Background: an optimization exercise with open tools, aiming at small area. Do not read the settings as production practice.
Where RTL was checked, it was by simulation tests only, not by an equivalence proof against the original.
The series may have gaps, and a smaller design here may also do less where the tests do not look.
The RTL of runs 3 to 7 was laid out without a check of its function.
Power is estimated from default activity; no workload was simulated.

Figure 1. Wiring heat map (run 1).
The die is cut into 22 by 22 equal tiles; dark blue is low, red is high, scaled to the fullest tile. Values are wire area over tile area, all layers added.
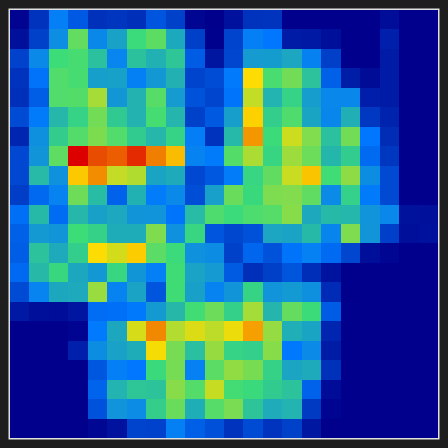
Figure 2. Wires after detailed routing (run 1).
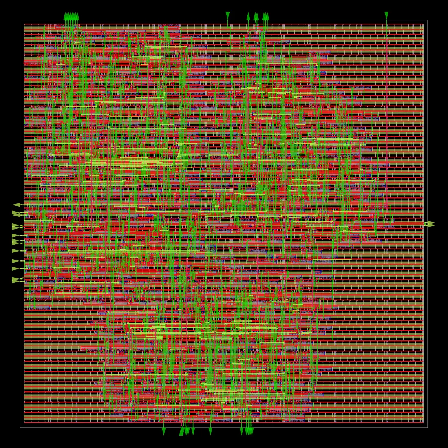
Figure 3. A small window of the routed layout (run 1).
Region (148, 39) to (178, 69) um. Cells in gray, sequential cells in the stronger gray; small squares are vias.
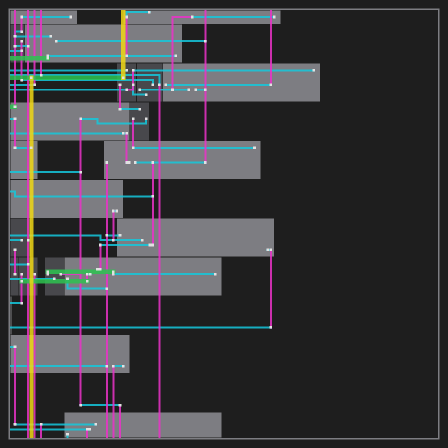
`flow/design.v`:
```
module fifo_router (
    input            clock,
    input            resetn,
    input            write_enb,
    input            soft_reset,
    input            read_enb,
    input      [7:0] data_in,
    output           empty,
    output           full,
    output     [7:0] data_out
);
    reg [7:0] mem [0:15];
    reg [4:0] count;
    reg       out_vld;
    assign empty = (count == 5'd0);
    assign full  = count[4];
    wire push = write_enb & ~full;
    wire pop  = read_enb & ~empty;
    wire [7:0] rd_data = mem[count[3:0]];
    assign data_out = out_vld ? rd_data : 8'h00;
    always @(posedge clock) begin
        if (!resetn || soft_reset)
            count <= 5'd0;
        else if (push && !pop)
            count <= count + 5'd1;
        else if (pop && !push)
            count <= count - 5'd1;
    end
    always @(posedge clock) begin
        if (!resetn || soft_reset)
            out_vld <= 1'b0;
        else
            out_vld <= pop & ~(|data_out);
    end
    integer i;
    always @(posedge clock) begin
        if (push) begin
            mem[0] <= data_in;
            for (i = 1; i < 16; i = i + 1)
                mem[i] <= mem[i - 1];
        end
    end
endmodule
module router_sync (
    input      clock,
    input      resetn,
    input      vld,
    input      read_enb,
    output reg soft_reset
);
    reg [4:0] count;
    always @(posedge clock) begin
        if (!resetn || !vld || read_enb) begin
            soft_reset <= 1'b0;
            count      <= 5'd0;
        end else begin
            soft_reset <= (count == 5'b10000);
            count      <= {count[3:0], ~(count[4] ^ count[2])};
        end
    end
endmodule
module router_reg (
    input            clock,
    input            resetn,
    input            pkt_valid,
    input      [7:0] data_in,
    input            fifo_full,
    input            detect_add,
    input            ld_state,
    input            laf_state,
    input            rst_int_reg,
    output reg       parity_done,
    output reg       low_pkt_valid,
    output reg       error,
    output reg [7:0] dout
);
    reg [7:0] full_byte, parity;
    wire ld_ok   = ld_state & ~fifo_full;
    wire par_in  = (ld_ok & ~pkt_valid) | (laf_state & ~parity_done & low_pkt_valid);
    always @(posedge clock)
        if (ld_state && fifo_full)
            full_byte <= data_in;
    always @(posedge clock) begin
        if (!resetn)
            dout <= 8'h00;
        else if (ld_ok)
            dout <= data_in;
        else if (laf_state)
            dout <= full_byte;
    end
    always @(posedge clock) begin
        if (detect_add)
            parity <= data_in;
        else if (ld_ok || par_in)
            parity <= parity ^ data_in;
    end
    always @(posedge clock) begin
        if (!resetn || detect_add || rst_int_reg)
            parity_done <= 1'b0;
        else if (par_in)
            parity_done <= 1'b1;
    end
    always @(posedge clock) begin
        if (!resetn)
            low_pkt_valid <= 1'b0;
        else if (ld_state && !pkt_valid)
            low_pkt_valid <= 1'b1;
    end
    always @(posedge clock) begin
        if (!resetn)
            error <= 1'b0;
        else
            error <= parity_done & (|parity);
    end
endmodule
module router_fsm (
    input        clock,
    input        resetn,
    input        pkt_valid,
    input        parity_done,
    input  [2:0] soft_reset,
    input        low_pkt_valid,
    input  [2:0] fifo_empty,
    input  [2:0] fifo_full_n,
    input  [1:0] data_in,
    output       busy,
    output       detect_add,
    output       ld_state,
    output       laf_state,
    output       rst_int_reg,
    output       fifo_full,
    output [2:0] write_enb
);
    localparam DECODE_ADDRESS     = 3'b000;
    localparam LOAD_FIRST_DATA    = 3'b001;
    localparam LOAD_DATA          = 3'b010;
    localparam FIFO_FULL_STATE    = 3'b011;
    localparam LOAD_AFTER_FULL    = 3'b100;
    localparam LOAD_PARITY        = 3'b101;
    localparam CHECK_PARITY_ERROR = 3'b110;
    localparam WAIT_TILL_EMPTY    = 3'b111;
    reg [2:0] state, next_state;
    reg [1:0] addr;
    wire addr_empty = (addr == 2'd0) ? fifo_empty[0] :
                      (addr == 2'd1) ? fifo_empty[1] :
                      (addr == 2'd2) ? fifo_empty[2] : 1'b0;
    assign fifo_full = (addr == 2'd0) ? fifo_full_n[0] :
                       (addr == 2'd1) ? fifo_full_n[1] :
                       (addr == 2'd2) ? fifo_full_n[2] : 1'b0;
    wire addr_sr    = (addr == 2'd0) ? soft_reset[0] :
                      (addr == 2'd1) ? soft_reset[1] :
                      (addr == 2'd2) ? soft_reset[2] : 1'b0;
    wire in_empty   = (data_in == 2'd0) ? fifo_empty[0] :
                      (data_in == 2'd1) ? fifo_empty[1] : fifo_empty[2];
    assign detect_add  = (state == DECODE_ADDRESS);
    assign ld_state    = (state == LOAD_DATA);
    assign laf_state   = (state == LOAD_AFTER_FULL);
    assign rst_int_reg = (state == CHECK_PARITY_ERROR);
    assign busy        = !(detect_add || ld_state);
    wire write_enb_reg = ld_state || laf_state || (state == LOAD_PARITY);
    always @(posedge clock)
        if (detect_add)
            addr <= data_in;
    reg write_d;
    always @(posedge clock)
        write_d <= write_enb_reg;
    assign write_enb[0] = write_d && addr == 2'd0;
    assign write_enb[1] = write_d && addr == 2'd1;
    assign write_enb[2] = write_d && addr == 2'd2;
    always @(posedge clock) begin
        if (!resetn || addr_sr)
            state <= DECODE_ADDRESS;
        else
            state <= next_state;
    end
    always @(*) begin
        case (state)
            DECODE_ADDRESS:
                if (pkt_valid && data_in != 2'b11)
                    next_state = in_empty ? LOAD_FIRST_DATA : WAIT_TILL_EMPTY;
                else
                    next_state = DECODE_ADDRESS;
            LOAD_FIRST_DATA:
                next_state = LOAD_DATA;
            LOAD_DATA:
                if (fifo_full)
                    next_state = FIFO_FULL_STATE;
                else if (!pkt_valid)
                    next_state = LOAD_PARITY;
                else
                    next_state = LOAD_DATA;
            FIFO_FULL_STATE:
                next_state = fifo_full ? FIFO_FULL_STATE : LOAD_AFTER_FULL;
            LOAD_AFTER_FULL:
                if (parity_done)
                    next_state = DECODE_ADDRESS;
                else if (low_pkt_valid)
                    next_state = LOAD_PARITY;
                else
                    next_state = LOAD_DATA;
            LOAD_PARITY:
                next_state = CHECK_PARITY_ERROR;
            CHECK_PARITY_ERROR:
                next_state = fifo_full ? CHECK_PARITY_ERROR : DECODE_ADDRESS;
            default:  
                next_state = addr_empty ? LOAD_FIRST_DATA : WAIT_TILL_EMPTY;
        endcase
    end
endmodule
module router_top (
    input           clock,
    input           resetn,
    input           read_enb_0,
    input           read_enb_1,
    input           read_enb_2,
    input           pkt_valid,
    input  [7:0]    data_in,
    output          valid_out_0,
    output          valid_out_1,
    output          valid_out_2,
    output          error,
    output          busy,
    output [7:0]    data_out_0,
    output [7:0]    data_out_1,
    output [7:0]    data_out_2
);
    wire       fifo_full, detect_add, ld_state, laf_state, rst_int_reg;
    wire       parity_done, low_pkt_valid;
    wire [7:0] dout;
    wire [2:0] write_enb;
    wire [2:0] empty, full, soft_reset;
    assign valid_out_0 = ~empty[0];
    assign valid_out_1 = ~empty[1];
    assign valid_out_2 = ~empty[2];
    router_reg register (
        .clock(clock), .resetn(resetn), .pkt_valid(pkt_valid), .data_in(data_in),
        .fifo_full(fifo_full), .detect_add(detect_add), .ld_state(ld_state),
        .laf_state(laf_state), .rst_int_reg(rst_int_reg), .parity_done(parity_done),
        .low_pkt_valid(low_pkt_valid), .error(error), .dout(dout));
    router_fsm fsm (
        .clock(clock), .resetn(resetn), .pkt_valid(pkt_valid), .parity_done(parity_done),
        .soft_reset(soft_reset), .low_pkt_valid(low_pkt_valid), .fifo_empty(empty),
        .fifo_full_n(full), .data_in(data_in[1:0]), .busy(busy), .detect_add(detect_add),
        .ld_state(ld_state), .laf_state(laf_state), .rst_int_reg(rst_int_reg),
        .fifo_full(fifo_full), .write_enb(write_enb));
    router_sync sync_0 (.clock(clock), .resetn(resetn), .vld(~empty[0]), .read_enb(read_enb_0), .soft_reset(soft_reset[0]));
    router_sync sync_1 (.clock(clock), .resetn(resetn), .vld(~empty[1]), .read_enb(read_enb_1), .soft_reset(soft_reset[1]));
    router_sync sync_2 (.clock(clock), .resetn(resetn), .vld(~empty[2]), .read_enb(read_enb_2), .soft_reset(soft_reset[2]));
    fifo_router fifo_0 (.clock(clock), .resetn(resetn), .write_enb(write_enb[0]), .soft_reset(soft_reset[0]),
        .read_enb(read_enb_0), .data_in(dout), .empty(empty[0]), .full(full[0]), .data_out(data_out_0));
    fifo_router fifo_1 (.clock(clock), .resetn(resetn), .write_enb(write_enb[1]), .soft_reset(soft_reset[1]),
        .read_enb(read_enb_1), .data_in(dout), .empty(empty[1]), .full(full[1]), .data_out(data_out_1));
    fifo_router fifo_2 (.clock(clock), .resetn(resetn), .write_enb(write_enb[2]), .soft_reset(soft_reset[2]),
        .read_enb(read_enb_2), .data_in(dout), .empty(empty[2]), .full(full[2]), .data_out(data_out_2));
endmodule
```
`flow/config.mk`:
```
export PLATFORM = sky130hd
export DESIGN_NAME = router_top
export DESIGN_NICKNAME = router_top
export VERILOG_FILES = /design/flow/design.v
export SDC_FILE = /design/flow/constraint.sdc
export NUM_CORES = 4
export LEC_CHECK = 0
export ABC_AREA = 1
export CAP_MARGIN = 20
export CORE_MARGIN = 2
export CORE_UTILIZATION = 40
export SLEW_MARGIN = 20
```
`flow/standard.sh`:
```
#!/bin/bash
# synth_recipe.tcl (not shown) runs the flow's synth.tcl, then flattens the netlist and writes it again
# the make line also repeats each setting of config.mk as NAME=value (left out here)
make -C /OpenROAD-flow-scripts/flow DESIGN_CONFIG=/design/flow/config.mk WORK_HOME=/design/flow/orfs CLKGATE_MAP_FILE= SYNTH_SCRIPT=/design/flow/synth_recipe.tcl "${@:-finish}"
```
`flow/flow/run.sh`:
```
#!/bin/bash
# Standard layout, with plain buf_1 port buffers and a clock tree of its own settings.
export BUFFER_PORTS_ARGS="-buffer_cell sky130_fd_sc_hd__buf_1"
export CTS_ARGS="-sink_clustering_enable -repair_clock_nets -dont_use_dummy_load -buf_list sky130_fd_sc_hd__clkbuf_8 -sink_clustering_size 16 -sink_clustering_max_diameter 60"
bash standard.sh > standard.log 2>&1
```
`flow/constraint.sdc`:
```
create_clock -name core_clock -period 5.0 [get_ports {clock}]
set_input_delay 1.0000 -clock core_clock [delete_from_list [all_inputs] [get_ports {clock}]]
set_output_delay 1.0000 -clock core_clock [all_outputs]
set_load 0.01 [all_outputs]
```
==> flow_summary.html, run 1 <==
<table>
<tr><th>Metric</th><th>Value</th></tr>
<tr><th colspan="2">Outcome</th></tr>
<tr><td>Run status</td><td>complete, no violations</td></tr>
<tr><th colspan="2">Logic synthesis</th></tr>
<tr><td>Largest area contributor in the synthesized netlist</td><td>sky130_fd_sc_hd__edfxtp_1</td></tr>
<tr><td>Multiplexer share of the synthesized area</td><td>0%</td></tr>
<tr><td>Most common cell in the netlist</td><td>sky130_fd_sc_hd__nand2_1</td></tr>
<tr><td>Largest cells by area after synthesis</td><td>sky130_fd_sc_hd__edfxtp_1 66%, sky130_fd_sc_hd__nand2_1 12%, sky130_fd_sc_hd__dfxtp_1 5.6%</td></tr>
<tr><td>Post-synthesis average cell area</td><td>roughly 11 um^2</td></tr>
<tr><td>Number of distinct library cells after synthesis</td><td>33</td></tr>
<tr><td>Synth Net Count</td><td>1663</td></tr>
<tr><td>Area fraction in compound gates after synthesis</td><td>around 2.8%</td></tr>
<tr><td>Flops &amp; latches, synth</td><td>453</td></tr>
<tr><td>Basic-gate share of the synthesized area counting and, or, nand and nor cells</td><td>21.05%</td></tr>
<tr><td>Post-synth top cells</td><td>586 x sky130_fd_sc_hd__nand2_1, 402 x sky130_fd_sc_hd__edfxtp_1, 225 x sky130_fd_sc_hd__nor2_1, 106 x sky130_fd_sc_hd__nand3_1, 85 x sky130_fd_sc_hd__inv_1</td></tr>
<tr><td>Cell area after technology mapping</td><td>18170 um^2</td></tr>
<tr><td>Area share of the leading cell type in the synthesized netlist</td><td>66.42%</td></tr>
<tr><td>XOR/XNOR share of the synthesized area</td><td>0.7711%</td></tr>
<tr><th colspan="2">Setup path</th></tr>
<tr><td>Slack of the worst reg-to-reg path</td><td>1330 ps</td></tr>
<tr><td>Worst reg2reg startpoint</td><td>fifo_0.count[2]$_SDFFE_PP0P_</td></tr>
<tr><td>Cell type group with the largest total delay on the critical path</td><td>simple AND/OR/NAND/NOR gates</td></tr>
<tr><td>Crit-path slowest cell</td><td>sky130_fd_sc_hd__nor2_1</td></tr>
<tr><td>Beginning of the critical path</td><td>fifo_0.count[2]$_SDFFE_PP0P_</td></tr>
<tr><td>Type of destination of the critical path</td><td>output pin</td></tr>
<tr><td>Cell repeated most along the worst path</td><td>sky130_fd_sc_hd__nor2_1</td></tr>
<tr><td>End point of the critical path</td><td>data_out_0[3]</td></tr>
<tr><td>Total stage count of the critical path</td><td>8</td></tr>
<tr><td>Maximum cell stage delay along the critical path</td><td>710 ps</td></tr>
<tr><td>Crit path max fanout</td><td>16</td></tr>
<tr><th colspan="2">Power and ir drop</th></tr>
<tr><td>Clock network fraction of design power</td><td>a little under a fifth</td></tr>
<tr><td>Leakage Power</td><td>0.007415 uW</td></tr>
<tr><td>Internal power consumption</td><td>6307 uW</td></tr>
<tr><td>Fraction of power consumed by combinational cells</td><td>between 20 and 30%</td></tr>
<tr><td>Power consumed by combinational cells</td><td>2820 uW</td></tr>
<tr><td>Sw frac</td><td>36.10%</td></tr>
<tr><td>Group with the largest share of power</td><td>sequential cells</td></tr>
<tr><th colspan="2">Timing</th></tr>
<tr><td>Final Slew Violations</td><td>0</td></tr>
<tr><td>Final-report hold violation count</td><td>0</td></tr>
<tr><td>Minimum setup slack in the final design</td><td>866.1 ps</td></tr>
<tr><td>Actual transition at the worst max-transition pin</td><td>1073 ps</td></tr>
<tr><td>Final Skew</td><td>80.10 ps</td></tr>
<tr><td>Setup total negative slack</td><td>0 ps</td></tr>
<tr><th colspan="2">Global route</th></tr>
<tr><td>Final global-route overflow total</td><td>0</td></tr>
<tr><td>GRT busiest layer</td><td>met2</td></tr>
<tr><td>Pin count of the biggest net entering global routing</td><td>69</td></tr>
<tr><td>Met2 usage</td><td>27.98%</td></tr>
<tr><td>Routing usage on met3</td><td>3.354%</td></tr>
<tr><td>Vias in the first global route</td><td>roughly 11000</td></tr>
<tr><th colspan="2">Place</th></tr>
<tr><td>Count of placed standard cells including taps</td><td>2269</td></tr>
<tr><td>Port Buffer Count</td><td>42</td></tr>
<tr><td>RePlAce Congestion</td><td>0.8585</td></tr>
<tr><th colspan="2">Final layout</th></tr>
<tr><td>Count of flip-flops and latches</td><td>453</td></tr>
<tr><td>Multi-input comb cells</td><td>1081</td></tr>
<tr><td>Antenna Cells</td><td>1</td></tr>
<tr><td>Sequential cell area</td><td>13090 um^2</td></tr>
<tr><td>Fraction of layout instances using a drive strength above 1</td><td>3.866%</td></tr>
<tr><td>Repair and plain buffers</td><td>48</td></tr>
<tr><td>Final-layout clock-cell area share</td><td>2.662%</td></tr>
<tr><th colspan="2">Drt</th></tr>
<tr><td>Average vias per placed instance</td><td>5.087</td></tr>
<tr><td>Number of violations reported at the end of detailed-routing iteration 0</td><td>1069</td></tr>
<tr><td>Routed len/inst</td><td>18.00 um</td></tr>
<tr><td>Met2 Wirelength</td><td>19.16 mm</td></tr>
<tr><td>Antenna Violating Nets Remaining</td><td>0</td></tr>
<tr><th colspan="2">Worst hold path</th></tr>
<tr><td>Worst Hold Class</td><td>flip-flop to flip-flop</td></tr>
<tr><td>Hold path endpoint</td><td>sync_2.count[1]$_SDFF_PP0_</td></tr>
<tr><th colspan="2">Die</th></tr>
<tr><td>Tapcells inserted</td><td>600</td></tr>
<tr><td>Area of the placeable core</td><td>45090 um^2</td></tr>
<tr><td>Initial standard-cell utilization of the core</td><td>40.31%</td></tr>
<tr><td>IO Pins</td><td>43</td></tr>
<tr><th colspan="2">Run</th></tr>
<tr><td>Count of max-cap constraint violations</td><td>0</td></tr>
<tr><th colspan="2">Clock tree</th></tr>
<tr><td>Number of setup buffers added after CTS</td><td>0</td></tr>
<tr><td>Number of buffers inserted during clock tree synthesis</td><td>38</td></tr>
</table>
Notes on Figure 1 above:
mean over tiles = 0.14
densest ninth of the die = south
nearly empty tiles = 22%
emptiest ninth of the die = south-east
tiles over half the peak = 19%
fullest tile = 0.52

Notes on Figure 2 above:
total met3 wirelength after detailed routing: 2.894 mm
sum of routed wire segments on met1: 18.35 mm
gr usage total: 17.67%
highest metal layer with signal wires: met4

Notes on Figure 3 above:
green -> metal 3
yellow -> metal 4
cyan -> metal 1
magenta -> metal 2
most frequent = edfxtp_1 (9), nand2_1 (4), nand3_1 (3)
cells with their middle in the window = 16
sequential cells in the window = 9
netlist names of flops here include = fifo_0.mem (9)

==> run 2: changes to the inputs <==
==> flow/flow/run.sh (replaced) <==
#!/bin/bash
# Standard layout, with plain buf_1 port buffers and a clock tree of its own settings.
export BUFFER_PORTS_ARGS="-buffer_cell sky130_fd_sc_hd__buf_1"
export CTS_ARGS="-sink_clustering_enable -repair_clock_nets -dont_use_dummy_load -buf_list sky130_fd_sc_hd__clkbuf_16 -sink_clustering_size 30 -sink_clustering_max_diameter 100"
bash standard.sh > standard.log 2>&1
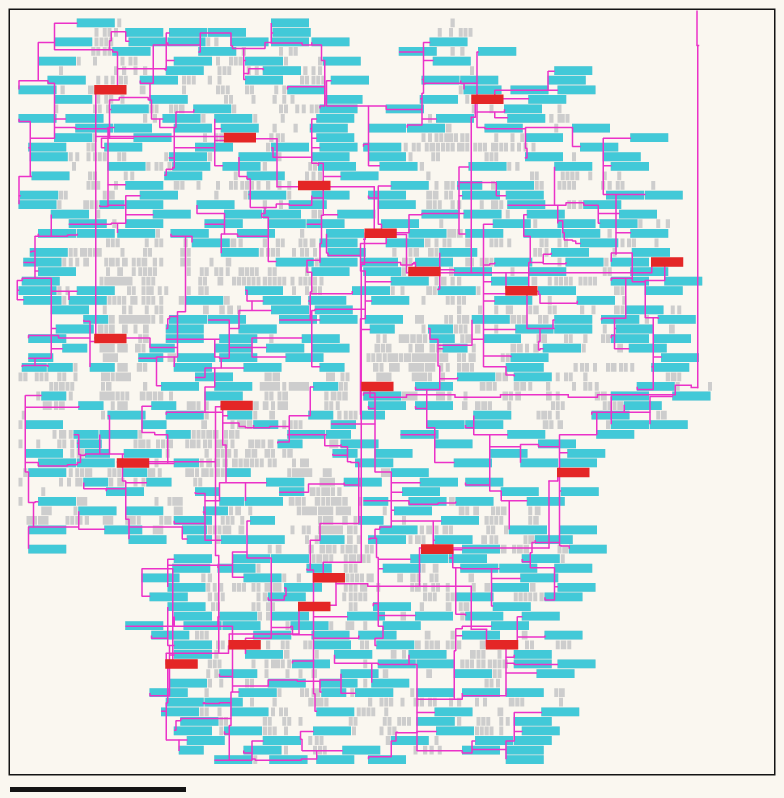
Figure 4: run 2, clock network drawn from the DEF.
The bar under the picture is 50 um long.
cyan -> flip-flops  # count 453
magenta -> clock wires  # length 4940 um
red -> clock drivers  # count 19
routed clock nets = 20

==> run 2 against run 1 <==
  * Die area unchanged
  * Sequential share of layout area increased by 0.16 points
  * Combinational power about the same
  * Non-clock buffer count unchanged
  * Critical path type unchanged
==> flow_summary.html, run 2 <==
<table>
<tr><th>Metric</th><th>Value</th></tr>
<tr><th colspan="2">Outcome</th></tr>
<tr><td>Run status</td><td>complete, no violations</td></tr>
<tr><th colspan="2">Setup path</th></tr>
<tr><td>Destination of the worst register-to-register timing path</td><td>fifo_0.count[4]$_SDFFE_PP0P_</td></tr>
<tr><td>Worst reg2reg startpoint</td><td>fifo_0.count[2]$_SDFFE_PP0P_</td></tr>
<tr><td>End point of the critical path</td><td>data_out_0[3]</td></tr>
<tr><td>Slack of the worst reg-to-reg path</td><td>1360 ps (+30 ps)</td></tr>
<tr><td>Crit path max fanout</td><td>16 (unchanged)</td></tr>
<tr><td>Crit path required time</td><td>4000 ps</td></tr>
<tr><td>Type of destination of the critical path</td><td>output pin</td></tr>
<tr><td>Length in cells of the worst reg-to-reg path</td><td>14</td></tr>
<tr><td>Crit-path slowest cell</td><td>sky130_fd_sc_hd__nor2_1</td></tr>
<tr><td>Cell repeated most along the worst path</td><td>sky130_fd_sc_hd__nor2_1</td></tr>
<tr><td>Beginning of the critical path</td><td>fifo_0.count[2]$_SDFFE_PP0P_</td></tr>
<tr><td>Total stage count of the critical path</td><td>8 (unchanged)</td></tr>
<tr><td>Maximum cell stage delay along the critical path</td><td>690 ps (-20 ps)</td></tr>
<tr><td>Cell type group with the largest total delay on the critical path</td><td>simple AND/OR/NAND/NOR gates</td></tr>
<tr><th colspan="2">Clock tree</th></tr>
<tr><td>Clock-pin slew on the worst setup and hold paths</td><td>120 ps</td></tr>
<tr><td>H-tree level count</td><td>1</td></tr>
<tr><td>Number of buffers inserted during clock tree synthesis</td><td>19 (-50%)</td></tr>
<tr><td>Clock latency of the later-clocked register in the worst-skew pair</td><td>550 ps</td></tr>
<tr><td>Number of setup buffers added after CTS</td><td>0 (unchanged)</td></tr>
<tr><td>Maximum clock insertion buffer count</td><td>3</td></tr>
<tr><th colspan="2">Logic synthesis</th></tr>
<tr><td>Basic-gate share of the synthesized area counting and, or, nand and nor cells</td><td>21.05% (unchanged)</td></tr>
<tr><td>Largest family of logic cells by synthesized area</td><td>simple AND/OR/NAND/NOR gates</td></tr>
<tr><td>Area fraction in compound gates after synthesis</td><td>2.816% (unchanged)</td></tr>
<tr><td>Post-synth top cells</td><td>586 x sky130_fd_sc_hd__nand2_1, 402 x sky130_fd_sc_hd__edfxtp_1, 225 x sky130_fd_sc_hd__nor2_1, 106 x sky130_fd_sc_hd__nand3_1, 85 x sky130_fd_sc_hd__inv_1</td></tr>
<tr><td>Post-synthesis average cell area</td><td>11.12 um^2 (unchanged)</td></tr>
<tr><td>Flops &amp; latches, synth</td><td>453 (unchanged)</td></tr>
<tr><td>Largest cells by area after synthesis</td><td>sky130_fd_sc_hd__edfxtp_1 66%, sky130_fd_sc_hd__nand2_1 12%, sky130_fd_sc_hd__dfxtp_1 5.6%</td></tr>
<tr><td>FFs w/ async S/R, synth</td><td>0%</td></tr>
<tr><td>Area share of the leading cell type in the synthesized netlist</td><td>66.42% (unchanged)</td></tr>
<tr><td>Synth Net Count</td><td>1663 (unchanged)</td></tr>
<tr><td>Most common cell in the netlist</td><td>sky130_fd_sc_hd__nand2_1</td></tr>
<tr><td>Largest area contributor in the synthesized netlist</td><td>sky130_fd_sc_hd__edfxtp_1</td></tr>
<tr><td>Multiplexer share of the synthesized area</td><td>0% (unchanged)</td></tr>
<tr><td>XOR/XNOR share of the synthesized area</td><td>0.7711% (unchanged)</td></tr>
<tr><td>Number of distinct library cells after synthesis</td><td>33 (unchanged)</td></tr>
<tr><td>Cell area after technology mapping</td><td>18170 um^2 (unchanged)</td></tr>
<tr><th colspan="2">Global route</th></tr>
<tr><td>Final global-route overflow total</td><td>0 (unchanged)</td></tr>
<tr><td>Pin count of the biggest net entering global routing</td><td>69 (unchanged)</td></tr>
<tr><td>Routing usage on met3</td><td>2.739% (-0.61 points)</td></tr>
<tr><td>Vias in the first global route</td><td>11090 (-1.3%)</td></tr>
<tr><td>GRT busiest layer</td><td>met2</td></tr>
<tr><td>Met2 usage</td><td>27.84% (-0.14 points)</td></tr>
<tr><th colspan="2">Final layout</th></tr>
<tr><td>Util after Layout</td><td>43.47%</td></tr>
<tr><td>Sequential cell area</td><td>13090 um^2 (unchanged)</td></tr>
<tr><td>Area used by multi-input combinational logic</td><td>4748 um^2</td></tr>
<tr><td>Fin cells</td><td>around 2300</td></tr>
<tr><td>Leading cell category by total area</td><td>flip-flops and latches</td></tr>
<tr><td>Final-layout clock-cell area share</td><td>2.426% (-0.24 points)</td></tr>
<tr><td>Antenna Cells</td><td>1 (unchanged)</td></tr>
<tr><td>Most common cell after layout, fill and taps aside</td><td>sky130_fd_sc_hd__nand2_1</td></tr>
<tr><td>Fraction of layout instances using a drive strength above 1</td><td>2.784% (-1.1 points)</td></tr>
<tr><td>Repair and plain buffers</td><td>48 (unchanged)</td></tr>
<tr><td>Count of flip-flops and latches</td><td>453 (unchanged)</td></tr>
<tr><td>Multi-input comb cells</td><td>1081 (unchanged)</td></tr>
<tr><td>Final instance area</td><td>19600 um^2</td></tr>
<tr><th colspan="2">Drt</th></tr>
<tr><td>Average vias per placed instance</td><td>5.069 (-0.36%)</td></tr>
<tr><td>Met2 Wirelength</td><td>19.14 mm (-0.14%)</td></tr>
<tr><td>Highest metal layer with signal wires</td><td>met4</td></tr>
<tr><td>Number of violations reported at the end of detailed-routing iteration 0</td><td>1014 (-5.1%)</td></tr>
<tr><td>Routed len/inst</td><td>18.00 um (about the same)</td></tr>
<tr><td>Antenna Violating Nets Remaining</td><td>0 (unchanged)</td></tr>
<tr><th colspan="2">Timing</th></tr>
<tr><td>Final-report hold violation count</td><td>0 (unchanged)</td></tr>
<tr><td>Minimum setup slack in the final design</td><td>920.7 ps (+54.52 ps)</td></tr>
<tr><td>Unrepaired setup endpoints after global routing</td><td>false</td></tr>
<tr><td>Final Slew Violations</td><td>0 (unchanged)</td></tr>
<tr><td>Maximum clock frequency</td><td>between 200 and 250 MHz</td></tr>
<tr><td>Final Skew</td><td>61.06 ps (-19.04 ps)</td></tr>
<tr><td>Actual transition at the worst max-transition pin</td><td>1068 ps (-4.254 ps)</td></tr>
<tr><td>Setup total negative slack</td><td>0 ps (unchanged)</td></tr>
<tr><th colspan="2">Worst hold path</th></tr>
<tr><td>Hold path cells</td><td>0</td></tr>
<tr><td>Hold path endpoint</td><td>fifo_0.mem[6][7]$_DFFE_PP_</td></tr>
<tr><td>Worst Hold Class</td><td>flip-flop to flip-flop</td></tr>
<tr><th colspan="2">Die</th></tr>
<tr><td>IO Pins</td><td>43 (unchanged)</td></tr>
<tr><td>Area of the die</td><td>47150 um^2</td></tr>
<tr><td>Area of the placeable core</td><td>45090 um^2 (unchanged)</td></tr>
<tr><td>Tapcells inserted</td><td>600 (unchanged)</td></tr>
<tr><td>Initial standard-cell utilization of the core</td><td>40.31% (unchanged)</td></tr>
<tr><th colspan="2">Power and ir drop</th></tr>
<tr><td>Clock network fraction of design power</td><td>18.2% (-0.4 points)</td></tr>
<tr><td>Internal power consumption</td><td>6312 uW (about the same)</td></tr>
<tr><td>Total Power</td><td>9825 uW</td></tr>
<tr><td>Power attributed to the clock group</td><td>1790 uW</td></tr>
<tr><td>Switching power summed over all nets</td><td>around 3500 uW</td></tr>
<tr><td>Fraction of power consumed by combinational cells</td><td>28.8% (+0.2 points)</td></tr>
<tr><td>Worst ir drop on vdd</td><td>0.2332 mV</td></tr>
<tr><td>Leakage Power</td><td>0.007376 uW (-0.53%)</td></tr>
<tr><td>Power per Cell Area</td><td>between 500 and 600 nW/um^2</td></tr>
<tr><td>Group with the largest share of power</td><td>sequential cells</td></tr>
<tr><td>Sw frac</td><td>35.76% (-0.35 points)</td></tr>
<tr><td>Power consumed by combinational cells</td><td>2830 uW (about the same)</td></tr>
<tr><th colspan="2">Place</th></tr>
<tr><td>RePlAce Congestion</td><td>0.8585 (unchanged)</td></tr>
<tr><td>Count of placed standard cells including taps</td><td>2269 (unchanged)</td></tr>
<tr><td>Port Buffer Count</td><td>42 (unchanged)</td></tr>
<tr><th colspan="2">Run</th></tr>
<tr><td>Count of max-cap constraint violations</td><td>0 (unchanged)</td></tr>
</table>
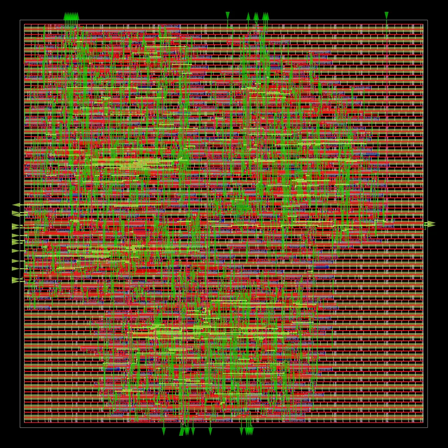
Figure 5: run 2, wires after detailed routing.
Routed WL: 41.21 mm
gr usage total: 17.31%
total met3 wirelength after detailed routing: 2.481 mm
sum of routed wire segments on met1: 18.58 mm
total number of vias: 11600

==> run 3: changes to the inputs <==
--- a/flow/design.v
+++ b/flow/design.v
@@ -129,7 +129,7 @@
     output       laf_state,
     output       rst_int_reg,
     output       fifo_full,
-    output [2:0] write_enb
+    output reg [1:0] wr_sel
 );
     localparam DECODE_ADDRESS     = 3'b000;
     localparam LOAD_FIRST_DATA    = 3'b001;
@@ -158,15 +158,14 @@
     assign rst_int_reg = (state == CHECK_PARITY_ERROR);
     assign busy        = !(detect_add || ld_state);
     wire write_enb_reg = ld_state || laf_state || (state == LOAD_PARITY);
+    always @(posedge clock) begin
+        if (!resetn)
+            addr <= 2'b00;
+        else if (detect_add)
+            addr <= data_in;
+    end
     always @(posedge clock)
-        if (detect_add)
-            addr <= data_in;
-    reg write_d;
-    always @(posedge clock)
-        write_d <= write_enb_reg;
-    assign write_enb[0] = write_d && addr == 2'd0;
-    assign write_enb[1] = write_d && addr == 2'd1;
-    assign write_enb[2] = write_d && addr == 2'd2;
+        wr_sel <= write_enb_reg ? addr : 2'b11;
     always @(posedge clock) begin
         if (!resetn || addr_sr)
             state <= DECODE_ADDRESS;
@@ -227,7 +226,7 @@
     wire       fifo_full, detect_add, ld_state, laf_state, rst_int_reg;
     wire       parity_done, low_pkt_valid;
     wire [7:0] dout;
-    wire [2:0] write_enb;
+    wire [1:0] wr_sel;
     wire [2:0] empty, full, soft_reset;
     assign valid_out_0 = ~empty[0];
     assign valid_out_1 = ~empty[1];
@@ -242,14 +241,14 @@
         .soft_reset(soft_reset), .low_pkt_valid(low_pkt_valid), .fifo_empty(empty),
         .fifo_full_n(full), .data_in(data_in[1:0]), .busy(busy), .detect_add(detect_add),
         .ld_state(ld_state), .laf_state(laf_state), .rst_int_reg(rst_int_reg),
-        .fifo_full(fifo_full), .write_enb(write_enb));
+        .fifo_full(fifo_full), .wr_sel(wr_sel));
     router_sync sync_0 (.clock(clock), .resetn(resetn), .vld(~empty[0]), .read_enb(read_enb_0), .soft_reset(soft_reset[0]));
     router_sync sync_1 (.clock(clock), .resetn(resetn), .vld(~empty[1]), .read_enb(read_enb_1), .soft_reset(soft_reset[1]));
     router_sync sync_2 (.clock(clock), .resetn(resetn), .vld(~empty[2]), .read_enb(read_enb_2), .soft_reset(soft_reset[2]));
-    fifo_router fifo_0 (.clock(clock), .resetn(resetn), .write_enb(write_enb[0]), .soft_reset(soft_reset[0]),
+    fifo_router fifo_0 (.clock(clock), .resetn(resetn), .write_enb(wr_sel == 2'd0), .soft_reset(soft_reset[0]),
         .read_enb(read_enb_0), .data_in(dout), .empty(empty[0]), .full(full[0]), .data_out(data_out_0));
-    fifo_router fifo_1 (.clock(clock), .resetn(resetn), .write_enb(write_enb[1]), .soft_reset(soft_reset[1]),
+    fifo_router fifo_1 (.clock(clock), .resetn(resetn), .write_enb(wr_sel == 2'd1), .soft_reset(soft_reset[1]),
         .read_enb(read_enb_1), .data_in(dout), .empty(empty[1]), .full(full[1]), .data_out(data_out_1));
-    fifo_router fifo_2 (.clock(clock), .resetn(resetn), .write_enb(write_enb[2]), .soft_reset(soft_reset[2]),
+    fifo_router fifo_2 (.clock(clock), .resetn(resetn), .write_enb(wr_sel == 2'd2), .soft_reset(soft_reset[2]),
         .read_enb(read_enb_2), .data_in(dout), .empty(empty[2]), .full(full[2]), .data_out(data_out_2));
 endmodule
==> flow/run.sh (new file) <==
#!/bin/bash
# synth_recipe.tcl (not shown) runs the flow's synth.tcl, then flattens the netlist and writes it again
# the make line also repeats each setting of config.mk as NAME=value (left out here)
make -C /OpenROAD-flow-scripts/flow DESIGN_CONFIG=/design/flow/config.mk WORK_HOME=/design/flow/orfs CLKGATE_MAP_FILE= SYNTH_SCRIPT=/design/flow/synth_recipe.tcl finish
--- a/flow/config.mk
+++ b/flow/config.mk
@@ -9,4 +9,5 @@
 export CAP_MARGIN = 20
 export CORE_MARGIN = 2
 export CORE_UTILIZATION = 40
+export CTS_BUF_LIST = sky130_fd_sc_hd__clkbuf_4 sky130_fd_sc_hd__clkbuf_8 sky130_fd_sc_hd__clkbuf_16
 export SLEW_MARGIN = 20
removed: flow/flow/run.sh
removed: flow/standard.sh
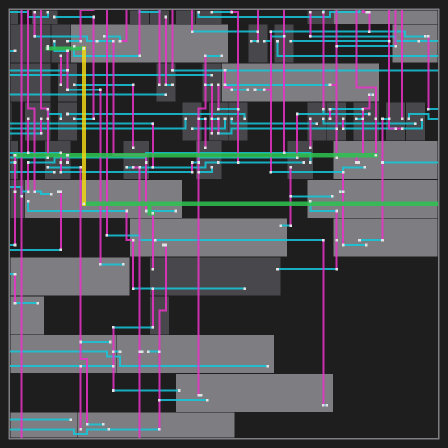
Figure 6: run 3, a small window of the routed layout.
Region (148, 39) to (178, 69) um. Cells in gray, sequential cells in the stronger gray; small squares are vias.
magenta -> metal 2
cyan -> metal 1
green -> metal 3
yellow -> metal 4
most frequent = edfxtp_1 (12), nand2_1 (11), nand3_1 (7)
netlist names of flops here include = fifo_0.mem (12)
sequential cells in the window = 12
cells with their middle in the window = 35

==> run 3 against run 2 <==
  * Still clean
  * Largest cell class unchanged
  * Power up 24%
  * Global-route usage is 0.52 points higher
  * Sequential cell count rose by 1
  * Routed wire length up 1.9%
  * Critical path depth is the same
  * Non-clock buffer count up 3
  * Worst setup slack got worse by 220 ps
  * Clock power is 100% higher
  * Final area is 7.6% higher
  * Clock skew decreased by 44 ps
  * Via count rose by 4.4%
==> flow_summary.html, run 3 <==
<table>
<tr><th>Metric</th><th>Value</th></tr>
<tr><th colspan="2">Outcome</th></tr>
<tr><td>Run status</td><td>complete, no violations</td></tr>
<tr><th colspan="2">Setup path</th></tr>
<tr><td>Type of destination of the critical path</td><td>output pin</td></tr>
<tr><td>Beginning of the critical path</td><td>fifo_2.count[3]$_SDFFE_PP0P_</td></tr>
<tr><td>Cell repeated most along the worst path</td><td>sky130_fd_sc_hd__nor2_1</td></tr>
<tr><td>Maximum cell stage delay along the critical path</td><td>600 ps (-90 ps)</td></tr>
<tr><td>Crit-path slowest cell</td><td>sky130_fd_sc_hd__nor2_1</td></tr>
<tr><td>Destination of the worst register-to-register timing path</td><td>fifo_1.count[4]$_SDFFE_PP0P_</td></tr>
<tr><td>Data arrival, critical path</td><td>3300 ps</td></tr>
<tr><td>Worst reg2reg startpoint</td><td>fifo_1.count[1]$_SDFFE_PP0P_</td></tr>
<tr><td>Slack of the worst reg-to-reg path</td><td>1510 ps (+150 ps)</td></tr>
<tr><td>Cell type group with the largest total delay on the critical path</td><td>simple AND/OR/NAND/NOR gates</td></tr>
<tr><td>End point of the critical path</td><td>data_out_2[3]</td></tr>
<tr><td>Crit path max fanout</td><td>16 (unchanged)</td></tr>
<tr><td>Total stage count of the critical path</td><td>8 (unchanged)</td></tr>
<tr><td>Crit path required time</td><td>4000 ps (about the same)</td></tr>
<tr><th colspan="2">Logic synthesis</th></tr>
<tr><td>Area share of the leading cell type in the synthesized netlist</td><td>65.79% (-0.63 points)</td></tr>
<tr><td>Largest family of logic cells by synthesized area</td><td>simple AND/OR/NAND/NOR gates</td></tr>
<tr><td>Largest cells by area after synthesis</td><td>sky130_fd_sc_hd__edfxtp_1 66%, sky130_fd_sc_hd__nand2_1 12%, sky130_fd_sc_hd__dfxtp_1 5.9%</td></tr>
<tr><td>Share of the yosys chip area belonging to registers</td><td>71.72%</td></tr>
<tr><td>Post-synthesis average cell area</td><td>11.00 um^2 (-1.1%)</td></tr>
<tr><td>Synth Net Count</td><td>1688 (+1.5%)</td></tr>
<tr><td>Basic-gate share of the synthesized area counting and, or, nand and nor cells</td><td>21.33% (+0.27 points)</td></tr>
<tr><td>XOR/XNOR share of the synthesized area</td><td>0.6716% (-0.099 points)</td></tr>
<tr><td>Most common cell in the netlist</td><td>sky130_fd_sc_hd__nand2_1</td></tr>
<tr><td>Cell area after technology mapping</td><td>18260 um^2 (+0.45%)</td></tr>
<tr><td>Multiplexer share of the synthesized area</td><td>0% (unchanged)</td></tr>
<tr><td>FFs w/ async S/R, synth</td><td>0% (unchanged)</td></tr>
<tr><td>Flops &amp; latches, synth</td><td>454 (+0.22%)</td></tr>
<tr><td>Largest area contributor in the synthesized netlist</td><td>sky130_fd_sc_hd__edfxtp_1</td></tr>
<tr><td>Area fraction in compound gates after synthesis</td><td>2.831% (+0.015 points)</td></tr>
<tr><td>Number of distinct library cells after synthesis</td><td>33 (unchanged)</td></tr>
<tr><th colspan="2">Timing</th></tr>
<tr><td>Final Skew</td><td>17.43 ps (-43.63 ps)</td></tr>
<tr><td>Actual transition at the worst max-transition pin</td><td>1089 ps (+20.90 ps)</td></tr>
<tr><td>Maximum clock frequency</td><td>232.8 MHz (-5.0%)</td></tr>
<tr><td>Final-report hold violation count</td><td>0 (unchanged)</td></tr>
<tr><td>Minimum setup slack in the final design</td><td>704.3 ps (-216.4 ps)</td></tr>
<tr><td>Setup total negative slack</td><td>0 ps (unchanged)</td></tr>
<tr><td>Final Slew Violations</td><td>0 (unchanged)</td></tr>
<tr><th colspan="2">Final layout</th></tr>
<tr><td>Leading cell category by total area</td><td>flip-flops and latches</td></tr>
<tr><td>Layout buffering overhead excluding clock cells</td><td>2.314%</td></tr>
<tr><td>Count of flip-flops and latches</td><td>454 (+0.22%)</td></tr>
<tr><td>Util after Layout</td><td>46.67% (+3.2 points)</td></tr>
<tr><td>Multi-input comb cells</td><td>1098 (+1.6%)</td></tr>
<tr><td>Fin cells</td><td>2385 (+4.2%)</td></tr>
<tr><td>Fraction of layout instances using a drive strength above 1</td><td>5.826% (+3.0 points)</td></tr>
<tr><td>Final instance area</td><td>21090 um^2 (+7.6%)</td></tr>
<tr><td>Area used by multi-input combinational logic</td><td>4807 um^2 (+1.2%)</td></tr>
<tr><td>Final-layout clock-cell area share</td><td>7.582% (+5.2 points)</td></tr>
<tr><td>Antenna Cells</td><td>0 (-1)</td></tr>
<tr><td>Repair and plain buffers</td><td>51 (+6.3%)</td></tr>
<tr><td>Most common cell after layout, fill and taps aside</td><td>sky130_fd_sc_hd__nand2_1</td></tr>
<tr><td>Sequential cell area</td><td>13100 um^2 (about the same)</td></tr>
<tr><th colspan="2">Power and ir drop</th></tr>
<tr><td>Clock network fraction of design power</td><td>29.6% (+11 points)</td></tr>
<tr><td>Internal power consumption</td><td>8130 uW (+29%)</td></tr>
<tr><td>Power consumed by combinational cells</td><td>3120 uW (+10%)</td></tr>
<tr><td>Switching power summed over all nets</td><td>4043 uW (+15%)</td></tr>
<tr><td>Sw frac</td><td>33.21% (-2.5 points)</td></tr>
<tr><td>Group with the largest share of power</td><td>sequential cells</td></tr>
<tr><td>Fraction of power consumed by combinational cells</td><td>25.6% (-3.2 points)</td></tr>
<tr><td>Power per Cell Area</td><td>577.2 nW/um^2 (+15%)</td></tr>
<tr><td>Worst ir drop on vdd</td><td>0.3064 mV (+31%)</td></tr>
<tr><td>Total Power</td><td>12170 uW (+24%)</td></tr>
<tr><td>Power attributed to the clock group</td><td>3610 uW (+100%)</td></tr>
<tr><td>Leakage Power</td><td>0.008182 uW (+11%)</td></tr>
<tr><th colspan="2">Worst hold path</th></tr>
<tr><td>Worst Hold Class</td><td>flip-flop to flip-flop</td></tr>
<tr><td>Hold path endpoint</td><td>sync_1.count[2]$_SDFF_PP0_</td></tr>
<tr><td>Hold path cells</td><td>2 (+2)</td></tr>
<tr><th colspan="2">Die</th></tr>
<tr><td>Initial standard-cell utilization of the core</td><td>40.40% (+0.096 points)</td></tr>
<tr><td>Tapcells inserted</td><td>600 (unchanged)</td></tr>
<tr><td>IO Pins</td><td>43 (unchanged)</td></tr>
<tr><td>Area of the placeable core</td><td>45190 um^2 (+0.22%)</td></tr>
<tr><td>Area of the die</td><td>47370 um^2 (+0.45%)</td></tr>
<tr><th colspan="2">Clock tree</th></tr>
<tr><td>Maximum clock insertion buffer count</td><td>3 (unchanged)</td></tr>
<tr><td>Clock latency of the later-clocked register in the worst-skew pair</td><td>580 ps (+30 ps)</td></tr>
<tr><td>Clock-pin slew on the worst setup and hold paths</td><td>60 ps (-60 ps)</td></tr>
<tr><td>Number of setup buffers added after CTS</td><td>0 (unchanged)</td></tr>
<tr><td>Number of buffers inserted during clock tree synthesis</td><td>48 (+29)</td></tr>
<tr><td>H-tree level count</td><td>2 (+1)</td></tr>
<tr><th colspan="2">Global route</th></tr>
<tr><td>Final global-route overflow total</td><td>0 (unchanged)</td></tr>
<tr><td>Vias in the first global route</td><td>11540 (+4.1%)</td></tr>
<tr><td>Gr usage total</td><td>17.83% (+0.52 points)</td></tr>
<tr><td>Pin count of the biggest net entering global routing</td><td>86 (+25%)</td></tr>
<tr><td>Routing usage on met3</td><td>3.529% (+0.79 points)</td></tr>
<tr><td>GRT busiest layer</td><td>met1</td></tr>
<tr><th colspan="2">Place</th></tr>
<tr><td>Placement Cell Area</td><td>~19000 um^2</td></tr>
<tr><td>RePlAce Congestion</td><td>0.8464 (-1.4%)</td></tr>
<tr><td>Port Buffer Count</td><td>42 (unchanged)</td></tr>
<tr><th colspan="2">Drt</th></tr>
<tr><td>Routed len/inst</td><td>17.61 um (-2.2%)</td></tr>
<tr><td>Antenna Violating Nets Remaining</td><td>0 (unchanged)</td></tr>
<tr><td>Sum of routed wire segments on met1</td><td>19.87 mm (+7.0%)</td></tr>
<tr><td>Met2 Wirelength</td><td>18.33 mm (-4.2%)</td></tr>
<tr><td>Average vias per placed instance</td><td>5.079 (+0.20%)</td></tr>
<tr><td>Total met3 wirelength after detailed routing</td><td>2.819 mm (+14%)</td></tr>
<tr><td>Highest metal layer with signal wires</td><td>met4</td></tr>
<tr><td>Routed WL</td><td>42.01 mm (+1.9%)</td></tr>
<tr><td>Number of violations reported at the end of detailed-routing iteration 0</td><td>1199 (+18%)</td></tr>
<tr><th colspan="2">Run</th></tr>
<tr><td>Count of max-cap constraint violations</td><td>0 (unchanged)</td></tr>
</table>
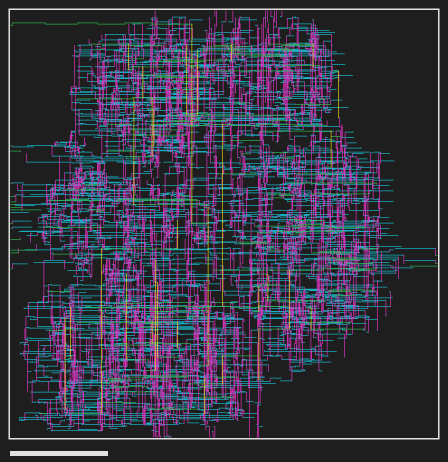
Figure 7: run 3, signal wires by layer.
The bar under the picture is 50 um long.
green -> metal 3  # wire length 2820 um
magenta -> metal 2  # wire length 18300 um
yellow -> metal 4  # wire length 991 um
cyan -> metal 1  # wire length 19900 um

==> run 4: changes to the inputs <==
--- a/flow/config.mk
+++ b/flow/config.mk
@@ -9,5 +9,7 @@
 export CAP_MARGIN = 20
 export CORE_MARGIN = 2
 export CORE_UTILIZATION = 40
-export CTS_BUF_LIST = sky130_fd_sc_hd__clkbuf_4 sky130_fd_sc_hd__clkbuf_8 sky130_fd_sc_hd__clkbuf_16
+export CTS_BUF_LIST = sky130_fd_sc_hd__clkbuf_8
+export CTS_CLUSTER_DIAMETER = 60
+export CTS_CLUSTER_SIZE = 16
 export SLEW_MARGIN = 20
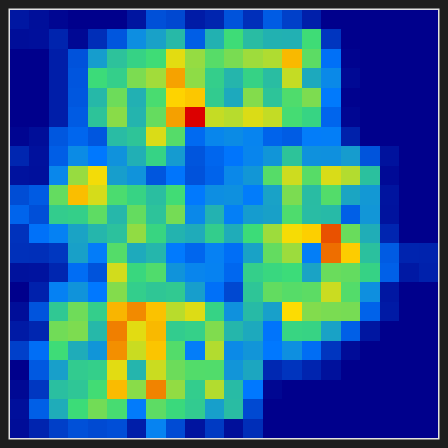
Figure 8: run 4, wiring heat map.
The die is cut into 22 by 22 equal tiles; dark blue is low, red is high, scaled to the fullest tile. Values are wire area over tile area, all layers added.
tiles over half the peak = 23%
mean over tiles = 0.14
emptiest ninth of the die = south-east
fullest tile = 0.49
densest ninth of the die = north
nearly empty tiles = 22%

==> run 4 against run 3 <==
  * Still clean
  * Core utilization fell by 1.9 points
  * Via count decreased by 0.84%
  * Synthesized area did not move
  * Critical path type unchanged
  * Largest cell class unchanged
==> flow_summary.html, run 4 <==
<table>
<tr><th>Metric</th><th>Value</th></tr>
<tr><th colspan="2">Power and ir drop</th></tr>
<tr><td>Power attributed to the clock group</td><td>2100 uW (-42%)</td></tr>
<tr><td>Total Power</td><td>10640 uW (-13%)</td></tr>
<tr><td>Internal power consumption</td><td>6775 uW (-17%)</td></tr>
<tr><td>Sw frac</td><td>36.34% (+3.1 points)</td></tr>
<tr><td>Power consumed by combinational cells</td><td>3110 uW (about the same)</td></tr>
<tr><td>Fraction of power consumed by combinational cells</td><td>29.2% (+3.6 points)</td></tr>
<tr><td>Group with the largest share of power</td><td>sequential cells</td></tr>
<tr><td>Worst ir drop on vdd</td><td>0.2296 mV (-25%)</td></tr>
<tr><th colspan="2">Setup path</th></tr>
<tr><td>Destination of the worst register-to-register timing path</td><td>fifo_1.count[4]$_SDFFE_PP0P_</td></tr>
<tr><td>Type of destination of the critical path</td><td>output pin</td></tr>
<tr><td>Total stage count of the critical path</td><td>9 (+1)</td></tr>
<tr><td>End point of the critical path</td><td>data_out_1[3]</td></tr>
<tr><td>Maximum cell stage delay along the critical path</td><td>820 ps (+220 ps)</td></tr>
<tr><td>Worst reg2reg startpoint</td><td>fifo_1.count[1]$_SDFFE_PP0P_</td></tr>
<tr><td>Beginning of the critical path</td><td>fifo_1.count[2]$_SDFFE_PP0P_</td></tr>
<tr><td>Crit-path slowest cell</td><td>sky130_fd_sc_hd__nor2_1</td></tr>
<tr><td>Data arrival, critical path</td><td>3330 ps (+30 ps)</td></tr>
<tr><td>Crit path required time</td><td>4000 ps (about the same)</td></tr>
<tr><td>Crit path max fanout</td><td>7 (-9)</td></tr>
<tr><th colspan="2">Timing</th></tr>
<tr><td>Maximum clock frequency</td><td>231.0 MHz (-0.77%)</td></tr>
<tr><td>Setup total negative slack</td><td>0 ps (unchanged)</td></tr>
<tr><td>Final-report hold violation count</td><td>0 (unchanged)</td></tr>
<tr><td>Final Slew Violations</td><td>0 (unchanged)</td></tr>
<tr><td>Final Skew</td><td>43.51 ps (+26.08 ps)</td></tr>
<tr><td>Actual transition at the worst max-transition pin</td><td>1084 ps (-5.328 ps)</td></tr>
<tr><th colspan="2">Final layout</th></tr>
<tr><td>Most common cell after layout, fill and taps aside</td><td>sky130_fd_sc_hd__nand2_1</td></tr>
<tr><td>Layout buffering overhead excluding clock cells</td><td>2.414% (+0.10 points)</td></tr>
<tr><td>Repair and plain buffers</td><td>51 (unchanged)</td></tr>
<tr><td>Sequential cell area</td><td>13100 um^2 (unchanged)</td></tr>
<tr><td>Antenna Cells</td><td>0 (unchanged)</td></tr>
<tr><td>Count of flip-flops and latches</td><td>454 (unchanged)</td></tr>
<tr><td>Leading cell category by total area</td><td>flip-flops and latches</td></tr>
<tr><td>Util after Layout</td><td>44.74% (-1.9 points)</td></tr>
<tr><th colspan="2">Logic synthesis</th></tr>
<tr><td>Cell area after technology mapping</td><td>18260 um^2 (unchanged)</td></tr>
<tr><td>Synth Net Count</td><td>1688 (unchanged)</td></tr>
<tr><td>Largest area contributor in the synthesized netlist</td><td>sky130_fd_sc_hd__edfxtp_1</td></tr>
<tr><td>Basic-gate share of the synthesized area counting and, or, nand and nor cells</td><td>21.33% (unchanged)</td></tr>
<tr><td>Flops &amp; latches, synth</td><td>454 (unchanged)</td></tr>
<tr><td>Area share of the leading cell type in the synthesized netlist</td><td>65.79% (unchanged)</td></tr>
<tr><td>Number of distinct library cells after synthesis</td><td>33 (unchanged)</td></tr>
<tr><td>Area fraction in compound gates after synthesis</td><td>2.831% (unchanged)</td></tr>
<tr><td>Most common cell in the netlist</td><td>sky130_fd_sc_hd__nand2_1</td></tr>
<tr><th colspan="2">Die</th></tr>
<tr><td>Initial standard-cell utilization of the core</td><td>40.40% (unchanged)</td></tr>
<tr><td>Area of the die</td><td>47370 um^2 (unchanged)</td></tr>
<tr><td>Area of the placeable core</td><td>45190 um^2 (unchanged)</td></tr>
<tr><td>IO Pins</td><td>43 (unchanged)</td></tr>
<tr><td>Tapcells inserted</td><td>600 (unchanged)</td></tr>
<tr><th colspan="2">Global route</th></tr>
<tr><td>Vias in the first global route</td><td>11380 (-1.4%)</td></tr>
<tr><td>GRT busiest layer</td><td>met2</td></tr>
<tr><td>Routing usage on met3</td><td>2.762% (-0.77 points)</td></tr>
<tr><th colspan="2">Clock tree</th></tr>
<tr><td>Clock latency of the later-clocked register in the worst-skew pair</td><td>640 ps (+60 ps)</td></tr>
<tr><td>Clock-pin slew on the worst setup and hold paths</td><td>90 ps (+30 ps)</td></tr>
<tr><td>Number of setup buffers added after CTS</td><td>0 (unchanged)</td></tr>
<tr><td>Number of buffers inserted during clock tree synthesis</td><td>38 (-21%)</td></tr>
<tr><th colspan="2">Outcome</th></tr>
<tr><td>Run status</td><td>complete, no violations</td></tr>
<tr><th colspan="2">Drt</th></tr>
<tr><td>Met2 Wirelength</td><td>18.24 mm (-0.52%)</td></tr>
<tr><td>Average vias per placed instance</td><td>5.081 (about the same)</td></tr>
<tr><td>Routed len/inst</td><td>17.60 um (-0.11%)</td></tr>
<tr><th colspan="2">Worst hold path</th></tr>
<tr><td>Worst Hold Class</td><td>flip-flop to flip-flop</td></tr>
<tr><td>Hold path cells</td><td>2 (unchanged)</td></tr>
<tr><th colspan="2">Place</th></tr>
<tr><td>RePlAce Congestion</td><td>0.8464 (unchanged)</td></tr>
</table>
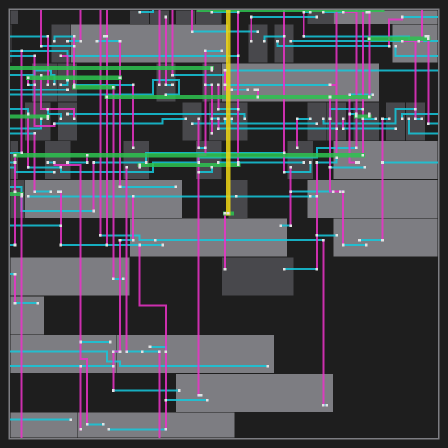
Figure 9: run 4, a small window of the routed layout.
Region (148, 39) to (178, 69) um. Cells in gray, sequential cells in the stronger gray; small squares are vias.
green -> metal 3
yellow -> metal 4
cyan -> metal 1
magenta -> metal 2
most frequent = edfxtp_1 (12), nand2_1 (11), nand3_1 (8)
cells with their middle in the window = 36
netlist names of flops here include = fifo_0.mem (12)
sequential cells in the window = 12

==> run 5: changes to the inputs <==
--- a/flow/design.v
+++ b/flow/design.v
@@ -10,21 +10,22 @@
     output     [7:0] data_out
 );
     reg [7:0] mem [0:15];
-    reg [4:0] count;
+    reg [4:0] wr_ptr, rd_ptr;
     reg       out_vld;
-    assign empty = (count == 5'd0);
-    assign full  = count[4];
+    assign empty = (wr_ptr == rd_ptr);
+    assign full  = (wr_ptr == {~rd_ptr[4], rd_ptr[3:0]});
     wire push = write_enb & ~full;
     wire pop  = read_enb & ~empty;
-    wire [7:0] rd_data = mem[count[3:0]];
+    wire [7:0] rd_data = mem[rd_ptr[3:0]];
     assign data_out = out_vld ? rd_data : 8'h00;
     always @(posedge clock) begin
-        if (!resetn || soft_reset)
-            count <= 5'd0;
-        else if (push && !pop)
-            count <= count + 5'd1;
-        else if (pop && !push)
-            count <= count - 5'd1;
+        if (!resetn || soft_reset) begin
+            wr_ptr <= 5'h1f;
+            rd_ptr <= 5'h1f;
+        end else begin
+            wr_ptr <= wr_ptr + push;
+            rd_ptr <= rd_ptr + pop;
+        end
     end
     always @(posedge clock) begin
         if (!resetn || soft_reset)
@@ -34,11 +35,9 @@
     end
     integer i;
     always @(posedge clock) begin
-        if (push) begin
-            mem[0] <= data_in;
-            for (i = 1; i < 16; i = i + 1)
-                mem[i] <= mem[i - 1];
-        end
+        for (i = 0; i < 16; i = i + 1)
+            if (push && wr_ptr[3:0] == ((i + 15) % 16))
+                mem[i] <= data_in;
     end
 endmodule
 module router_sync (
@@ -53,9 +52,12 @@
         if (!resetn || !vld || read_enb) begin
             soft_reset <= 1'b0;
             count      <= 5'd0;
+        end else if (count <= 5'd29) begin
+            soft_reset <= 1'b0;
+            count      <= count + 5'd1;
         end else begin
-            soft_reset <= (count == 5'b10000);
-            count      <= {count[3:0], ~(count[4] ^ count[2])};
+            soft_reset <= 1'b1;
+            count      <= 5'd0;
         end
     end
 endmodule
==> flow/config.mk (replaced) <==
export PLATFORM = sky130hd
export DESIGN_NAME = router_top
export DESIGN_NICKNAME = router_top
export VERILOG_FILES = /design/flow/design.v
export SDC_FILE = /design/flow/constraint.sdc
export NUM_CORES = 4
export LEC_CHECK = 0
export CAP_MARGIN = 20
export CORE_MARGIN = 2
export CORE_UTILIZATION = 40
export SLEW_MARGIN = 20
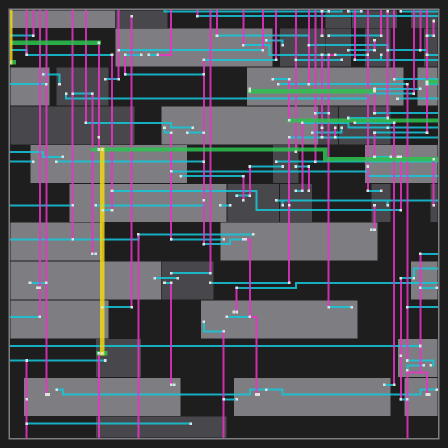
Figure 10: run 5, a small window of the routed layout.
Region (155, 42) to (185, 72) um. Cells in gray, sequential cells in the stronger gray; small squares are vias.
green -> metal 3
magenta -> metal 2
cyan -> metal 1
yellow -> metal 4
netlist names of flops here include = fifo_0.mem (12)
cells with their middle in the window = 27
most frequent = edfxtp_1 (12), mux2i_1 (4)
sequential cells in the window = 12

==> run 5 against run 4 <==
  * Via count grew 2.4%
  * Critical endpoint is now data_out_2[7]
  * Sequential cell count increased by 15
  * Final area grew 12%
  * Routed wire length is 20% higher
  * First-iteration DRC count rose by 12%
  * Core utilization up 1.6 points
  * Still clean
  * Clock skew fell by 24 ps
  * Global-route usage rose by 1.7 points
  * Worst setup slack got worse by 180 ps
  * Sequential power up 6.4%
  * Largest cell class unchanged
==> flow_summary.html, run 5 <==
<table>
<tr><th>Metric</th><th>Value</th></tr>
<tr><th colspan="2">Setup path</th></tr>
<tr><td>Beginning of the critical path</td><td>fifo_2.rd_ptr[1]$_SDFF_PP1_</td></tr>
<tr><td>Crit-path slowest cell</td><td>sky130_fd_sc_hd__dfxtp_2</td></tr>
<tr><td>Crit path required time</td><td>4000 ps (about the same)</td></tr>
<tr><td>Total stage count of the critical path</td><td>5 (-4)</td></tr>
<tr><td>End point of the critical path</td><td>data_out_2[7]</td></tr>
<tr><td>Critical path type</td><td>flip-flop to output pin</td></tr>
<tr><td>Length in cells of the worst reg-to-reg path</td><td>7</td></tr>
<tr><td>Worst reg2reg startpoint</td><td>fifo_1.rd_ptr[3]$_SDFF_PP1_</td></tr>
<tr><td>Cell type group with the largest total delay on the critical path</td><td>simple AND/OR/NAND/NOR gates</td></tr>
<tr><td>Data arrival, critical path</td><td>3510 ps (+180 ps)</td></tr>
<tr><td>Maximum cell stage delay along the critical path</td><td>840 ps (+20 ps)</td></tr>
<tr><td>Category of the worst setup path launch point</td><td>flip-flop</td></tr>
<tr><td>Type of destination of the critical path</td><td>output pin</td></tr>
<tr><td>Total buffers and inverters traversed by the critical path</td><td>1</td></tr>
<tr><td>Slack of the worst reg-to-reg path</td><td>roughly 1300 ps</td></tr>
<tr><td>Destination of the worst register-to-register timing path</td><td>fifo_1.mem[9][6]$_DFFE_PP_</td></tr>
<tr><td>Crit path max fanout</td><td>35 (+28)</td></tr>
<tr><th colspan="2">Timing</th></tr>
<tr><td>Maximum clock frequency</td><td>221.9 MHz (-3.9%)</td></tr>
<tr><td>Remaining max-slew budget at the tightest pin</td><td>28.38%</td></tr>
<tr><td>Final Slew Violations</td><td>0 (unchanged)</td></tr>
<tr><td>Actual transition at the worst max-transition pin</td><td>1074 ps (-9.591 ps)</td></tr>
<tr><td>Smallest hold slack</td><td>roughly 470 ps</td></tr>
<tr><td>Setup total negative slack</td><td>0 ps (unchanged)</td></tr>
<tr><td>Final Skew</td><td>19.90 ps (-23.61 ps)</td></tr>
<tr><td>Unrepaired setup endpoints after global routing</td><td>false</td></tr>
<tr><td>Final-report hold violation count</td><td>0 (unchanged)</td></tr>
<tr><th colspan="2">Global route</th></tr>
<tr><td>Vias in the first global route</td><td>12230 (+7.5%)</td></tr>
<tr><td>Met2 usage</td><td>31.60%</td></tr>
<tr><td>Global-route wire length before repair</td><td>74.81 mm</td></tr>
<tr><td>Pin count of the biggest net entering global routing</td><td>50</td></tr>
<tr><td>Routing usage on met3</td><td>3.240% (+0.48 points)</td></tr>
<tr><td>Antenna violations before repair</td><td>0</td></tr>
<tr><td>GRT busiest layer</td><td>met2</td></tr>
<tr><th colspan="2">Final layout</th></tr>
<tr><td>Count of flip-flops and latches</td><td>469 (+3.3%)</td></tr>
<tr><td>Top Registers</td><td>fifo_0.mem (128), fifo_1.mem (128), fifo_2.mem (128)</td></tr>
<tr><td>Antenna Cells</td><td>0 (unchanged)</td></tr>
<tr><td>Area Growth Syn to Fin</td><td>14.48%</td></tr>
<tr><td>Fraction of standard cell area that is sequential</td><td>59.21%</td></tr>
<tr><td>Repair and plain buffers</td><td>79 (+55%)</td></tr>
<tr><td>Fill cells</td><td>4293</td></tr>
<tr><td>Sequential cell area</td><td>13420 um^2 (+2.5%)</td></tr>
<tr><td>Most common cell after layout, fill and taps aside</td><td>sky130_fd_sc_hd__edfxtp_1</td></tr>
<tr><td>Multi-input comb cells</td><td>867</td></tr>
<tr><td>Util after Layout</td><td>46.39% (+1.6 points)</td></tr>
<tr><td>Leading cell category by total area</td><td>flip-flops and latches</td></tr>
<tr><td>Commonest cells after routing, fill and taps aside</td><td>400 x sky130_fd_sc_hd__edfxtp_1, 84 x sky130_fd_sc_hd__nand2_1, 82 x sky130_fd_sc_hd__nor2_1, 66 x sky130_fd_sc_hd__nand3_1, 64 x sky130_fd_sc_hd__mux2i_1</td></tr>
<tr><td>Multi-input combinational area share</td><td>26.21%</td></tr>
<tr><td>Layout buffering overhead excluding clock cells</td><td>3.081% (+0.67 points)</td></tr>
<tr><td>Area used by multi-input combinational logic</td><td>5939 um^2</td></tr>
<tr><th colspan="2">Clock tree</th></tr>
<tr><td>TritonCTS Sinks</td><td>469</td></tr>
<tr><td>Clock latency of the later-clocked register in the worst-skew pair</td><td>590 ps (-50 ps)</td></tr>
<tr><td>Clock-pin slew on the worst setup and hold paths</td><td>60 ps (-30 ps)</td></tr>
<tr><td>Quantity of gates resized following cts</td><td>0</td></tr>
<tr><td>Number of setup buffers added after CTS</td><td>0 (unchanged)</td></tr>
<tr><td>Maximum clock insertion buffer count</td><td>3</td></tr>
<tr><td>Clk Tree Root Cell</td><td>sky130_fd_sc_hd__clkbuf_16</td></tr>
<tr><td>Number of buffers inserted during clock tree synthesis</td><td>50 (+32%)</td></tr>
<tr><th colspan="2">Logic synthesis</th></tr>
<tr><td>FFs w/ async S/R, synth</td><td>0%</td></tr>
<tr><td>Largest cells by area after synthesis</td><td>sky130_fd_sc_hd__edfxtp_1 61%, sky130_fd_sc_hd__dfxtp_1 7.0%, sky130_fd_sc_hd__mux2i_1 3.2%</td></tr>
<tr><td>Synth Net Count</td><td>1471 (-13%)</td></tr>
<tr><td>Most common cell in the netlist</td><td>sky130_fd_sc_hd__edfxtp_1</td></tr>
<tr><td>Flops &amp; latches, synth</td><td>469 (+3.3%)</td></tr>
<tr><td>Area fraction in compound gates after synthesis</td><td>9.626% (+6.8 points)</td></tr>
<tr><td>Number of enable flip-flop cells after synthesis</td><td>400</td></tr>
<tr><td>Largest family of logic cells by synthesized area</td><td>simple AND/OR/NAND/NOR gates</td></tr>
<tr><td>Cell area after technology mapping</td><td>19800 um^2 (+8.4%)</td></tr>
<tr><td>Synthesis Warnings</td><td>5</td></tr>
<tr><td>Share of the yosys chip area belonging to registers</td><td>between 60% and 70%</td></tr>
<tr><td>Number of distinct library cells after synthesis</td><td>81 (+150%)</td></tr>
<tr><td>Basic-gate share of the synthesized area counting and, or, nand and nor cells</td><td>12.12% (-9.2 points)</td></tr>
<tr><td>Largest area contributor in the synthesized netlist</td><td>sky130_fd_sc_hd__edfxtp_1</td></tr>
<tr><td>Area share of the leading cell type in the synthesized netlist</td><td>60.68% (-5.1 points)</td></tr>
<tr><td>Post-synth top cells</td><td>400 x sky130_fd_sc_hd__edfxtp_1, 84 x sky130_fd_sc_hd__nand2_1, 83 x sky130_fd_sc_hd__nor2_1, 69 x sky130_fd_sc_hd__dfxtp_1, 66 x sky130_fd_sc_hd__nand3_1</td></tr>
<tr><th colspan="2">Run</th></tr>
<tr><td>Count of max-cap constraint violations</td><td>0</td></tr>
<tr><th colspan="2">Power and ir drop</th></tr>
<tr><td>Power attributed to the clock group</td><td>3770 uW (+80%)</td></tr>
<tr><td>Fraction of power consumed by combinational cells</td><td>24.8% (-4.4 points)</td></tr>
<tr><td>Seq power</td><td>slightly below 6000 uW</td></tr>
<tr><td>Worst ir drop on vdd</td><td>0.2850 mV (+24%)</td></tr>
<tr><td>Sequential Power Share</td><td>between 40 and 50%</td></tr>
<tr><td>Internal power consumption</td><td>8502 uW (+25%)</td></tr>
<tr><td>Clock network fraction of design power</td><td>between 20 and 30%</td></tr>
<tr><td>Group with the largest share of power</td><td>sequential cells</td></tr>
<tr><td>Power consumed by combinational cells</td><td>3160 uW (+2%)</td></tr>
<tr><td>Sw frac</td><td>33.12% (-3.2 points)</td></tr>
<tr><td>Total Power</td><td>12710 uW (+19%)</td></tr>
<tr><td>Switching power summed over all nets</td><td>4211 uW</td></tr>
<tr><th colspan="2">Worst hold path</th></tr>
<tr><td>Worst Hold Class</td><td>flip-flop to flip-flop</td></tr>
<tr><td>Hold path cells</td><td>2 (unchanged)</td></tr>
<tr><th colspan="2">Die</th></tr>
<tr><td>Site row count</td><td>81</td></tr>
<tr><td>Area of the placeable core</td><td>48850 um^2 (+8.1%)</td></tr>
<tr><td>IO Pins</td><td>43 (unchanged)</td></tr>
<tr><td>Tapcells inserted</td><td>664 (+11%)</td></tr>
<tr><td>Area of the die</td><td>51290 um^2 (+8.3%)</td></tr>
<tr><td>Die boundary height</td><td>226.5 um</td></tr>
<tr><td>Initial standard-cell utilization of the core</td><td>40.53% (+0.12 points)</td></tr>
<tr><th colspan="2">Place</th></tr>
<tr><td>RePlAce Congestion</td><td>0.9149 (+8.1%)</td></tr>
<tr><td>Port Buffer Count</td><td>42</td></tr>
<tr><td>Count of placed standard cells including taps</td><td>2102</td></tr>
<tr><th colspan="2">Drt</th></tr>
<tr><td>Average vias per placed instance</td><td>5.612 (+10%)</td></tr>
<tr><td>Number of violations reported at the end of detailed-routing iteration 0</td><td>1312</td></tr>
<tr><td>First-pass iteration count of the detailed router</td><td>5</td></tr>
<tr><th colspan="2">Outcome</th></tr>
<tr><td>Run status</td><td>complete, no violations</td></tr>
</table>
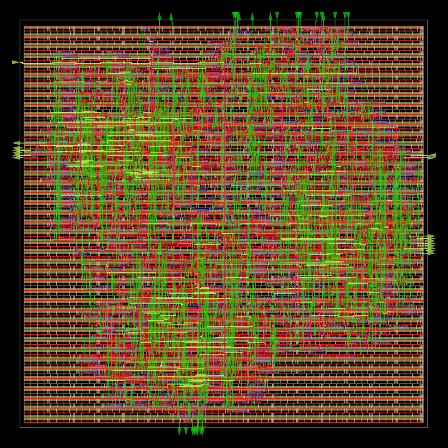
Figure 11: run 5, wires after detailed routing.
routed len/inst: 22.73 um
Met2 Wirelength: 23.81 mm
total number of vias: 12300
Routed WL: 49.82 mm

==> run 6: changes to the inputs <==
--- a/flow/design.v
+++ b/flow/design.v
@@ -10,21 +10,26 @@
     output     [7:0] data_out
 );
     reg [7:0] mem [0:15];
-    reg [4:0] wr_ptr, rd_ptr;
+    reg [3:0] wr_ptr, rd_ptr;
+    reg       last_push;
     reg       out_vld;
-    assign empty = (wr_ptr == rd_ptr);
-    assign full  = (wr_ptr == {~rd_ptr[4], rd_ptr[3:0]});
+    wire same = (wr_ptr == rd_ptr);
+    assign empty = same & ~last_push;
+    assign full  = same & last_push;
     wire push = write_enb & ~full;
     wire pop  = read_enb & ~empty;
-    wire [7:0] rd_data = mem[rd_ptr[3:0]];
+    wire [7:0] rd_data = mem[rd_ptr];
     assign data_out = out_vld ? rd_data : 8'h00;
     always @(posedge clock) begin
         if (!resetn || soft_reset) begin
-            wr_ptr <= 5'h1f;
-            rd_ptr <= 5'h1f;
+            wr_ptr    <= 4'h0;
+            rd_ptr    <= 4'h0;
+            last_push <= 1'b0;
         end else begin
             wr_ptr <= wr_ptr + push;
             rd_ptr <= rd_ptr + pop;
+            if (push != pop)
+                last_push <= push;
         end
     end
     always @(posedge clock) begin
@@ -36,7 +41,7 @@
     integer i;
     always @(posedge clock) begin
         for (i = 0; i < 16; i = i + 1)
-            if (push && wr_ptr[3:0] == ((i + 15) % 16))
+            if (push && wr_ptr == ((i + 15) % 16))
                 mem[i] <= data_in;
     end
 endmodule
--- a/flow/config.mk
+++ b/flow/config.mk
@@ -5,6 +5,7 @@
 export SDC_FILE = /design/flow/constraint.sdc
 export NUM_CORES = 4
 export LEC_CHECK = 0
+export ABC_AREA = 1
 export CAP_MARGIN = 20
 export CORE_MARGIN = 2
 export CORE_UTILIZATION = 40
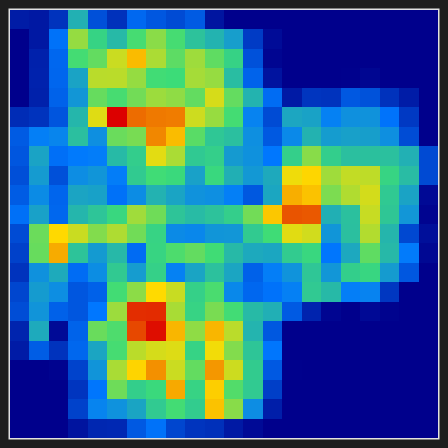
Figure 12: run 6, wiring heat map.
The die is cut into 22 by 22 equal tiles; dark blue is low, red is high, scaled to the fullest tile. Values are wire area over tile area, all layers added.
emptiest ninth of the die = south-east
mean over tiles = 0.16
nearly empty tiles = 24%

==> run 6 against run 5 <==
  * Core utilization decreased by 0.15 points
  * Die area down 4.8%
  * First-iteration DRC count shrank 2.4%
==> flow_summary.html, run 6 <==
<table>
<tr><th>Metric</th><th>Value</th></tr>
<tr><th colspan="2">Outcome</th></tr>
<tr><td>Run status</td><td>complete, no violations</td></tr>
<tr><th colspan="2">Global route</th></tr>
<tr><td>Gr usage total</td><td>between 10% and 20%</td></tr>
<tr><td>Antenna violations before repair</td><td>0 (unchanged)</td></tr>
<tr><td>GRT busiest layer</td><td>met2</td></tr>
<tr><td>Pin count of the biggest net entering global routing</td><td>50 (unchanged)</td></tr>
<tr><td>Routing usage on met3</td><td>3.320% (+0.080 points)</td></tr>
<tr><td>Global-route wire length before repair</td><td>71.89 mm (-3.9%)</td></tr>
<tr><td>Met2 usage</td><td>30.89% (-0.71 points)</td></tr>
<tr><th colspan="2">Logic synthesis</th></tr>
<tr><td>Largest cells by area after synthesis</td><td>sky130_fd_sc_hd__edfxtp_1 64%, sky130_fd_sc_hd__nand2_1 12%, sky130_fd_sc_hd__dfxtp_1 7.0%</td></tr>
<tr><td>Flops &amp; latches, synth</td><td>466 (-0.64%)</td></tr>
<tr><td>Number of distinct library cells after synthesis</td><td>38 (-53%)</td></tr>
<tr><td>Largest area contributor in the synthesized netlist</td><td>sky130_fd_sc_hd__edfxtp_1</td></tr>
<tr><td>Largest family of logic cells by synthesized area</td><td>simple AND/OR/NAND/NOR gates</td></tr>
<tr><td>Area fraction in compound gates after synthesis</td><td>2.358% (-7.3 points)</td></tr>
<tr><td>Most common cell in the netlist</td><td>sky130_fd_sc_hd__nand2_1</td></tr>
<tr><td>FFs w/ async S/R, synth</td><td>0% (unchanged)</td></tr>
<tr><td>Synth Net Count</td><td>1765 (+20%)</td></tr>
<tr><td>Synthesis Warnings</td><td>5 (unchanged)</td></tr>
<tr><td>Area share of the leading cell type in the synthesized netlist</td><td>63.77% (+3.1 points)</td></tr>
<tr><td>Post-synth top cells</td><td>591 x sky130_fd_sc_hd__nand2_1, 400 x sky130_fd_sc_hd__edfxtp_1, 270 x sky130_fd_sc_hd__nor2_1, 135 x sky130_fd_sc_hd__inv_1, 66 x sky130_fd_sc_hd__dfxtp_1</td></tr>
<tr><td>Number of enable flip-flop cells after synthesis</td><td>400 (unchanged)</td></tr>
<tr><td>Cell area after technology mapping</td><td>18830 um^2 (-4.9%)</td></tr>
<tr><td>Share of the yosys chip area belonging to registers</td><td>70.79% (+3.1 points)</td></tr>
<tr><td>Basic-gate share of the synthesized area counting and, or, nand and nor cells</td><td>21.13% (+9.0 points)</td></tr>
<tr><th colspan="2">Setup path</th></tr>
<tr><td>Total stage count of the critical path</td><td>10 (+5)</td></tr>
<tr><td>Crit-path slowest cell</td><td>sky130_fd_sc_hd__nor2_1</td></tr>
<tr><td>Worst reg2reg startpoint</td><td>fifo_0.wr_ptr[2]$_SDFF_PP0_</td></tr>
<tr><td>Data arrival, critical path</td><td>3230 ps (-280 ps)</td></tr>
<tr><td>Destination of the worst register-to-register timing path</td><td>fifo_0.mem[2][4]$_DFFE_PP_</td></tr>
<tr><td>Slack of the worst reg-to-reg path</td><td>2540 ps (+1250 ps)</td></tr>
<tr><td>Worst path cell trace</td><td>nand2_1, nor2_1, nand2_1, nand2_1, nor2_1, nand4_1, nor2_1, or2_1, inv_1, clkdlybuf4s50_1</td></tr>
<tr><td>End point of the critical path</td><td>data_out_2[1]</td></tr>
<tr><td>Category of the worst setup path launch point</td><td>flip-flop</td></tr>
<tr><td>Critical path type</td><td>flip-flop to output pin</td></tr>
<tr><td>Crit path max fanout</td><td>8 (-77%)</td></tr>
<tr><td>Maximum cell stage delay along the critical path</td><td>600 ps (-240 ps)</td></tr>
<tr><td>Type of destination of the critical path</td><td>output pin</td></tr>
<tr><td>Cell type group with the largest total delay on the critical path</td><td>simple AND/OR/NAND/NOR gates</td></tr>
<tr><td>Length in cells of the worst reg-to-reg path</td><td>9 (+2)</td></tr>
<tr><td>Total buffers and inverters traversed by the critical path</td><td>2 (+1)</td></tr>
<tr><td>Beginning of the critical path</td><td>fifo_2.rd_ptr[2]$_SDFF_PP0_</td></tr>
<tr><th colspan="2">Drt</th></tr>
<tr><td>First-pass iteration count of the detailed router</td><td>5 (unchanged)</td></tr>
<tr><td>Highest metal layer with signal wires</td><td>met4</td></tr>
<tr><td>Number of violations reported at the end of detailed-routing iteration 0</td><td>1280 (-2.4%)</td></tr>
<tr><td>Routed len/inst</td><td>18.98 um (-16%)</td></tr>
<tr><th colspan="2">Final layout</th></tr>
<tr><td>Leading cell category by total area</td><td>flip-flops and latches</td></tr>
<tr><td>Most common cell after layout, fill and taps aside</td><td>sky130_fd_sc_hd__nand2_1</td></tr>
<tr><td>Fill cells</td><td>4276 (-0.40%)</td></tr>
<tr><td>Layout buffering overhead excluding clock cells</td><td>2.197% (-0.88 points)</td></tr>
<tr><td>Util after Layout</td><td>46.24% (-0.15 points)</td></tr>
<tr><td>Top Registers</td><td>fifo_0.mem (128), fifo_1.mem (128), fifo_2.mem (128)</td></tr>
<tr><td>Sequential cell area</td><td>13350 um^2 (-0.55%)</td></tr>
<tr><td>Count of flip-flops and latches</td><td>466 (-0.64%)</td></tr>
<tr><td>Commonest cells after routing, fill and taps aside</td><td>591 x sky130_fd_sc_hd__nand2_1, 400 x sky130_fd_sc_hd__edfxtp_1, 270 x sky130_fd_sc_hd__nor2_1, 135 x sky130_fd_sc_hd__inv_1, 58 x sky130_fd_sc_hd__dfxtp_1</td></tr>
<tr><td>Multi-input comb cells</td><td>1117 (+29%)</td></tr>
<tr><td>Repair and plain buffers</td><td>49 (-38%)</td></tr>
<tr><td>Fraction of standard cell area that is sequential</td><td>61.99% (+2.8 points)</td></tr>
<tr><td>Area used by multi-input combinational logic</td><td>4906 um^2 (-17%)</td></tr>
<tr><th colspan="2">Clock tree</th></tr>
<tr><td>Quantity of gates resized following cts</td><td>0 (unchanged)</td></tr>
<tr><td>Maximum clock insertion buffer count</td><td>3 (unchanged)</td></tr>
<tr><td>Number of setup buffers added after CTS</td><td>0 (unchanged)</td></tr>
<tr><td>Clock latency of the later-clocked register in the worst-skew pair</td><td>600 ps (about the same)</td></tr>
<tr><td>TritonCTS Sinks</td><td>466 (-0.64%)</td></tr>
<tr><td>Clk Tree Root Cell</td><td>sky130_fd_sc_hd__clkbuf_16</td></tr>
<tr><td>Clock-pin slew on the worst setup and hold paths</td><td>60 ps (about the same)</td></tr>
<tr><th colspan="2">Timing</th></tr>
<tr><td>Remaining max-slew budget at the tightest pin</td><td>30.02% (+1.6 points)</td></tr>
<tr><td>Final Skew</td><td>44.98 ps (+25.08 ps)</td></tr>
<tr><td>Setup total negative slack</td><td>0 ps (unchanged)</td></tr>
<tr><td>Final Slew Violations</td><td>0 (unchanged)</td></tr>
<tr><td>Final period utilization</td><td>between 80 and 90%</td></tr>
<tr><td>Unrepaired setup endpoints after global routing</td><td>false</td></tr>
<tr><td>Maximum clock frequency</td><td>236.7 MHz (+6.7%)</td></tr>
<tr><td>Actual transition at the worst max-transition pin</td><td>1046 ps (-28.41 ps)</td></tr>
<tr><th colspan="2">Power and ir drop</th></tr>
<tr><td>Fraction of power consumed by combinational cells</td><td>14.3% (-10 points)</td></tr>
<tr><td>Group with the largest share of power</td><td>sequential cells</td></tr>
<tr><td>Power per Cell Area</td><td>451.8 nW/um^2</td></tr>
<tr><td>Internal power consumption</td><td>7009 uW (-18%)</td></tr>
<tr><td>Sequential Power Share</td><td>50.5% (+4.9 points)</td></tr>
<tr><td>Worst ir drop on vdd</td><td>0.3008 mV (+5.5%)</td></tr>
<tr><td>Power attributed to the clock group</td><td>3420 uW (-9.3%)</td></tr>
<tr><td>Power consumed by combinational cells</td><td>1390 uW (-56%)</td></tr>
<tr><td>Switching power summed over all nets</td><td>2718 uW (-35%)</td></tr>
<tr><td>Sw frac</td><td>27.94% (-5.2 points)</td></tr>
<tr><td>Seq power</td><td>4910 uW (-15%)</td></tr>
<tr><td>Total Power</td><td>9727 uW (-23%)</td></tr>
<tr><th colspan="2">Die</th></tr>
<tr><td>Area of the placeable core</td><td>46560 um^2 (-4.7%)</td></tr>
<tr><td>Die boundary height</td><td>221.0 um (-2.4%)</td></tr>
<tr><td>Area of the die</td><td>48840 um^2 (-4.8%)</td></tr>
<tr><td>IO Pins</td><td>43 (unchanged)</td></tr>
<tr><td>Site row count</td><td>79 (-2.5%)</td></tr>
<tr><th colspan="2">Worst hold path</th></tr>
<tr><td>Hold path cells</td><td>2 (unchanged)</td></tr>
<tr><td>Worst Hold Class</td><td>flip-flop to flip-flop</td></tr>
<tr><th colspan="2">Run</th></tr>
<tr><td>Count of max-cap constraint violations</td><td>0 (unchanged)</td></tr>
<tr><th colspan="2">Place</th></tr>
<tr><td>Port Buffer Count</td><td>42 (unchanged)</td></tr>
<tr><td>Count of placed standard cells including taps</td><td>2379 (+13%)</td></tr>
</table>
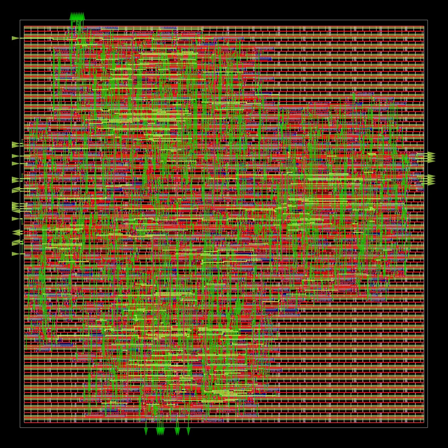
Figure 13: run 6, wires after detailed routing.
total number of vias: 12560
Met2 Wirelength: 21.85 mm
Routed WL: 46.94 mm
total met3 wirelength after detailed routing: 3.506 mm

## Run 7: files that changed since run 6, shown whole
removed: flow/run.sh
==> flow/design.v <==
module fifo_router (
    input            clock,
    input            resetn,
    input            write_enb,
    input            soft_reset,
    input            read_enb,
    input      [7:0] data_in,
    output           empty,
    output           full,
    output     [7:0] data_out
);
    reg [7:0] mem [0:15];
    reg [4:0] count;
    reg       out_vld;
    assign empty = (count == 5'd0);
    assign full  = count[4];
    wire push = write_enb & ~full;
    wire pop  = read_enb & ~empty;
    wire [3:0] a = count[3:0];
    wire [7:0] m0 = a[1] ? (a[0] ? mem[3]  : mem[2])  : (a[0] ? mem[1]  : mem[0]);
    wire [7:0] m1 = a[1] ? (a[0] ? mem[7]  : mem[6])  : (a[0] ? mem[5]  : mem[4]);
    wire [7:0] m2 = a[1] ? (a[0] ? mem[11] : mem[10]) : (a[0] ? mem[9]  : mem[8]);
    wire [7:0] m3 = a[1] ? (a[0] ? mem[15] : mem[14]) : (a[0] ? mem[13] : mem[12]);
    wire [7:0] rd_data = a[3] ? (a[2] ? m3 : m2) : (a[2] ? m1 : m0);
    assign data_out = out_vld ? rd_data : 8'h00;
    always @(posedge clock) begin
        if (!resetn || soft_reset)
            count <= 5'd0;
        else if (push && !pop)
            count <= count + 5'd1;
        else if (pop && !push)
            count <= count - 5'd1;
    end
    always @(posedge clock) begin
        if (!resetn || soft_reset)
            out_vld <= 1'b0;
        else
            out_vld <= pop & ~(|data_out);
    end
    integer i;
    always @(posedge clock) begin
        if (push) begin
            mem[0] <= data_in;
            for (i = 1; i < 16; i = i + 1)
                mem[i] <= mem[i - 1];
        end
    end
endmodule
module router_sync (
    input      clock,
    input      resetn,
    input      vld,
    input      read_enb,
    output reg soft_reset
);
    reg [4:0] count;
    always @(posedge clock) begin
        if (!resetn || !vld || read_enb) begin
            soft_reset <= 1'b0;
            count      <= 5'd0;
        end else begin
            soft_reset <= (count == 5'b10000);
            count      <= {count[3:0], ~(count[4] ^ count[2])};
        end
    end
endmodule
module router_reg (
    input            clock,
    input            resetn,
    input            pkt_valid,
    input      [7:0] data_in,
    input            fifo_full,
    input            detect_add,
    input            ld_state,
    input            laf_state,
    input            rst_int_reg,
    output reg       parity_done,
    output reg       low_pkt_valid,
    output reg       error,
    output reg [7:0] dout
);
    reg [7:0] full_byte, parity;
    wire ld_ok   = ld_state & ~fifo_full;
    wire par_in  = (ld_ok & ~pkt_valid) | (laf_state & ~parity_done & low_pkt_valid);
    always @(posedge clock)
        if (ld_state && fifo_full)
            full_byte <= data_in;
    always @(posedge clock) begin
        if (!resetn)
            dout <= 8'h00;
        else if (ld_ok)
            dout <= data_in;
        else if (laf_state)
            dout <= full_byte;
    end
    always @(posedge clock) begin
        if (detect_add)
            parity <= data_in;
        else if (ld_ok || par_in)
            parity <= parity ^ data_in;
    end
    always @(posedge clock) begin
        if (!resetn || detect_add || rst_int_reg)
            parity_done <= 1'b0;
        else if (par_in)
            parity_done <= 1'b1;
    end
    always @(posedge clock) begin
        if (!resetn)
            low_pkt_valid <= 1'b0;
        else if (ld_state && !pkt_valid)
            low_pkt_valid <= 1'b1;
    end
    always @(posedge clock) begin
        if (!resetn)
            error <= 1'b0;
        else
            error <= parity_done & (|parity);
    end
endmodule
module router_fsm (
    input        clock,
    input        resetn,
    input        pkt_valid,
    input        parity_done,
    input  [2:0] soft_reset,
    input        low_pkt_valid,
    input  [2:0] fifo_empty,
    input  [2:0] fifo_full_n,
    input  [1:0] data_in,
    output       busy,
    output       detect_add,
    output       ld_state,
    output       laf_state,
    output       rst_int_reg,
    output       fifo_full,
    output [2:0] write_enb
);
    localparam DECODE_ADDRESS     = 3'b000;
    localparam LOAD_FIRST_DATA    = 3'b001;
    localparam LOAD_DATA          = 3'b010;
    localparam FIFO_FULL_STATE    = 3'b011;
    localparam LOAD_AFTER_FULL    = 3'b100;
    localparam LOAD_PARITY        = 3'b101;
    localparam CHECK_PARITY_ERROR = 3'b110;
    localparam WAIT_TILL_EMPTY    = 3'b111;
    reg [2:0] state, next_state;
    reg [1:0] addr;
    wire addr_empty = (addr == 2'd0) ? fifo_empty[0] :
                      (addr == 2'd1) ? fifo_empty[1] :
                      (addr == 2'd2) ? fifo_empty[2] : 1'b0;
    assign fifo_full = (addr == 2'd0) ? fifo_full_n[0] :
                       (addr == 2'd1) ? fifo_full_n[1] :
                       (addr == 2'd2) ? fifo_full_n[2] : 1'b0;
    wire addr_sr    = (addr == 2'd0) ? soft_reset[0] :
                      (addr == 2'd1) ? soft_reset[1] :
                      (addr == 2'd2) ? soft_reset[2] : 1'b0;
    wire in_empty   = (data_in == 2'd0) ? fifo_empty[0] :
                      (data_in == 2'd1) ? fifo_empty[1] : fifo_empty[2];
    assign detect_add  = (state == DECODE_ADDRESS);
    assign ld_state    = (state == LOAD_DATA);
    assign laf_state   = (state == LOAD_AFTER_FULL);
    assign rst_int_reg = (state == CHECK_PARITY_ERROR);
    assign busy        = !(detect_add || ld_state);
    wire write_enb_reg = ld_state || laf_state || (state == LOAD_PARITY);
    always @(posedge clock)
        if (detect_add)
            addr <= data_in;
    reg write_d;
    always @(posedge clock)
        write_d <= write_enb_reg;
    assign write_enb[0] = write_d && addr == 2'd0;
    assign write_enb[1] = write_d && addr == 2'd1;
    assign write_enb[2] = write_d && addr == 2'd2;
    always @(posedge clock) begin
        if (!resetn || addr_sr)
            state <= DECODE_ADDRESS;
        else
            state <= next_state;
    end
    always @(*) begin
        case (state)
            DECODE_ADDRESS:
                if (pkt_valid && data_in != 2'b11)
                    next_state = in_empty ? LOAD_FIRST_DATA : WAIT_TILL_EMPTY;
                else
                    next_state = DECODE_ADDRESS;
            LOAD_FIRST_DATA:
                next_state = LOAD_DATA;
            LOAD_DATA:
                if (fifo_full)
                    next_state = FIFO_FULL_STATE;
                else if (!pkt_valid)
                    next_state = LOAD_PARITY;
                else
                    next_state = LOAD_DATA;
            FIFO_FULL_STATE:
                next_state = fifo_full ? FIFO_FULL_STATE : LOAD_AFTER_FULL;
            LOAD_AFTER_FULL:
                if (parity_done)
                    next_state = DECODE_ADDRESS;
                else if (low_pkt_valid)
                    next_state = LOAD_PARITY;
                else
                    next_state = LOAD_DATA;
            LOAD_PARITY:
                next_state = CHECK_PARITY_ERROR;
            CHECK_PARITY_ERROR:
                next_state = fifo_full ? CHECK_PARITY_ERROR : DECODE_ADDRESS;
            default:  
                next_state = addr_empty ? LOAD_FIRST_DATA : WAIT_TILL_EMPTY;
        endcase
    end
endmodule
module router_top (
    input           clock,
    input           resetn,
    input           read_enb_0,
    input           read_enb_1,
    input           read_enb_2,
    input           pkt_valid,
    input  [7:0]    data_in,
    output          valid_out_0,
    output          valid_out_1,
    output          valid_out_2,
    output          error,
    output          busy,
    output [7:0]    data_out_0,
    output [7:0]    data_out_1,
    output [7:0]    data_out_2
);
    wire       fifo_full, detect_add, ld_state, laf_state, rst_int_reg;
    wire       parity_done, low_pkt_valid;
    wire [7:0] dout;
    wire [2:0] write_enb;
    wire [2:0] empty, full, soft_reset;
    assign valid_out_0 = ~empty[0];
    assign valid_out_1 = ~empty[1];
    assign valid_out_2 = ~empty[2];
    router_reg register (
        .clock(clock), .resetn(resetn), .pkt_valid(pkt_valid), .data_in(data_in),
        .fifo_full(fifo_full), .detect_add(detect_add), .ld_state(ld_state),
        .laf_state(laf_state), .rst_int_reg(rst_int_reg), .parity_done(parity_done),
        .low_pkt_valid(low_pkt_valid), .error(error), .dout(dout));
    router_fsm fsm (
        .clock(clock), .resetn(resetn), .pkt_valid(pkt_valid), .parity_done(parity_done),
        .soft_reset(soft_reset), .low_pkt_valid(low_pkt_valid), .fifo_empty(empty),
        .fifo_full_n(full), .data_in(data_in[1:0]), .busy(busy), .detect_add(detect_add),
        .ld_state(ld_state), .laf_state(laf_state), .rst_int_reg(rst_int_reg),
        .fifo_full(fifo_full), .write_enb(write_enb));
    router_sync sync_0 (.clock(clock), .resetn(resetn), .vld(~empty[0]), .read_enb(read_enb_0), .soft_reset(soft_reset[0]));
    router_sync sync_1 (.clock(clock), .resetn(resetn), .vld(~empty[1]), .read_enb(read_enb_1), .soft_reset(soft_reset[1]));
    router_sync sync_2 (.clock(clock), .resetn(resetn), .vld(~empty[2]), .read_enb(read_enb_2), .soft_reset(soft_reset[2]));
    fifo_router fifo_0 (.clock(clock), .resetn(resetn), .write_enb(write_enb[0]), .soft_reset(soft_reset[0]),
        .read_enb(read_enb_0), .data_in(dout), .empty(empty[0]), .full(full[0]), .data_out(data_out_0));
    fifo_router fifo_1 (.clock(clock), .resetn(resetn), .write_enb(write_enb[1]), .soft_reset(soft_reset[1]),
        .read_enb(read_enb_1), .data_in(dout), .empty(empty[1]), .full(full[1]), .data_out(data_out_1));
    fifo_router fifo_2 (.clock(clock), .resetn(resetn), .write_enb(write_enb[2]), .soft_reset(soft_reset[2]),
        .read_enb(read_enb_2), .data_in(dout), .empty(empty[2]), .full(full[2]), .data_out(data_out_2));
endmodule
==> flow/flow/run.sh <==
#!/bin/bash
# The standard layout with three changes:
#  - synthesis covers multiplexer trees with 4:1 multiplexer cells before ABC maps
#    the rest (registers are mapped exactly as in the standard synthesis);
#  - port buffers are plain buf_1 cells;
#  - the clock tree uses clkbuf_8 buffers in small clusters, without dummy loads.
# Each tool's output goes to a log file here; ORFS keeps its own logs under orfs/logs.
set -uo pipefail
HERE=$PWD

# Synthesis script: synth_recipe.tcl with ORFS's synth.tcl replaced by a copy
# that runs muxcover before ABC.
sed 's|^  log_cmd abc {\*}\$abc_args$|  muxcover -mux4\n  techmap -map '"$HERE"'/flow/mux4_map.v\n  log_cmd abc {*}$abc_args|' \
    "$FLOW_HOME/scripts/synth.tcl" > "$HERE/flow_synth.tcl"
if ! grep -q '^  muxcover -mux4$' "$HERE/flow_synth.tcl"; then
    echo "run.sh: could not patch synth.tcl" >&2
    exit 1
fi
sed 's|^source \$::env(SCRIPTS_DIR)/synth.tcl$|source '"$HERE"'/flow_synth.tcl|' synth_recipe.tcl > "$HERE/flow_synth_recipe.tcl"
if ! grep -q "flow_synth.tcl" "$HERE/flow_synth_recipe.tcl"; then
    echo "run.sh: could not patch synth_recipe.tcl" >&2
    exit 1
fi
sed 's|SYNTH_SCRIPT=[^ ]*synth_recipe.tcl|SYNTH_SCRIPT='"$HERE"'/flow_synth_recipe.tcl|' standard.sh > "$HERE/flow_standard.sh"
if ! grep -q "flow_synth_recipe.tcl" "$HERE/flow_standard.sh"; then
    echo "run.sh: could not patch standard.sh" >&2
    exit 1
fi

export BUFFER_PORTS_ARGS="-buffer_cell sky130_fd_sc_hd__buf_1"
export CTS_ARGS="-sink_clustering_enable -repair_clock_nets -dont_use_dummy_load -buf_list sky130_fd_sc_hd__clkbuf_8 -sink_clustering_size 16 -sink_clustering_max_diameter 60"
bash "$HERE/flow_standard.sh" > "$HERE/flow_standard.log" 2>&1
==> flow/flow/mux4_map.v <==
// Maps Yosys's 4:1 multiplexer cell (from muxcover) to the platform's mux4.
module \$_MUX4_ (A, B, C, D, S, T, Y);
    input A, B, C, D, S, T;
    output Y;
    sky130_fd_sc_hd__mux4_2 _TECHMAP_REPLACE_ (.A0(A), .A1(B), .A2(C), .A3(D), .S0(S), .S1(T), .X(Y));
endmodule
==> flow/standard.sh <==
#!/bin/bash
# synth_recipe.tcl (not shown) runs the flow's synth.tcl, then flattens the netlist and writes it again
# the make line also repeats each setting of config.mk as NAME=value (left out here)
make -C /OpenROAD-flow-scripts/flow DESIGN_CONFIG=/design/flow/config.mk WORK_HOME=/design/flow/orfs CLKGATE_MAP_FILE= SYNTH_SCRIPT=/design/flow/synth_recipe.tcl "${@:-finish}"
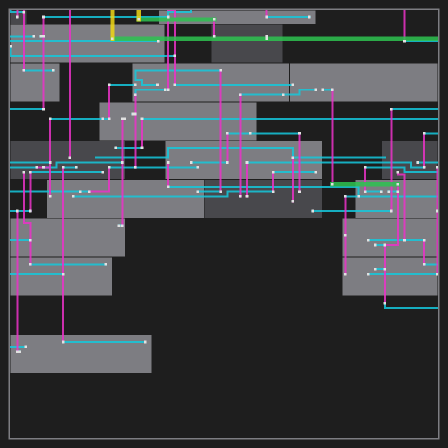
Figure 14: run 7, a small window of the routed layout.
Region (146, 39) to (176, 69) um. Cells in gray, sequential cells in the stronger gray; small squares are vias.
yellow -> metal 4
magenta -> metal 2
green -> metal 3
cyan -> metal 1
most frequent = edfxtp_1 (12), mux4_2 (2), clkbuf_8 (1)
sequential cells in the window = 12
netlist names of flops here include = fifo_1.mem (12)
cells with their middle in the window = 15

==> run 7 against run 6 <==
  * Non-clock buffer count grew 6
  * Critical path depth shrank 4
  * Core utilization shrank 2.3 points
  * Still clean on timing, DRC and antenna
  * Largest power group unchanged
  * Synthesized area shrank 6.2%
==> flow_summary.html, run 7 <==
<table>
<tr><th>Metric</th><th>Value</th></tr>
<tr><th colspan="2">Clock tree</th></tr>
<tr><td>Maximum clock insertion buffer count</td><td>3 (unchanged)</td></tr>
<tr><td>TritonCTS Sinks</td><td>453 (-2.8%)</td></tr>
<tr><td>Clock-pin slew on the worst setup and hold paths</td><td>100 ps (+40 ps)</td></tr>
<tr><td>Quantity of gates resized following cts</td><td>0 (unchanged)</td></tr>
<tr><td>Clk Tree Root Cell</td><td>sky130_fd_sc_hd__clkbuf_8</td></tr>
<tr><td>Clock latency of the later-clocked register in the worst-skew pair</td><td>600 ps (about the same)</td></tr>
<tr><td>Number of setup buffers added after CTS</td><td>0 (unchanged)</td></tr>
<tr><th colspan="2">Setup path</th></tr>
<tr><td>Type of destination of the critical path</td><td>output pin</td></tr>
<tr><td>Crit-path slowest cell</td><td>sky130_fd_sc_hd__mux4_2</td></tr>
<tr><td>Crit path max fanout</td><td>29 (+21)</td></tr>
<tr><td>Cell type group with the largest total delay on the critical path</td><td>multiplexers</td></tr>
<tr><td>Slack of the worst reg-to-reg path</td><td>1960 ps (-580 ps)</td></tr>
<tr><td>Category of the worst setup path launch point</td><td>flip-flop</td></tr>
<tr><td>Beginning of the critical path</td><td>fifo_0.count[0]$_SDFFE_PP0P_</td></tr>
<tr><td>Total buffers and inverters traversed by the critical path</td><td>3 (+1)</td></tr>
<tr><td>Critical path type</td><td>flip-flop to output pin</td></tr>
<tr><td>Worst path cell trace</td><td>buf_4, mux4_2, mux4_2, nand2_1, inv_1, buf_1</td></tr>
<tr><td>End point of the critical path</td><td>data_out_0[1]</td></tr>
<tr><td>Length in cells of the worst reg-to-reg path</td><td>13 (+4)</td></tr>
<tr><td>Maximum cell stage delay along the critical path</td><td>570 ps (-30 ps)</td></tr>
<tr><td>Data arrival, critical path</td><td>3010 ps (-220 ps)</td></tr>
<tr><td>Destination of the worst register-to-register timing path</td><td>fifo_0.count[4]$_SDFFE_PP0P_</td></tr>
<tr><th colspan="2">Global route</th></tr>
<tr><td>Global-route wire length before repair</td><td>48.69 mm (-32%)</td></tr>
<tr><td>Met2 usage</td><td>20.06% (-11 points)</td></tr>
<tr><td>GRT busiest layer</td><td>met1</td></tr>
<tr><td>Routing usage on met3</td><td>2.340% (-0.98 points)</td></tr>
<tr><td>Pin count of the biggest net entering global routing</td><td>97 (+94%)</td></tr>
<tr><td>Gr usage total</td><td>13.47% (-5.7 points)</td></tr>
<tr><th colspan="2">Power and ir drop</th></tr>
<tr><td>Sw frac</td><td>31.09% (+3.1 points)</td></tr>
<tr><td>Power per Cell Area</td><td>517.2 nW/um^2 (+14%)</td></tr>
<tr><td>Switching power summed over all nets</td><td>3106 uW (+14%)</td></tr>
<tr><td>Worst ir drop on vdd</td><td>0.1787 mV (-41%)</td></tr>
<tr><td>Group with the largest share of power</td><td>sequential cells</td></tr>
<tr><td>Fraction of power consumed by combinational cells</td><td>28.4% (+14 points)</td></tr>
<tr><td>Sequential Power Share</td><td>53.9% (+3.4 points)</td></tr>
<tr><td>Total Power</td><td>9990 uW (+2.7%)</td></tr>
<tr><td>Power consumed by combinational cells</td><td>2840 uW (+100%)</td></tr>
<tr><td>Seq power</td><td>5380 uW (+9.6%)</td></tr>
<tr><td>Internal power consumption</td><td>6884 uW (-1.8%)</td></tr>
<tr><td>Power attributed to the clock group</td><td>1770 uW (-48%)</td></tr>
<tr><th colspan="2">Timing</th></tr>
<tr><td>Unrepaired setup endpoints after global routing</td><td>false</td></tr>
<tr><td>Final Skew</td><td>50.94 ps (+5.957 ps)</td></tr>
<tr><td>Maximum clock frequency</td><td>249.3 MHz (+5.3%)</td></tr>
<tr><td>Final period utilization</td><td>80.22% (-4.3 points)</td></tr>
<tr><td>Final Slew Violations</td><td>0 (unchanged)</td></tr>
<tr><td>Actual transition at the worst max-transition pin</td><td>998.7 ps (-47.24 ps)</td></tr>
<tr><td>Setup total negative slack</td><td>0 ps (unchanged)</td></tr>
<tr><td>Remaining max-slew budget at the tightest pin</td><td>33.33% (+3.3 points)</td></tr>
<tr><th colspan="2">Logic synthesis</th></tr>
<tr><td>Largest cells by area after synthesis</td><td>sky130_fd_sc_hd__edfxtp_1 68%, sky130_fd_sc_hd__mux4_2 15%, sky130_fd_sc_hd__dfxtp_1 5.8%</td></tr>
<tr><td>Post-synth top cells</td><td>402 x sky130_fd_sc_hd__edfxtp_1, 120 x sky130_fd_sc_hd__mux4_2, 111 x sky130_fd_sc_hd__nand2_1, 78 x sky130_fd_sc_hd__inv_1</td></tr>
<tr><td>Flops &amp; latches, synth</td><td>453 (-2.8%)</td></tr>
<tr><td>Number of distinct library cells after synthesis</td><td>28 (-26%)</td></tr>
<tr><td>Basic-gate share of the synthesized area counting and, or, nand and nor cells</td><td>5.318% (-16 points)</td></tr>
<tr><td>Largest area contributor in the synthesized netlist</td><td>sky130_fd_sc_hd__edfxtp_1</td></tr>
<tr><td>Area share of the leading cell type in the synthesized netlist</td><td>68.31% (+4.5 points)</td></tr>
<tr><td>FFs w/ async S/R, synth</td><td>0% (unchanged)</td></tr>
<tr><td>Number of enable flip-flop cells after synthesis</td><td>402 (+0.50%)</td></tr>
<tr><td>Most common cell in the netlist</td><td>sky130_fd_sc_hd__edfxtp_1</td></tr>
<tr><td>Synth Net Count</td><td>981 (-44%)</td></tr>
<tr><td>Share of the yosys chip area belonging to registers</td><td>74.09% (+3.3 points)</td></tr>
<tr><td>Largest family of logic cells by synthesized area</td><td>multiplexers</td></tr>
<tr><td>Synthesis Warnings</td><td>5 (unchanged)</td></tr>
<tr><th colspan="2">Drt</th></tr>
<tr><td>Total number of vias</td><td>8350 (-34%)</td></tr>
<tr><td>Highest metal layer with signal wires</td><td>met4</td></tr>
<tr><td>Total met3 wirelength after detailed routing</td><td>1.254 mm (-64%)</td></tr>
<tr><td>Number of violations reported at the end of detailed-routing iteration 0</td><td>725 (-43%)</td></tr>
<tr><td>First-pass iteration count of the detailed router</td><td>5 (unchanged)</td></tr>
<tr><th colspan="2">Worst hold path</th></tr>
<tr><td>Worst Hold Class</td><td>flip-flop to flip-flop</td></tr>
<tr><th colspan="2">Final layout</th></tr>
<tr><td>Fraction of standard cell area that is sequential</td><td>67.80% (+5.8 points)</td></tr>
<tr><td>Area used by multi-input combinational logic</td><td>4359 um^2 (-11%)</td></tr>
<tr><td>Layout buffering overhead excluding clock cells</td><td>1.535% (-0.66 points)</td></tr>
<tr><td>Leading cell category by total area</td><td>flip-flops and latches</td></tr>
<tr><td>Commonest cells after routing, fill and taps aside</td><td>402 x sky130_fd_sc_hd__edfxtp_1, 120 x sky130_fd_sc_hd__mux4_2, 111 x sky130_fd_sc_hd__nand2_1, 71 x sky130_fd_sc_hd__inv_1, 51 x sky130_fd_sc_hd__nor2_1</td></tr>
<tr><td>Top Registers</td><td>fifo_0.mem (128), fifo_1.mem (128), fifo_2.mem (128)</td></tr>
<tr><td>Fill cells</td><td>3845 (-10%)</td></tr>
<tr><td>Repair and plain buffers</td><td>55 (+12%)</td></tr>
<tr><td>Count of flip-flops and latches</td><td>453 (-2.8%)</td></tr>
<tr><td>Sequential cell area</td><td>13100 um^2 (-1.9%)</td></tr>
<tr><td>Util after Layout</td><td>43.96% (-2.3 points)</td></tr>
<tr><td>Multi-input comb cells</td><td>411 (-63%)</td></tr>
<tr><th colspan="2">Run</th></tr>
<tr><td>Count of max-cap constraint violations</td><td>0 (unchanged)</td></tr>
<tr><th colspan="2">Die</th></tr>
<tr><td>Site row count</td><td>77 (-2.5%)</td></tr>
<tr><td>Area of the die</td><td>45870 um^2 (-6.1%)</td></tr>
<tr><td>IO Pins</td><td>43 (unchanged)</td></tr>
<tr><td>Tapcells inserted</td><td>~590</td></tr>
<tr><td>Area of the placeable core</td><td>43930 um^2 (-5.6%)</td></tr>
<tr><th colspan="2">Place</th></tr>
<tr><td>Count of placed standard cells including taps</td><td>1593 (-33%)</td></tr>
<tr><td>Port Buffer Count</td><td>42 (unchanged)</td></tr>
<tr><th colspan="2">Outcome</th></tr>
<tr><td>Run status</td><td>complete, no violations</td></tr>
</table>
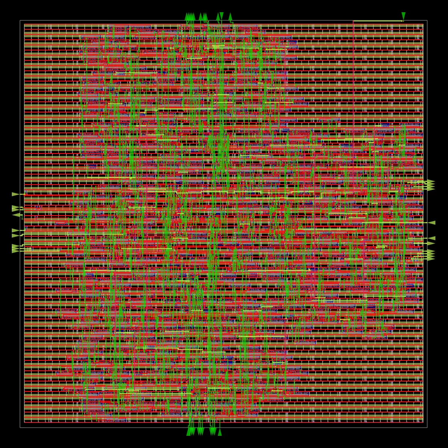
Figure 15: run 7, wires after detailed routing.
routed len/inst: 18.63 um
Met2 Wirelength: 13.84 mm
Routed WL: 30.40 mm


==> screenshots <==
Signal wires by layer.
The bar under the picture is 50 um long.
picture 1
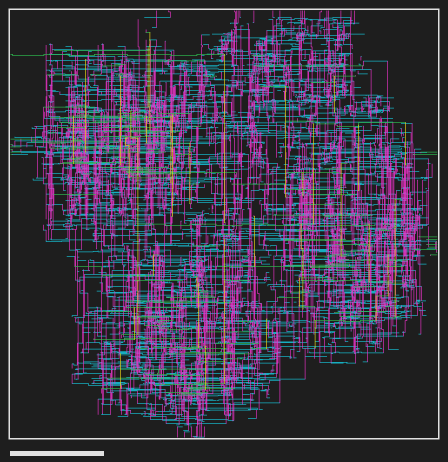
picture 2
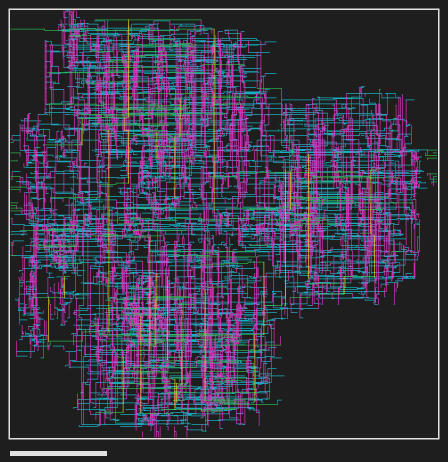
picture 3
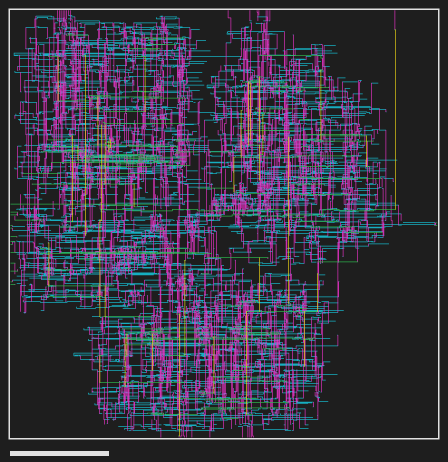
picture 4
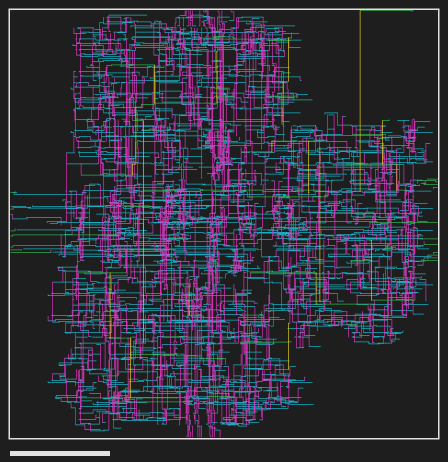
picture 5
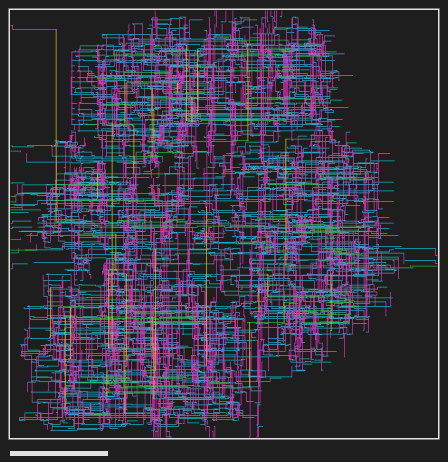
The one with the least wire is picture 4.
- picture 3 = run 1
- picture 4 = run 7
- picture 1 = run 5
- picture 2 = run 6
- picture 5 = run 4


==> screenshots <==
Wiring heat map.
image #1
The die is cut into 22 by 22 equal tiles; dark blue is low, red is high, scaled to the fullest tile. Values are wire area over tile area, all layers added.
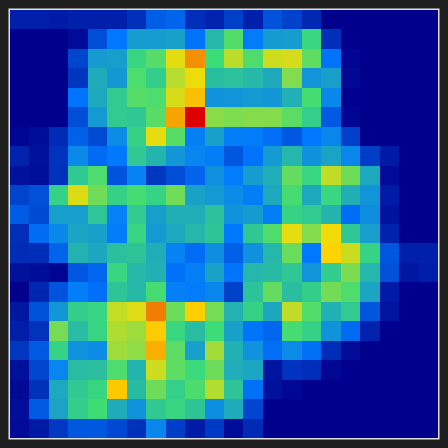
image #2
The die is cut into 21 by 21 equal tiles; dark blue is low, red is high, scaled to the fullest tile. Values are wire area over tile area, all layers added.
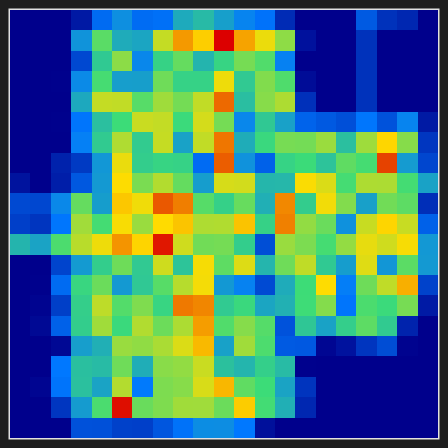
image #3
The die is cut into 23 by 23 equal tiles; dark blue is low, red is high, scaled to the fullest tile. Values are wire area over tile area, all layers added.
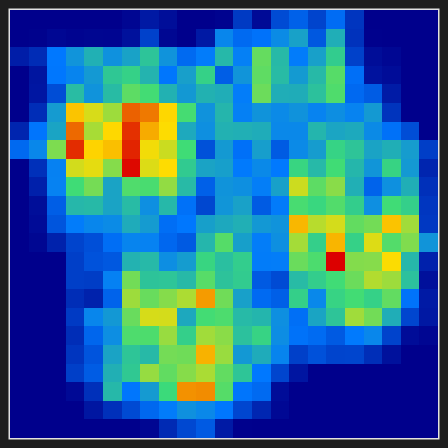
image #4
The die is cut into 22 by 22 equal tiles; dark blue is low, red is high, scaled to the fullest tile. Values are wire area over tile area, all layers added.
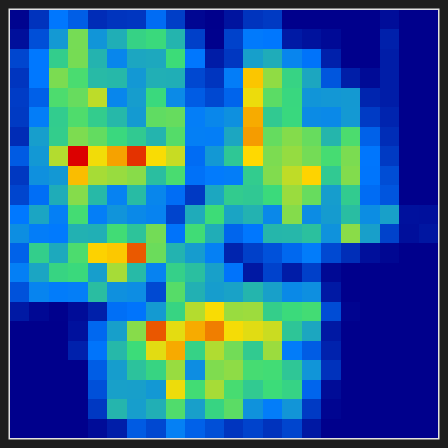
| picture | from |
|---|---|
| image #2 | run 7 |
| image #1 | run 3 |
| image #4 | run 2 |
| image #3 | run 5 |

Key to image #2:
fullest tile = 0.29
nearly empty tiles = 23%
tiles over half the peak = 37%
mean over tiles = 0.10

[what the ideal ports hide]
The results above use ideal ports. As a check the final layouts listed here were re-extracted and re-timed, cells and wires unchanged.
Step 1: set_driving_cell puts a clkbuf_16 on clock and a buf_2 on each other input, an assumption about the parent block.
Step 2 adds t to the input delays and takes it off the output delays; t is the mean of the earliest and latest rising clock arrival at the registers after step 1. Input paths then give back, and output paths get back, about the clock's delay inside the block.
a / b / c = ideal / step 1 / step 2; a / b = the first two.
| run | t (ns) | setup slack, ns | worst setup path after step 2 | worst register clock-pin slew, ns | worst slew at a driven data input, ns |
|---|---|---|---|---|---|
| run 1 | 0.628 | 0.866 / 0.815 / 1.334 | register to register | 0.11 / 0.11 | 0.08 |
| run 2 | 0.576 | 0.921 / 0.865 / 1.364 | register to register | 0.12 / 0.12 | 0.07 |
| run 3 | 0.624 | 0.704 / 0.650 / 1.274 | register to output | 0.06 / 0.06 | 0.09 |
| run 4 | 0.673 | 0.671 / 0.619 / 1.292 | register to output | 0.11 / 0.11 | 0.09 |
| run 5 | 0.637 | 0.494 / 0.438 / 1.075 | register to output | 0.07 / 0.07 | 0.04 |
| run 6 | 0.637 | 0.775 / 0.717 / 1.353 | register to output | 0.06 / 0.06 | 0.03 |
| run 7 | 0.618 | 0.989 / 0.945 / 1.563 | register to output | 0.10 / 0.10 | 0.10 |
After both steps every run listed still meets setup and hold.
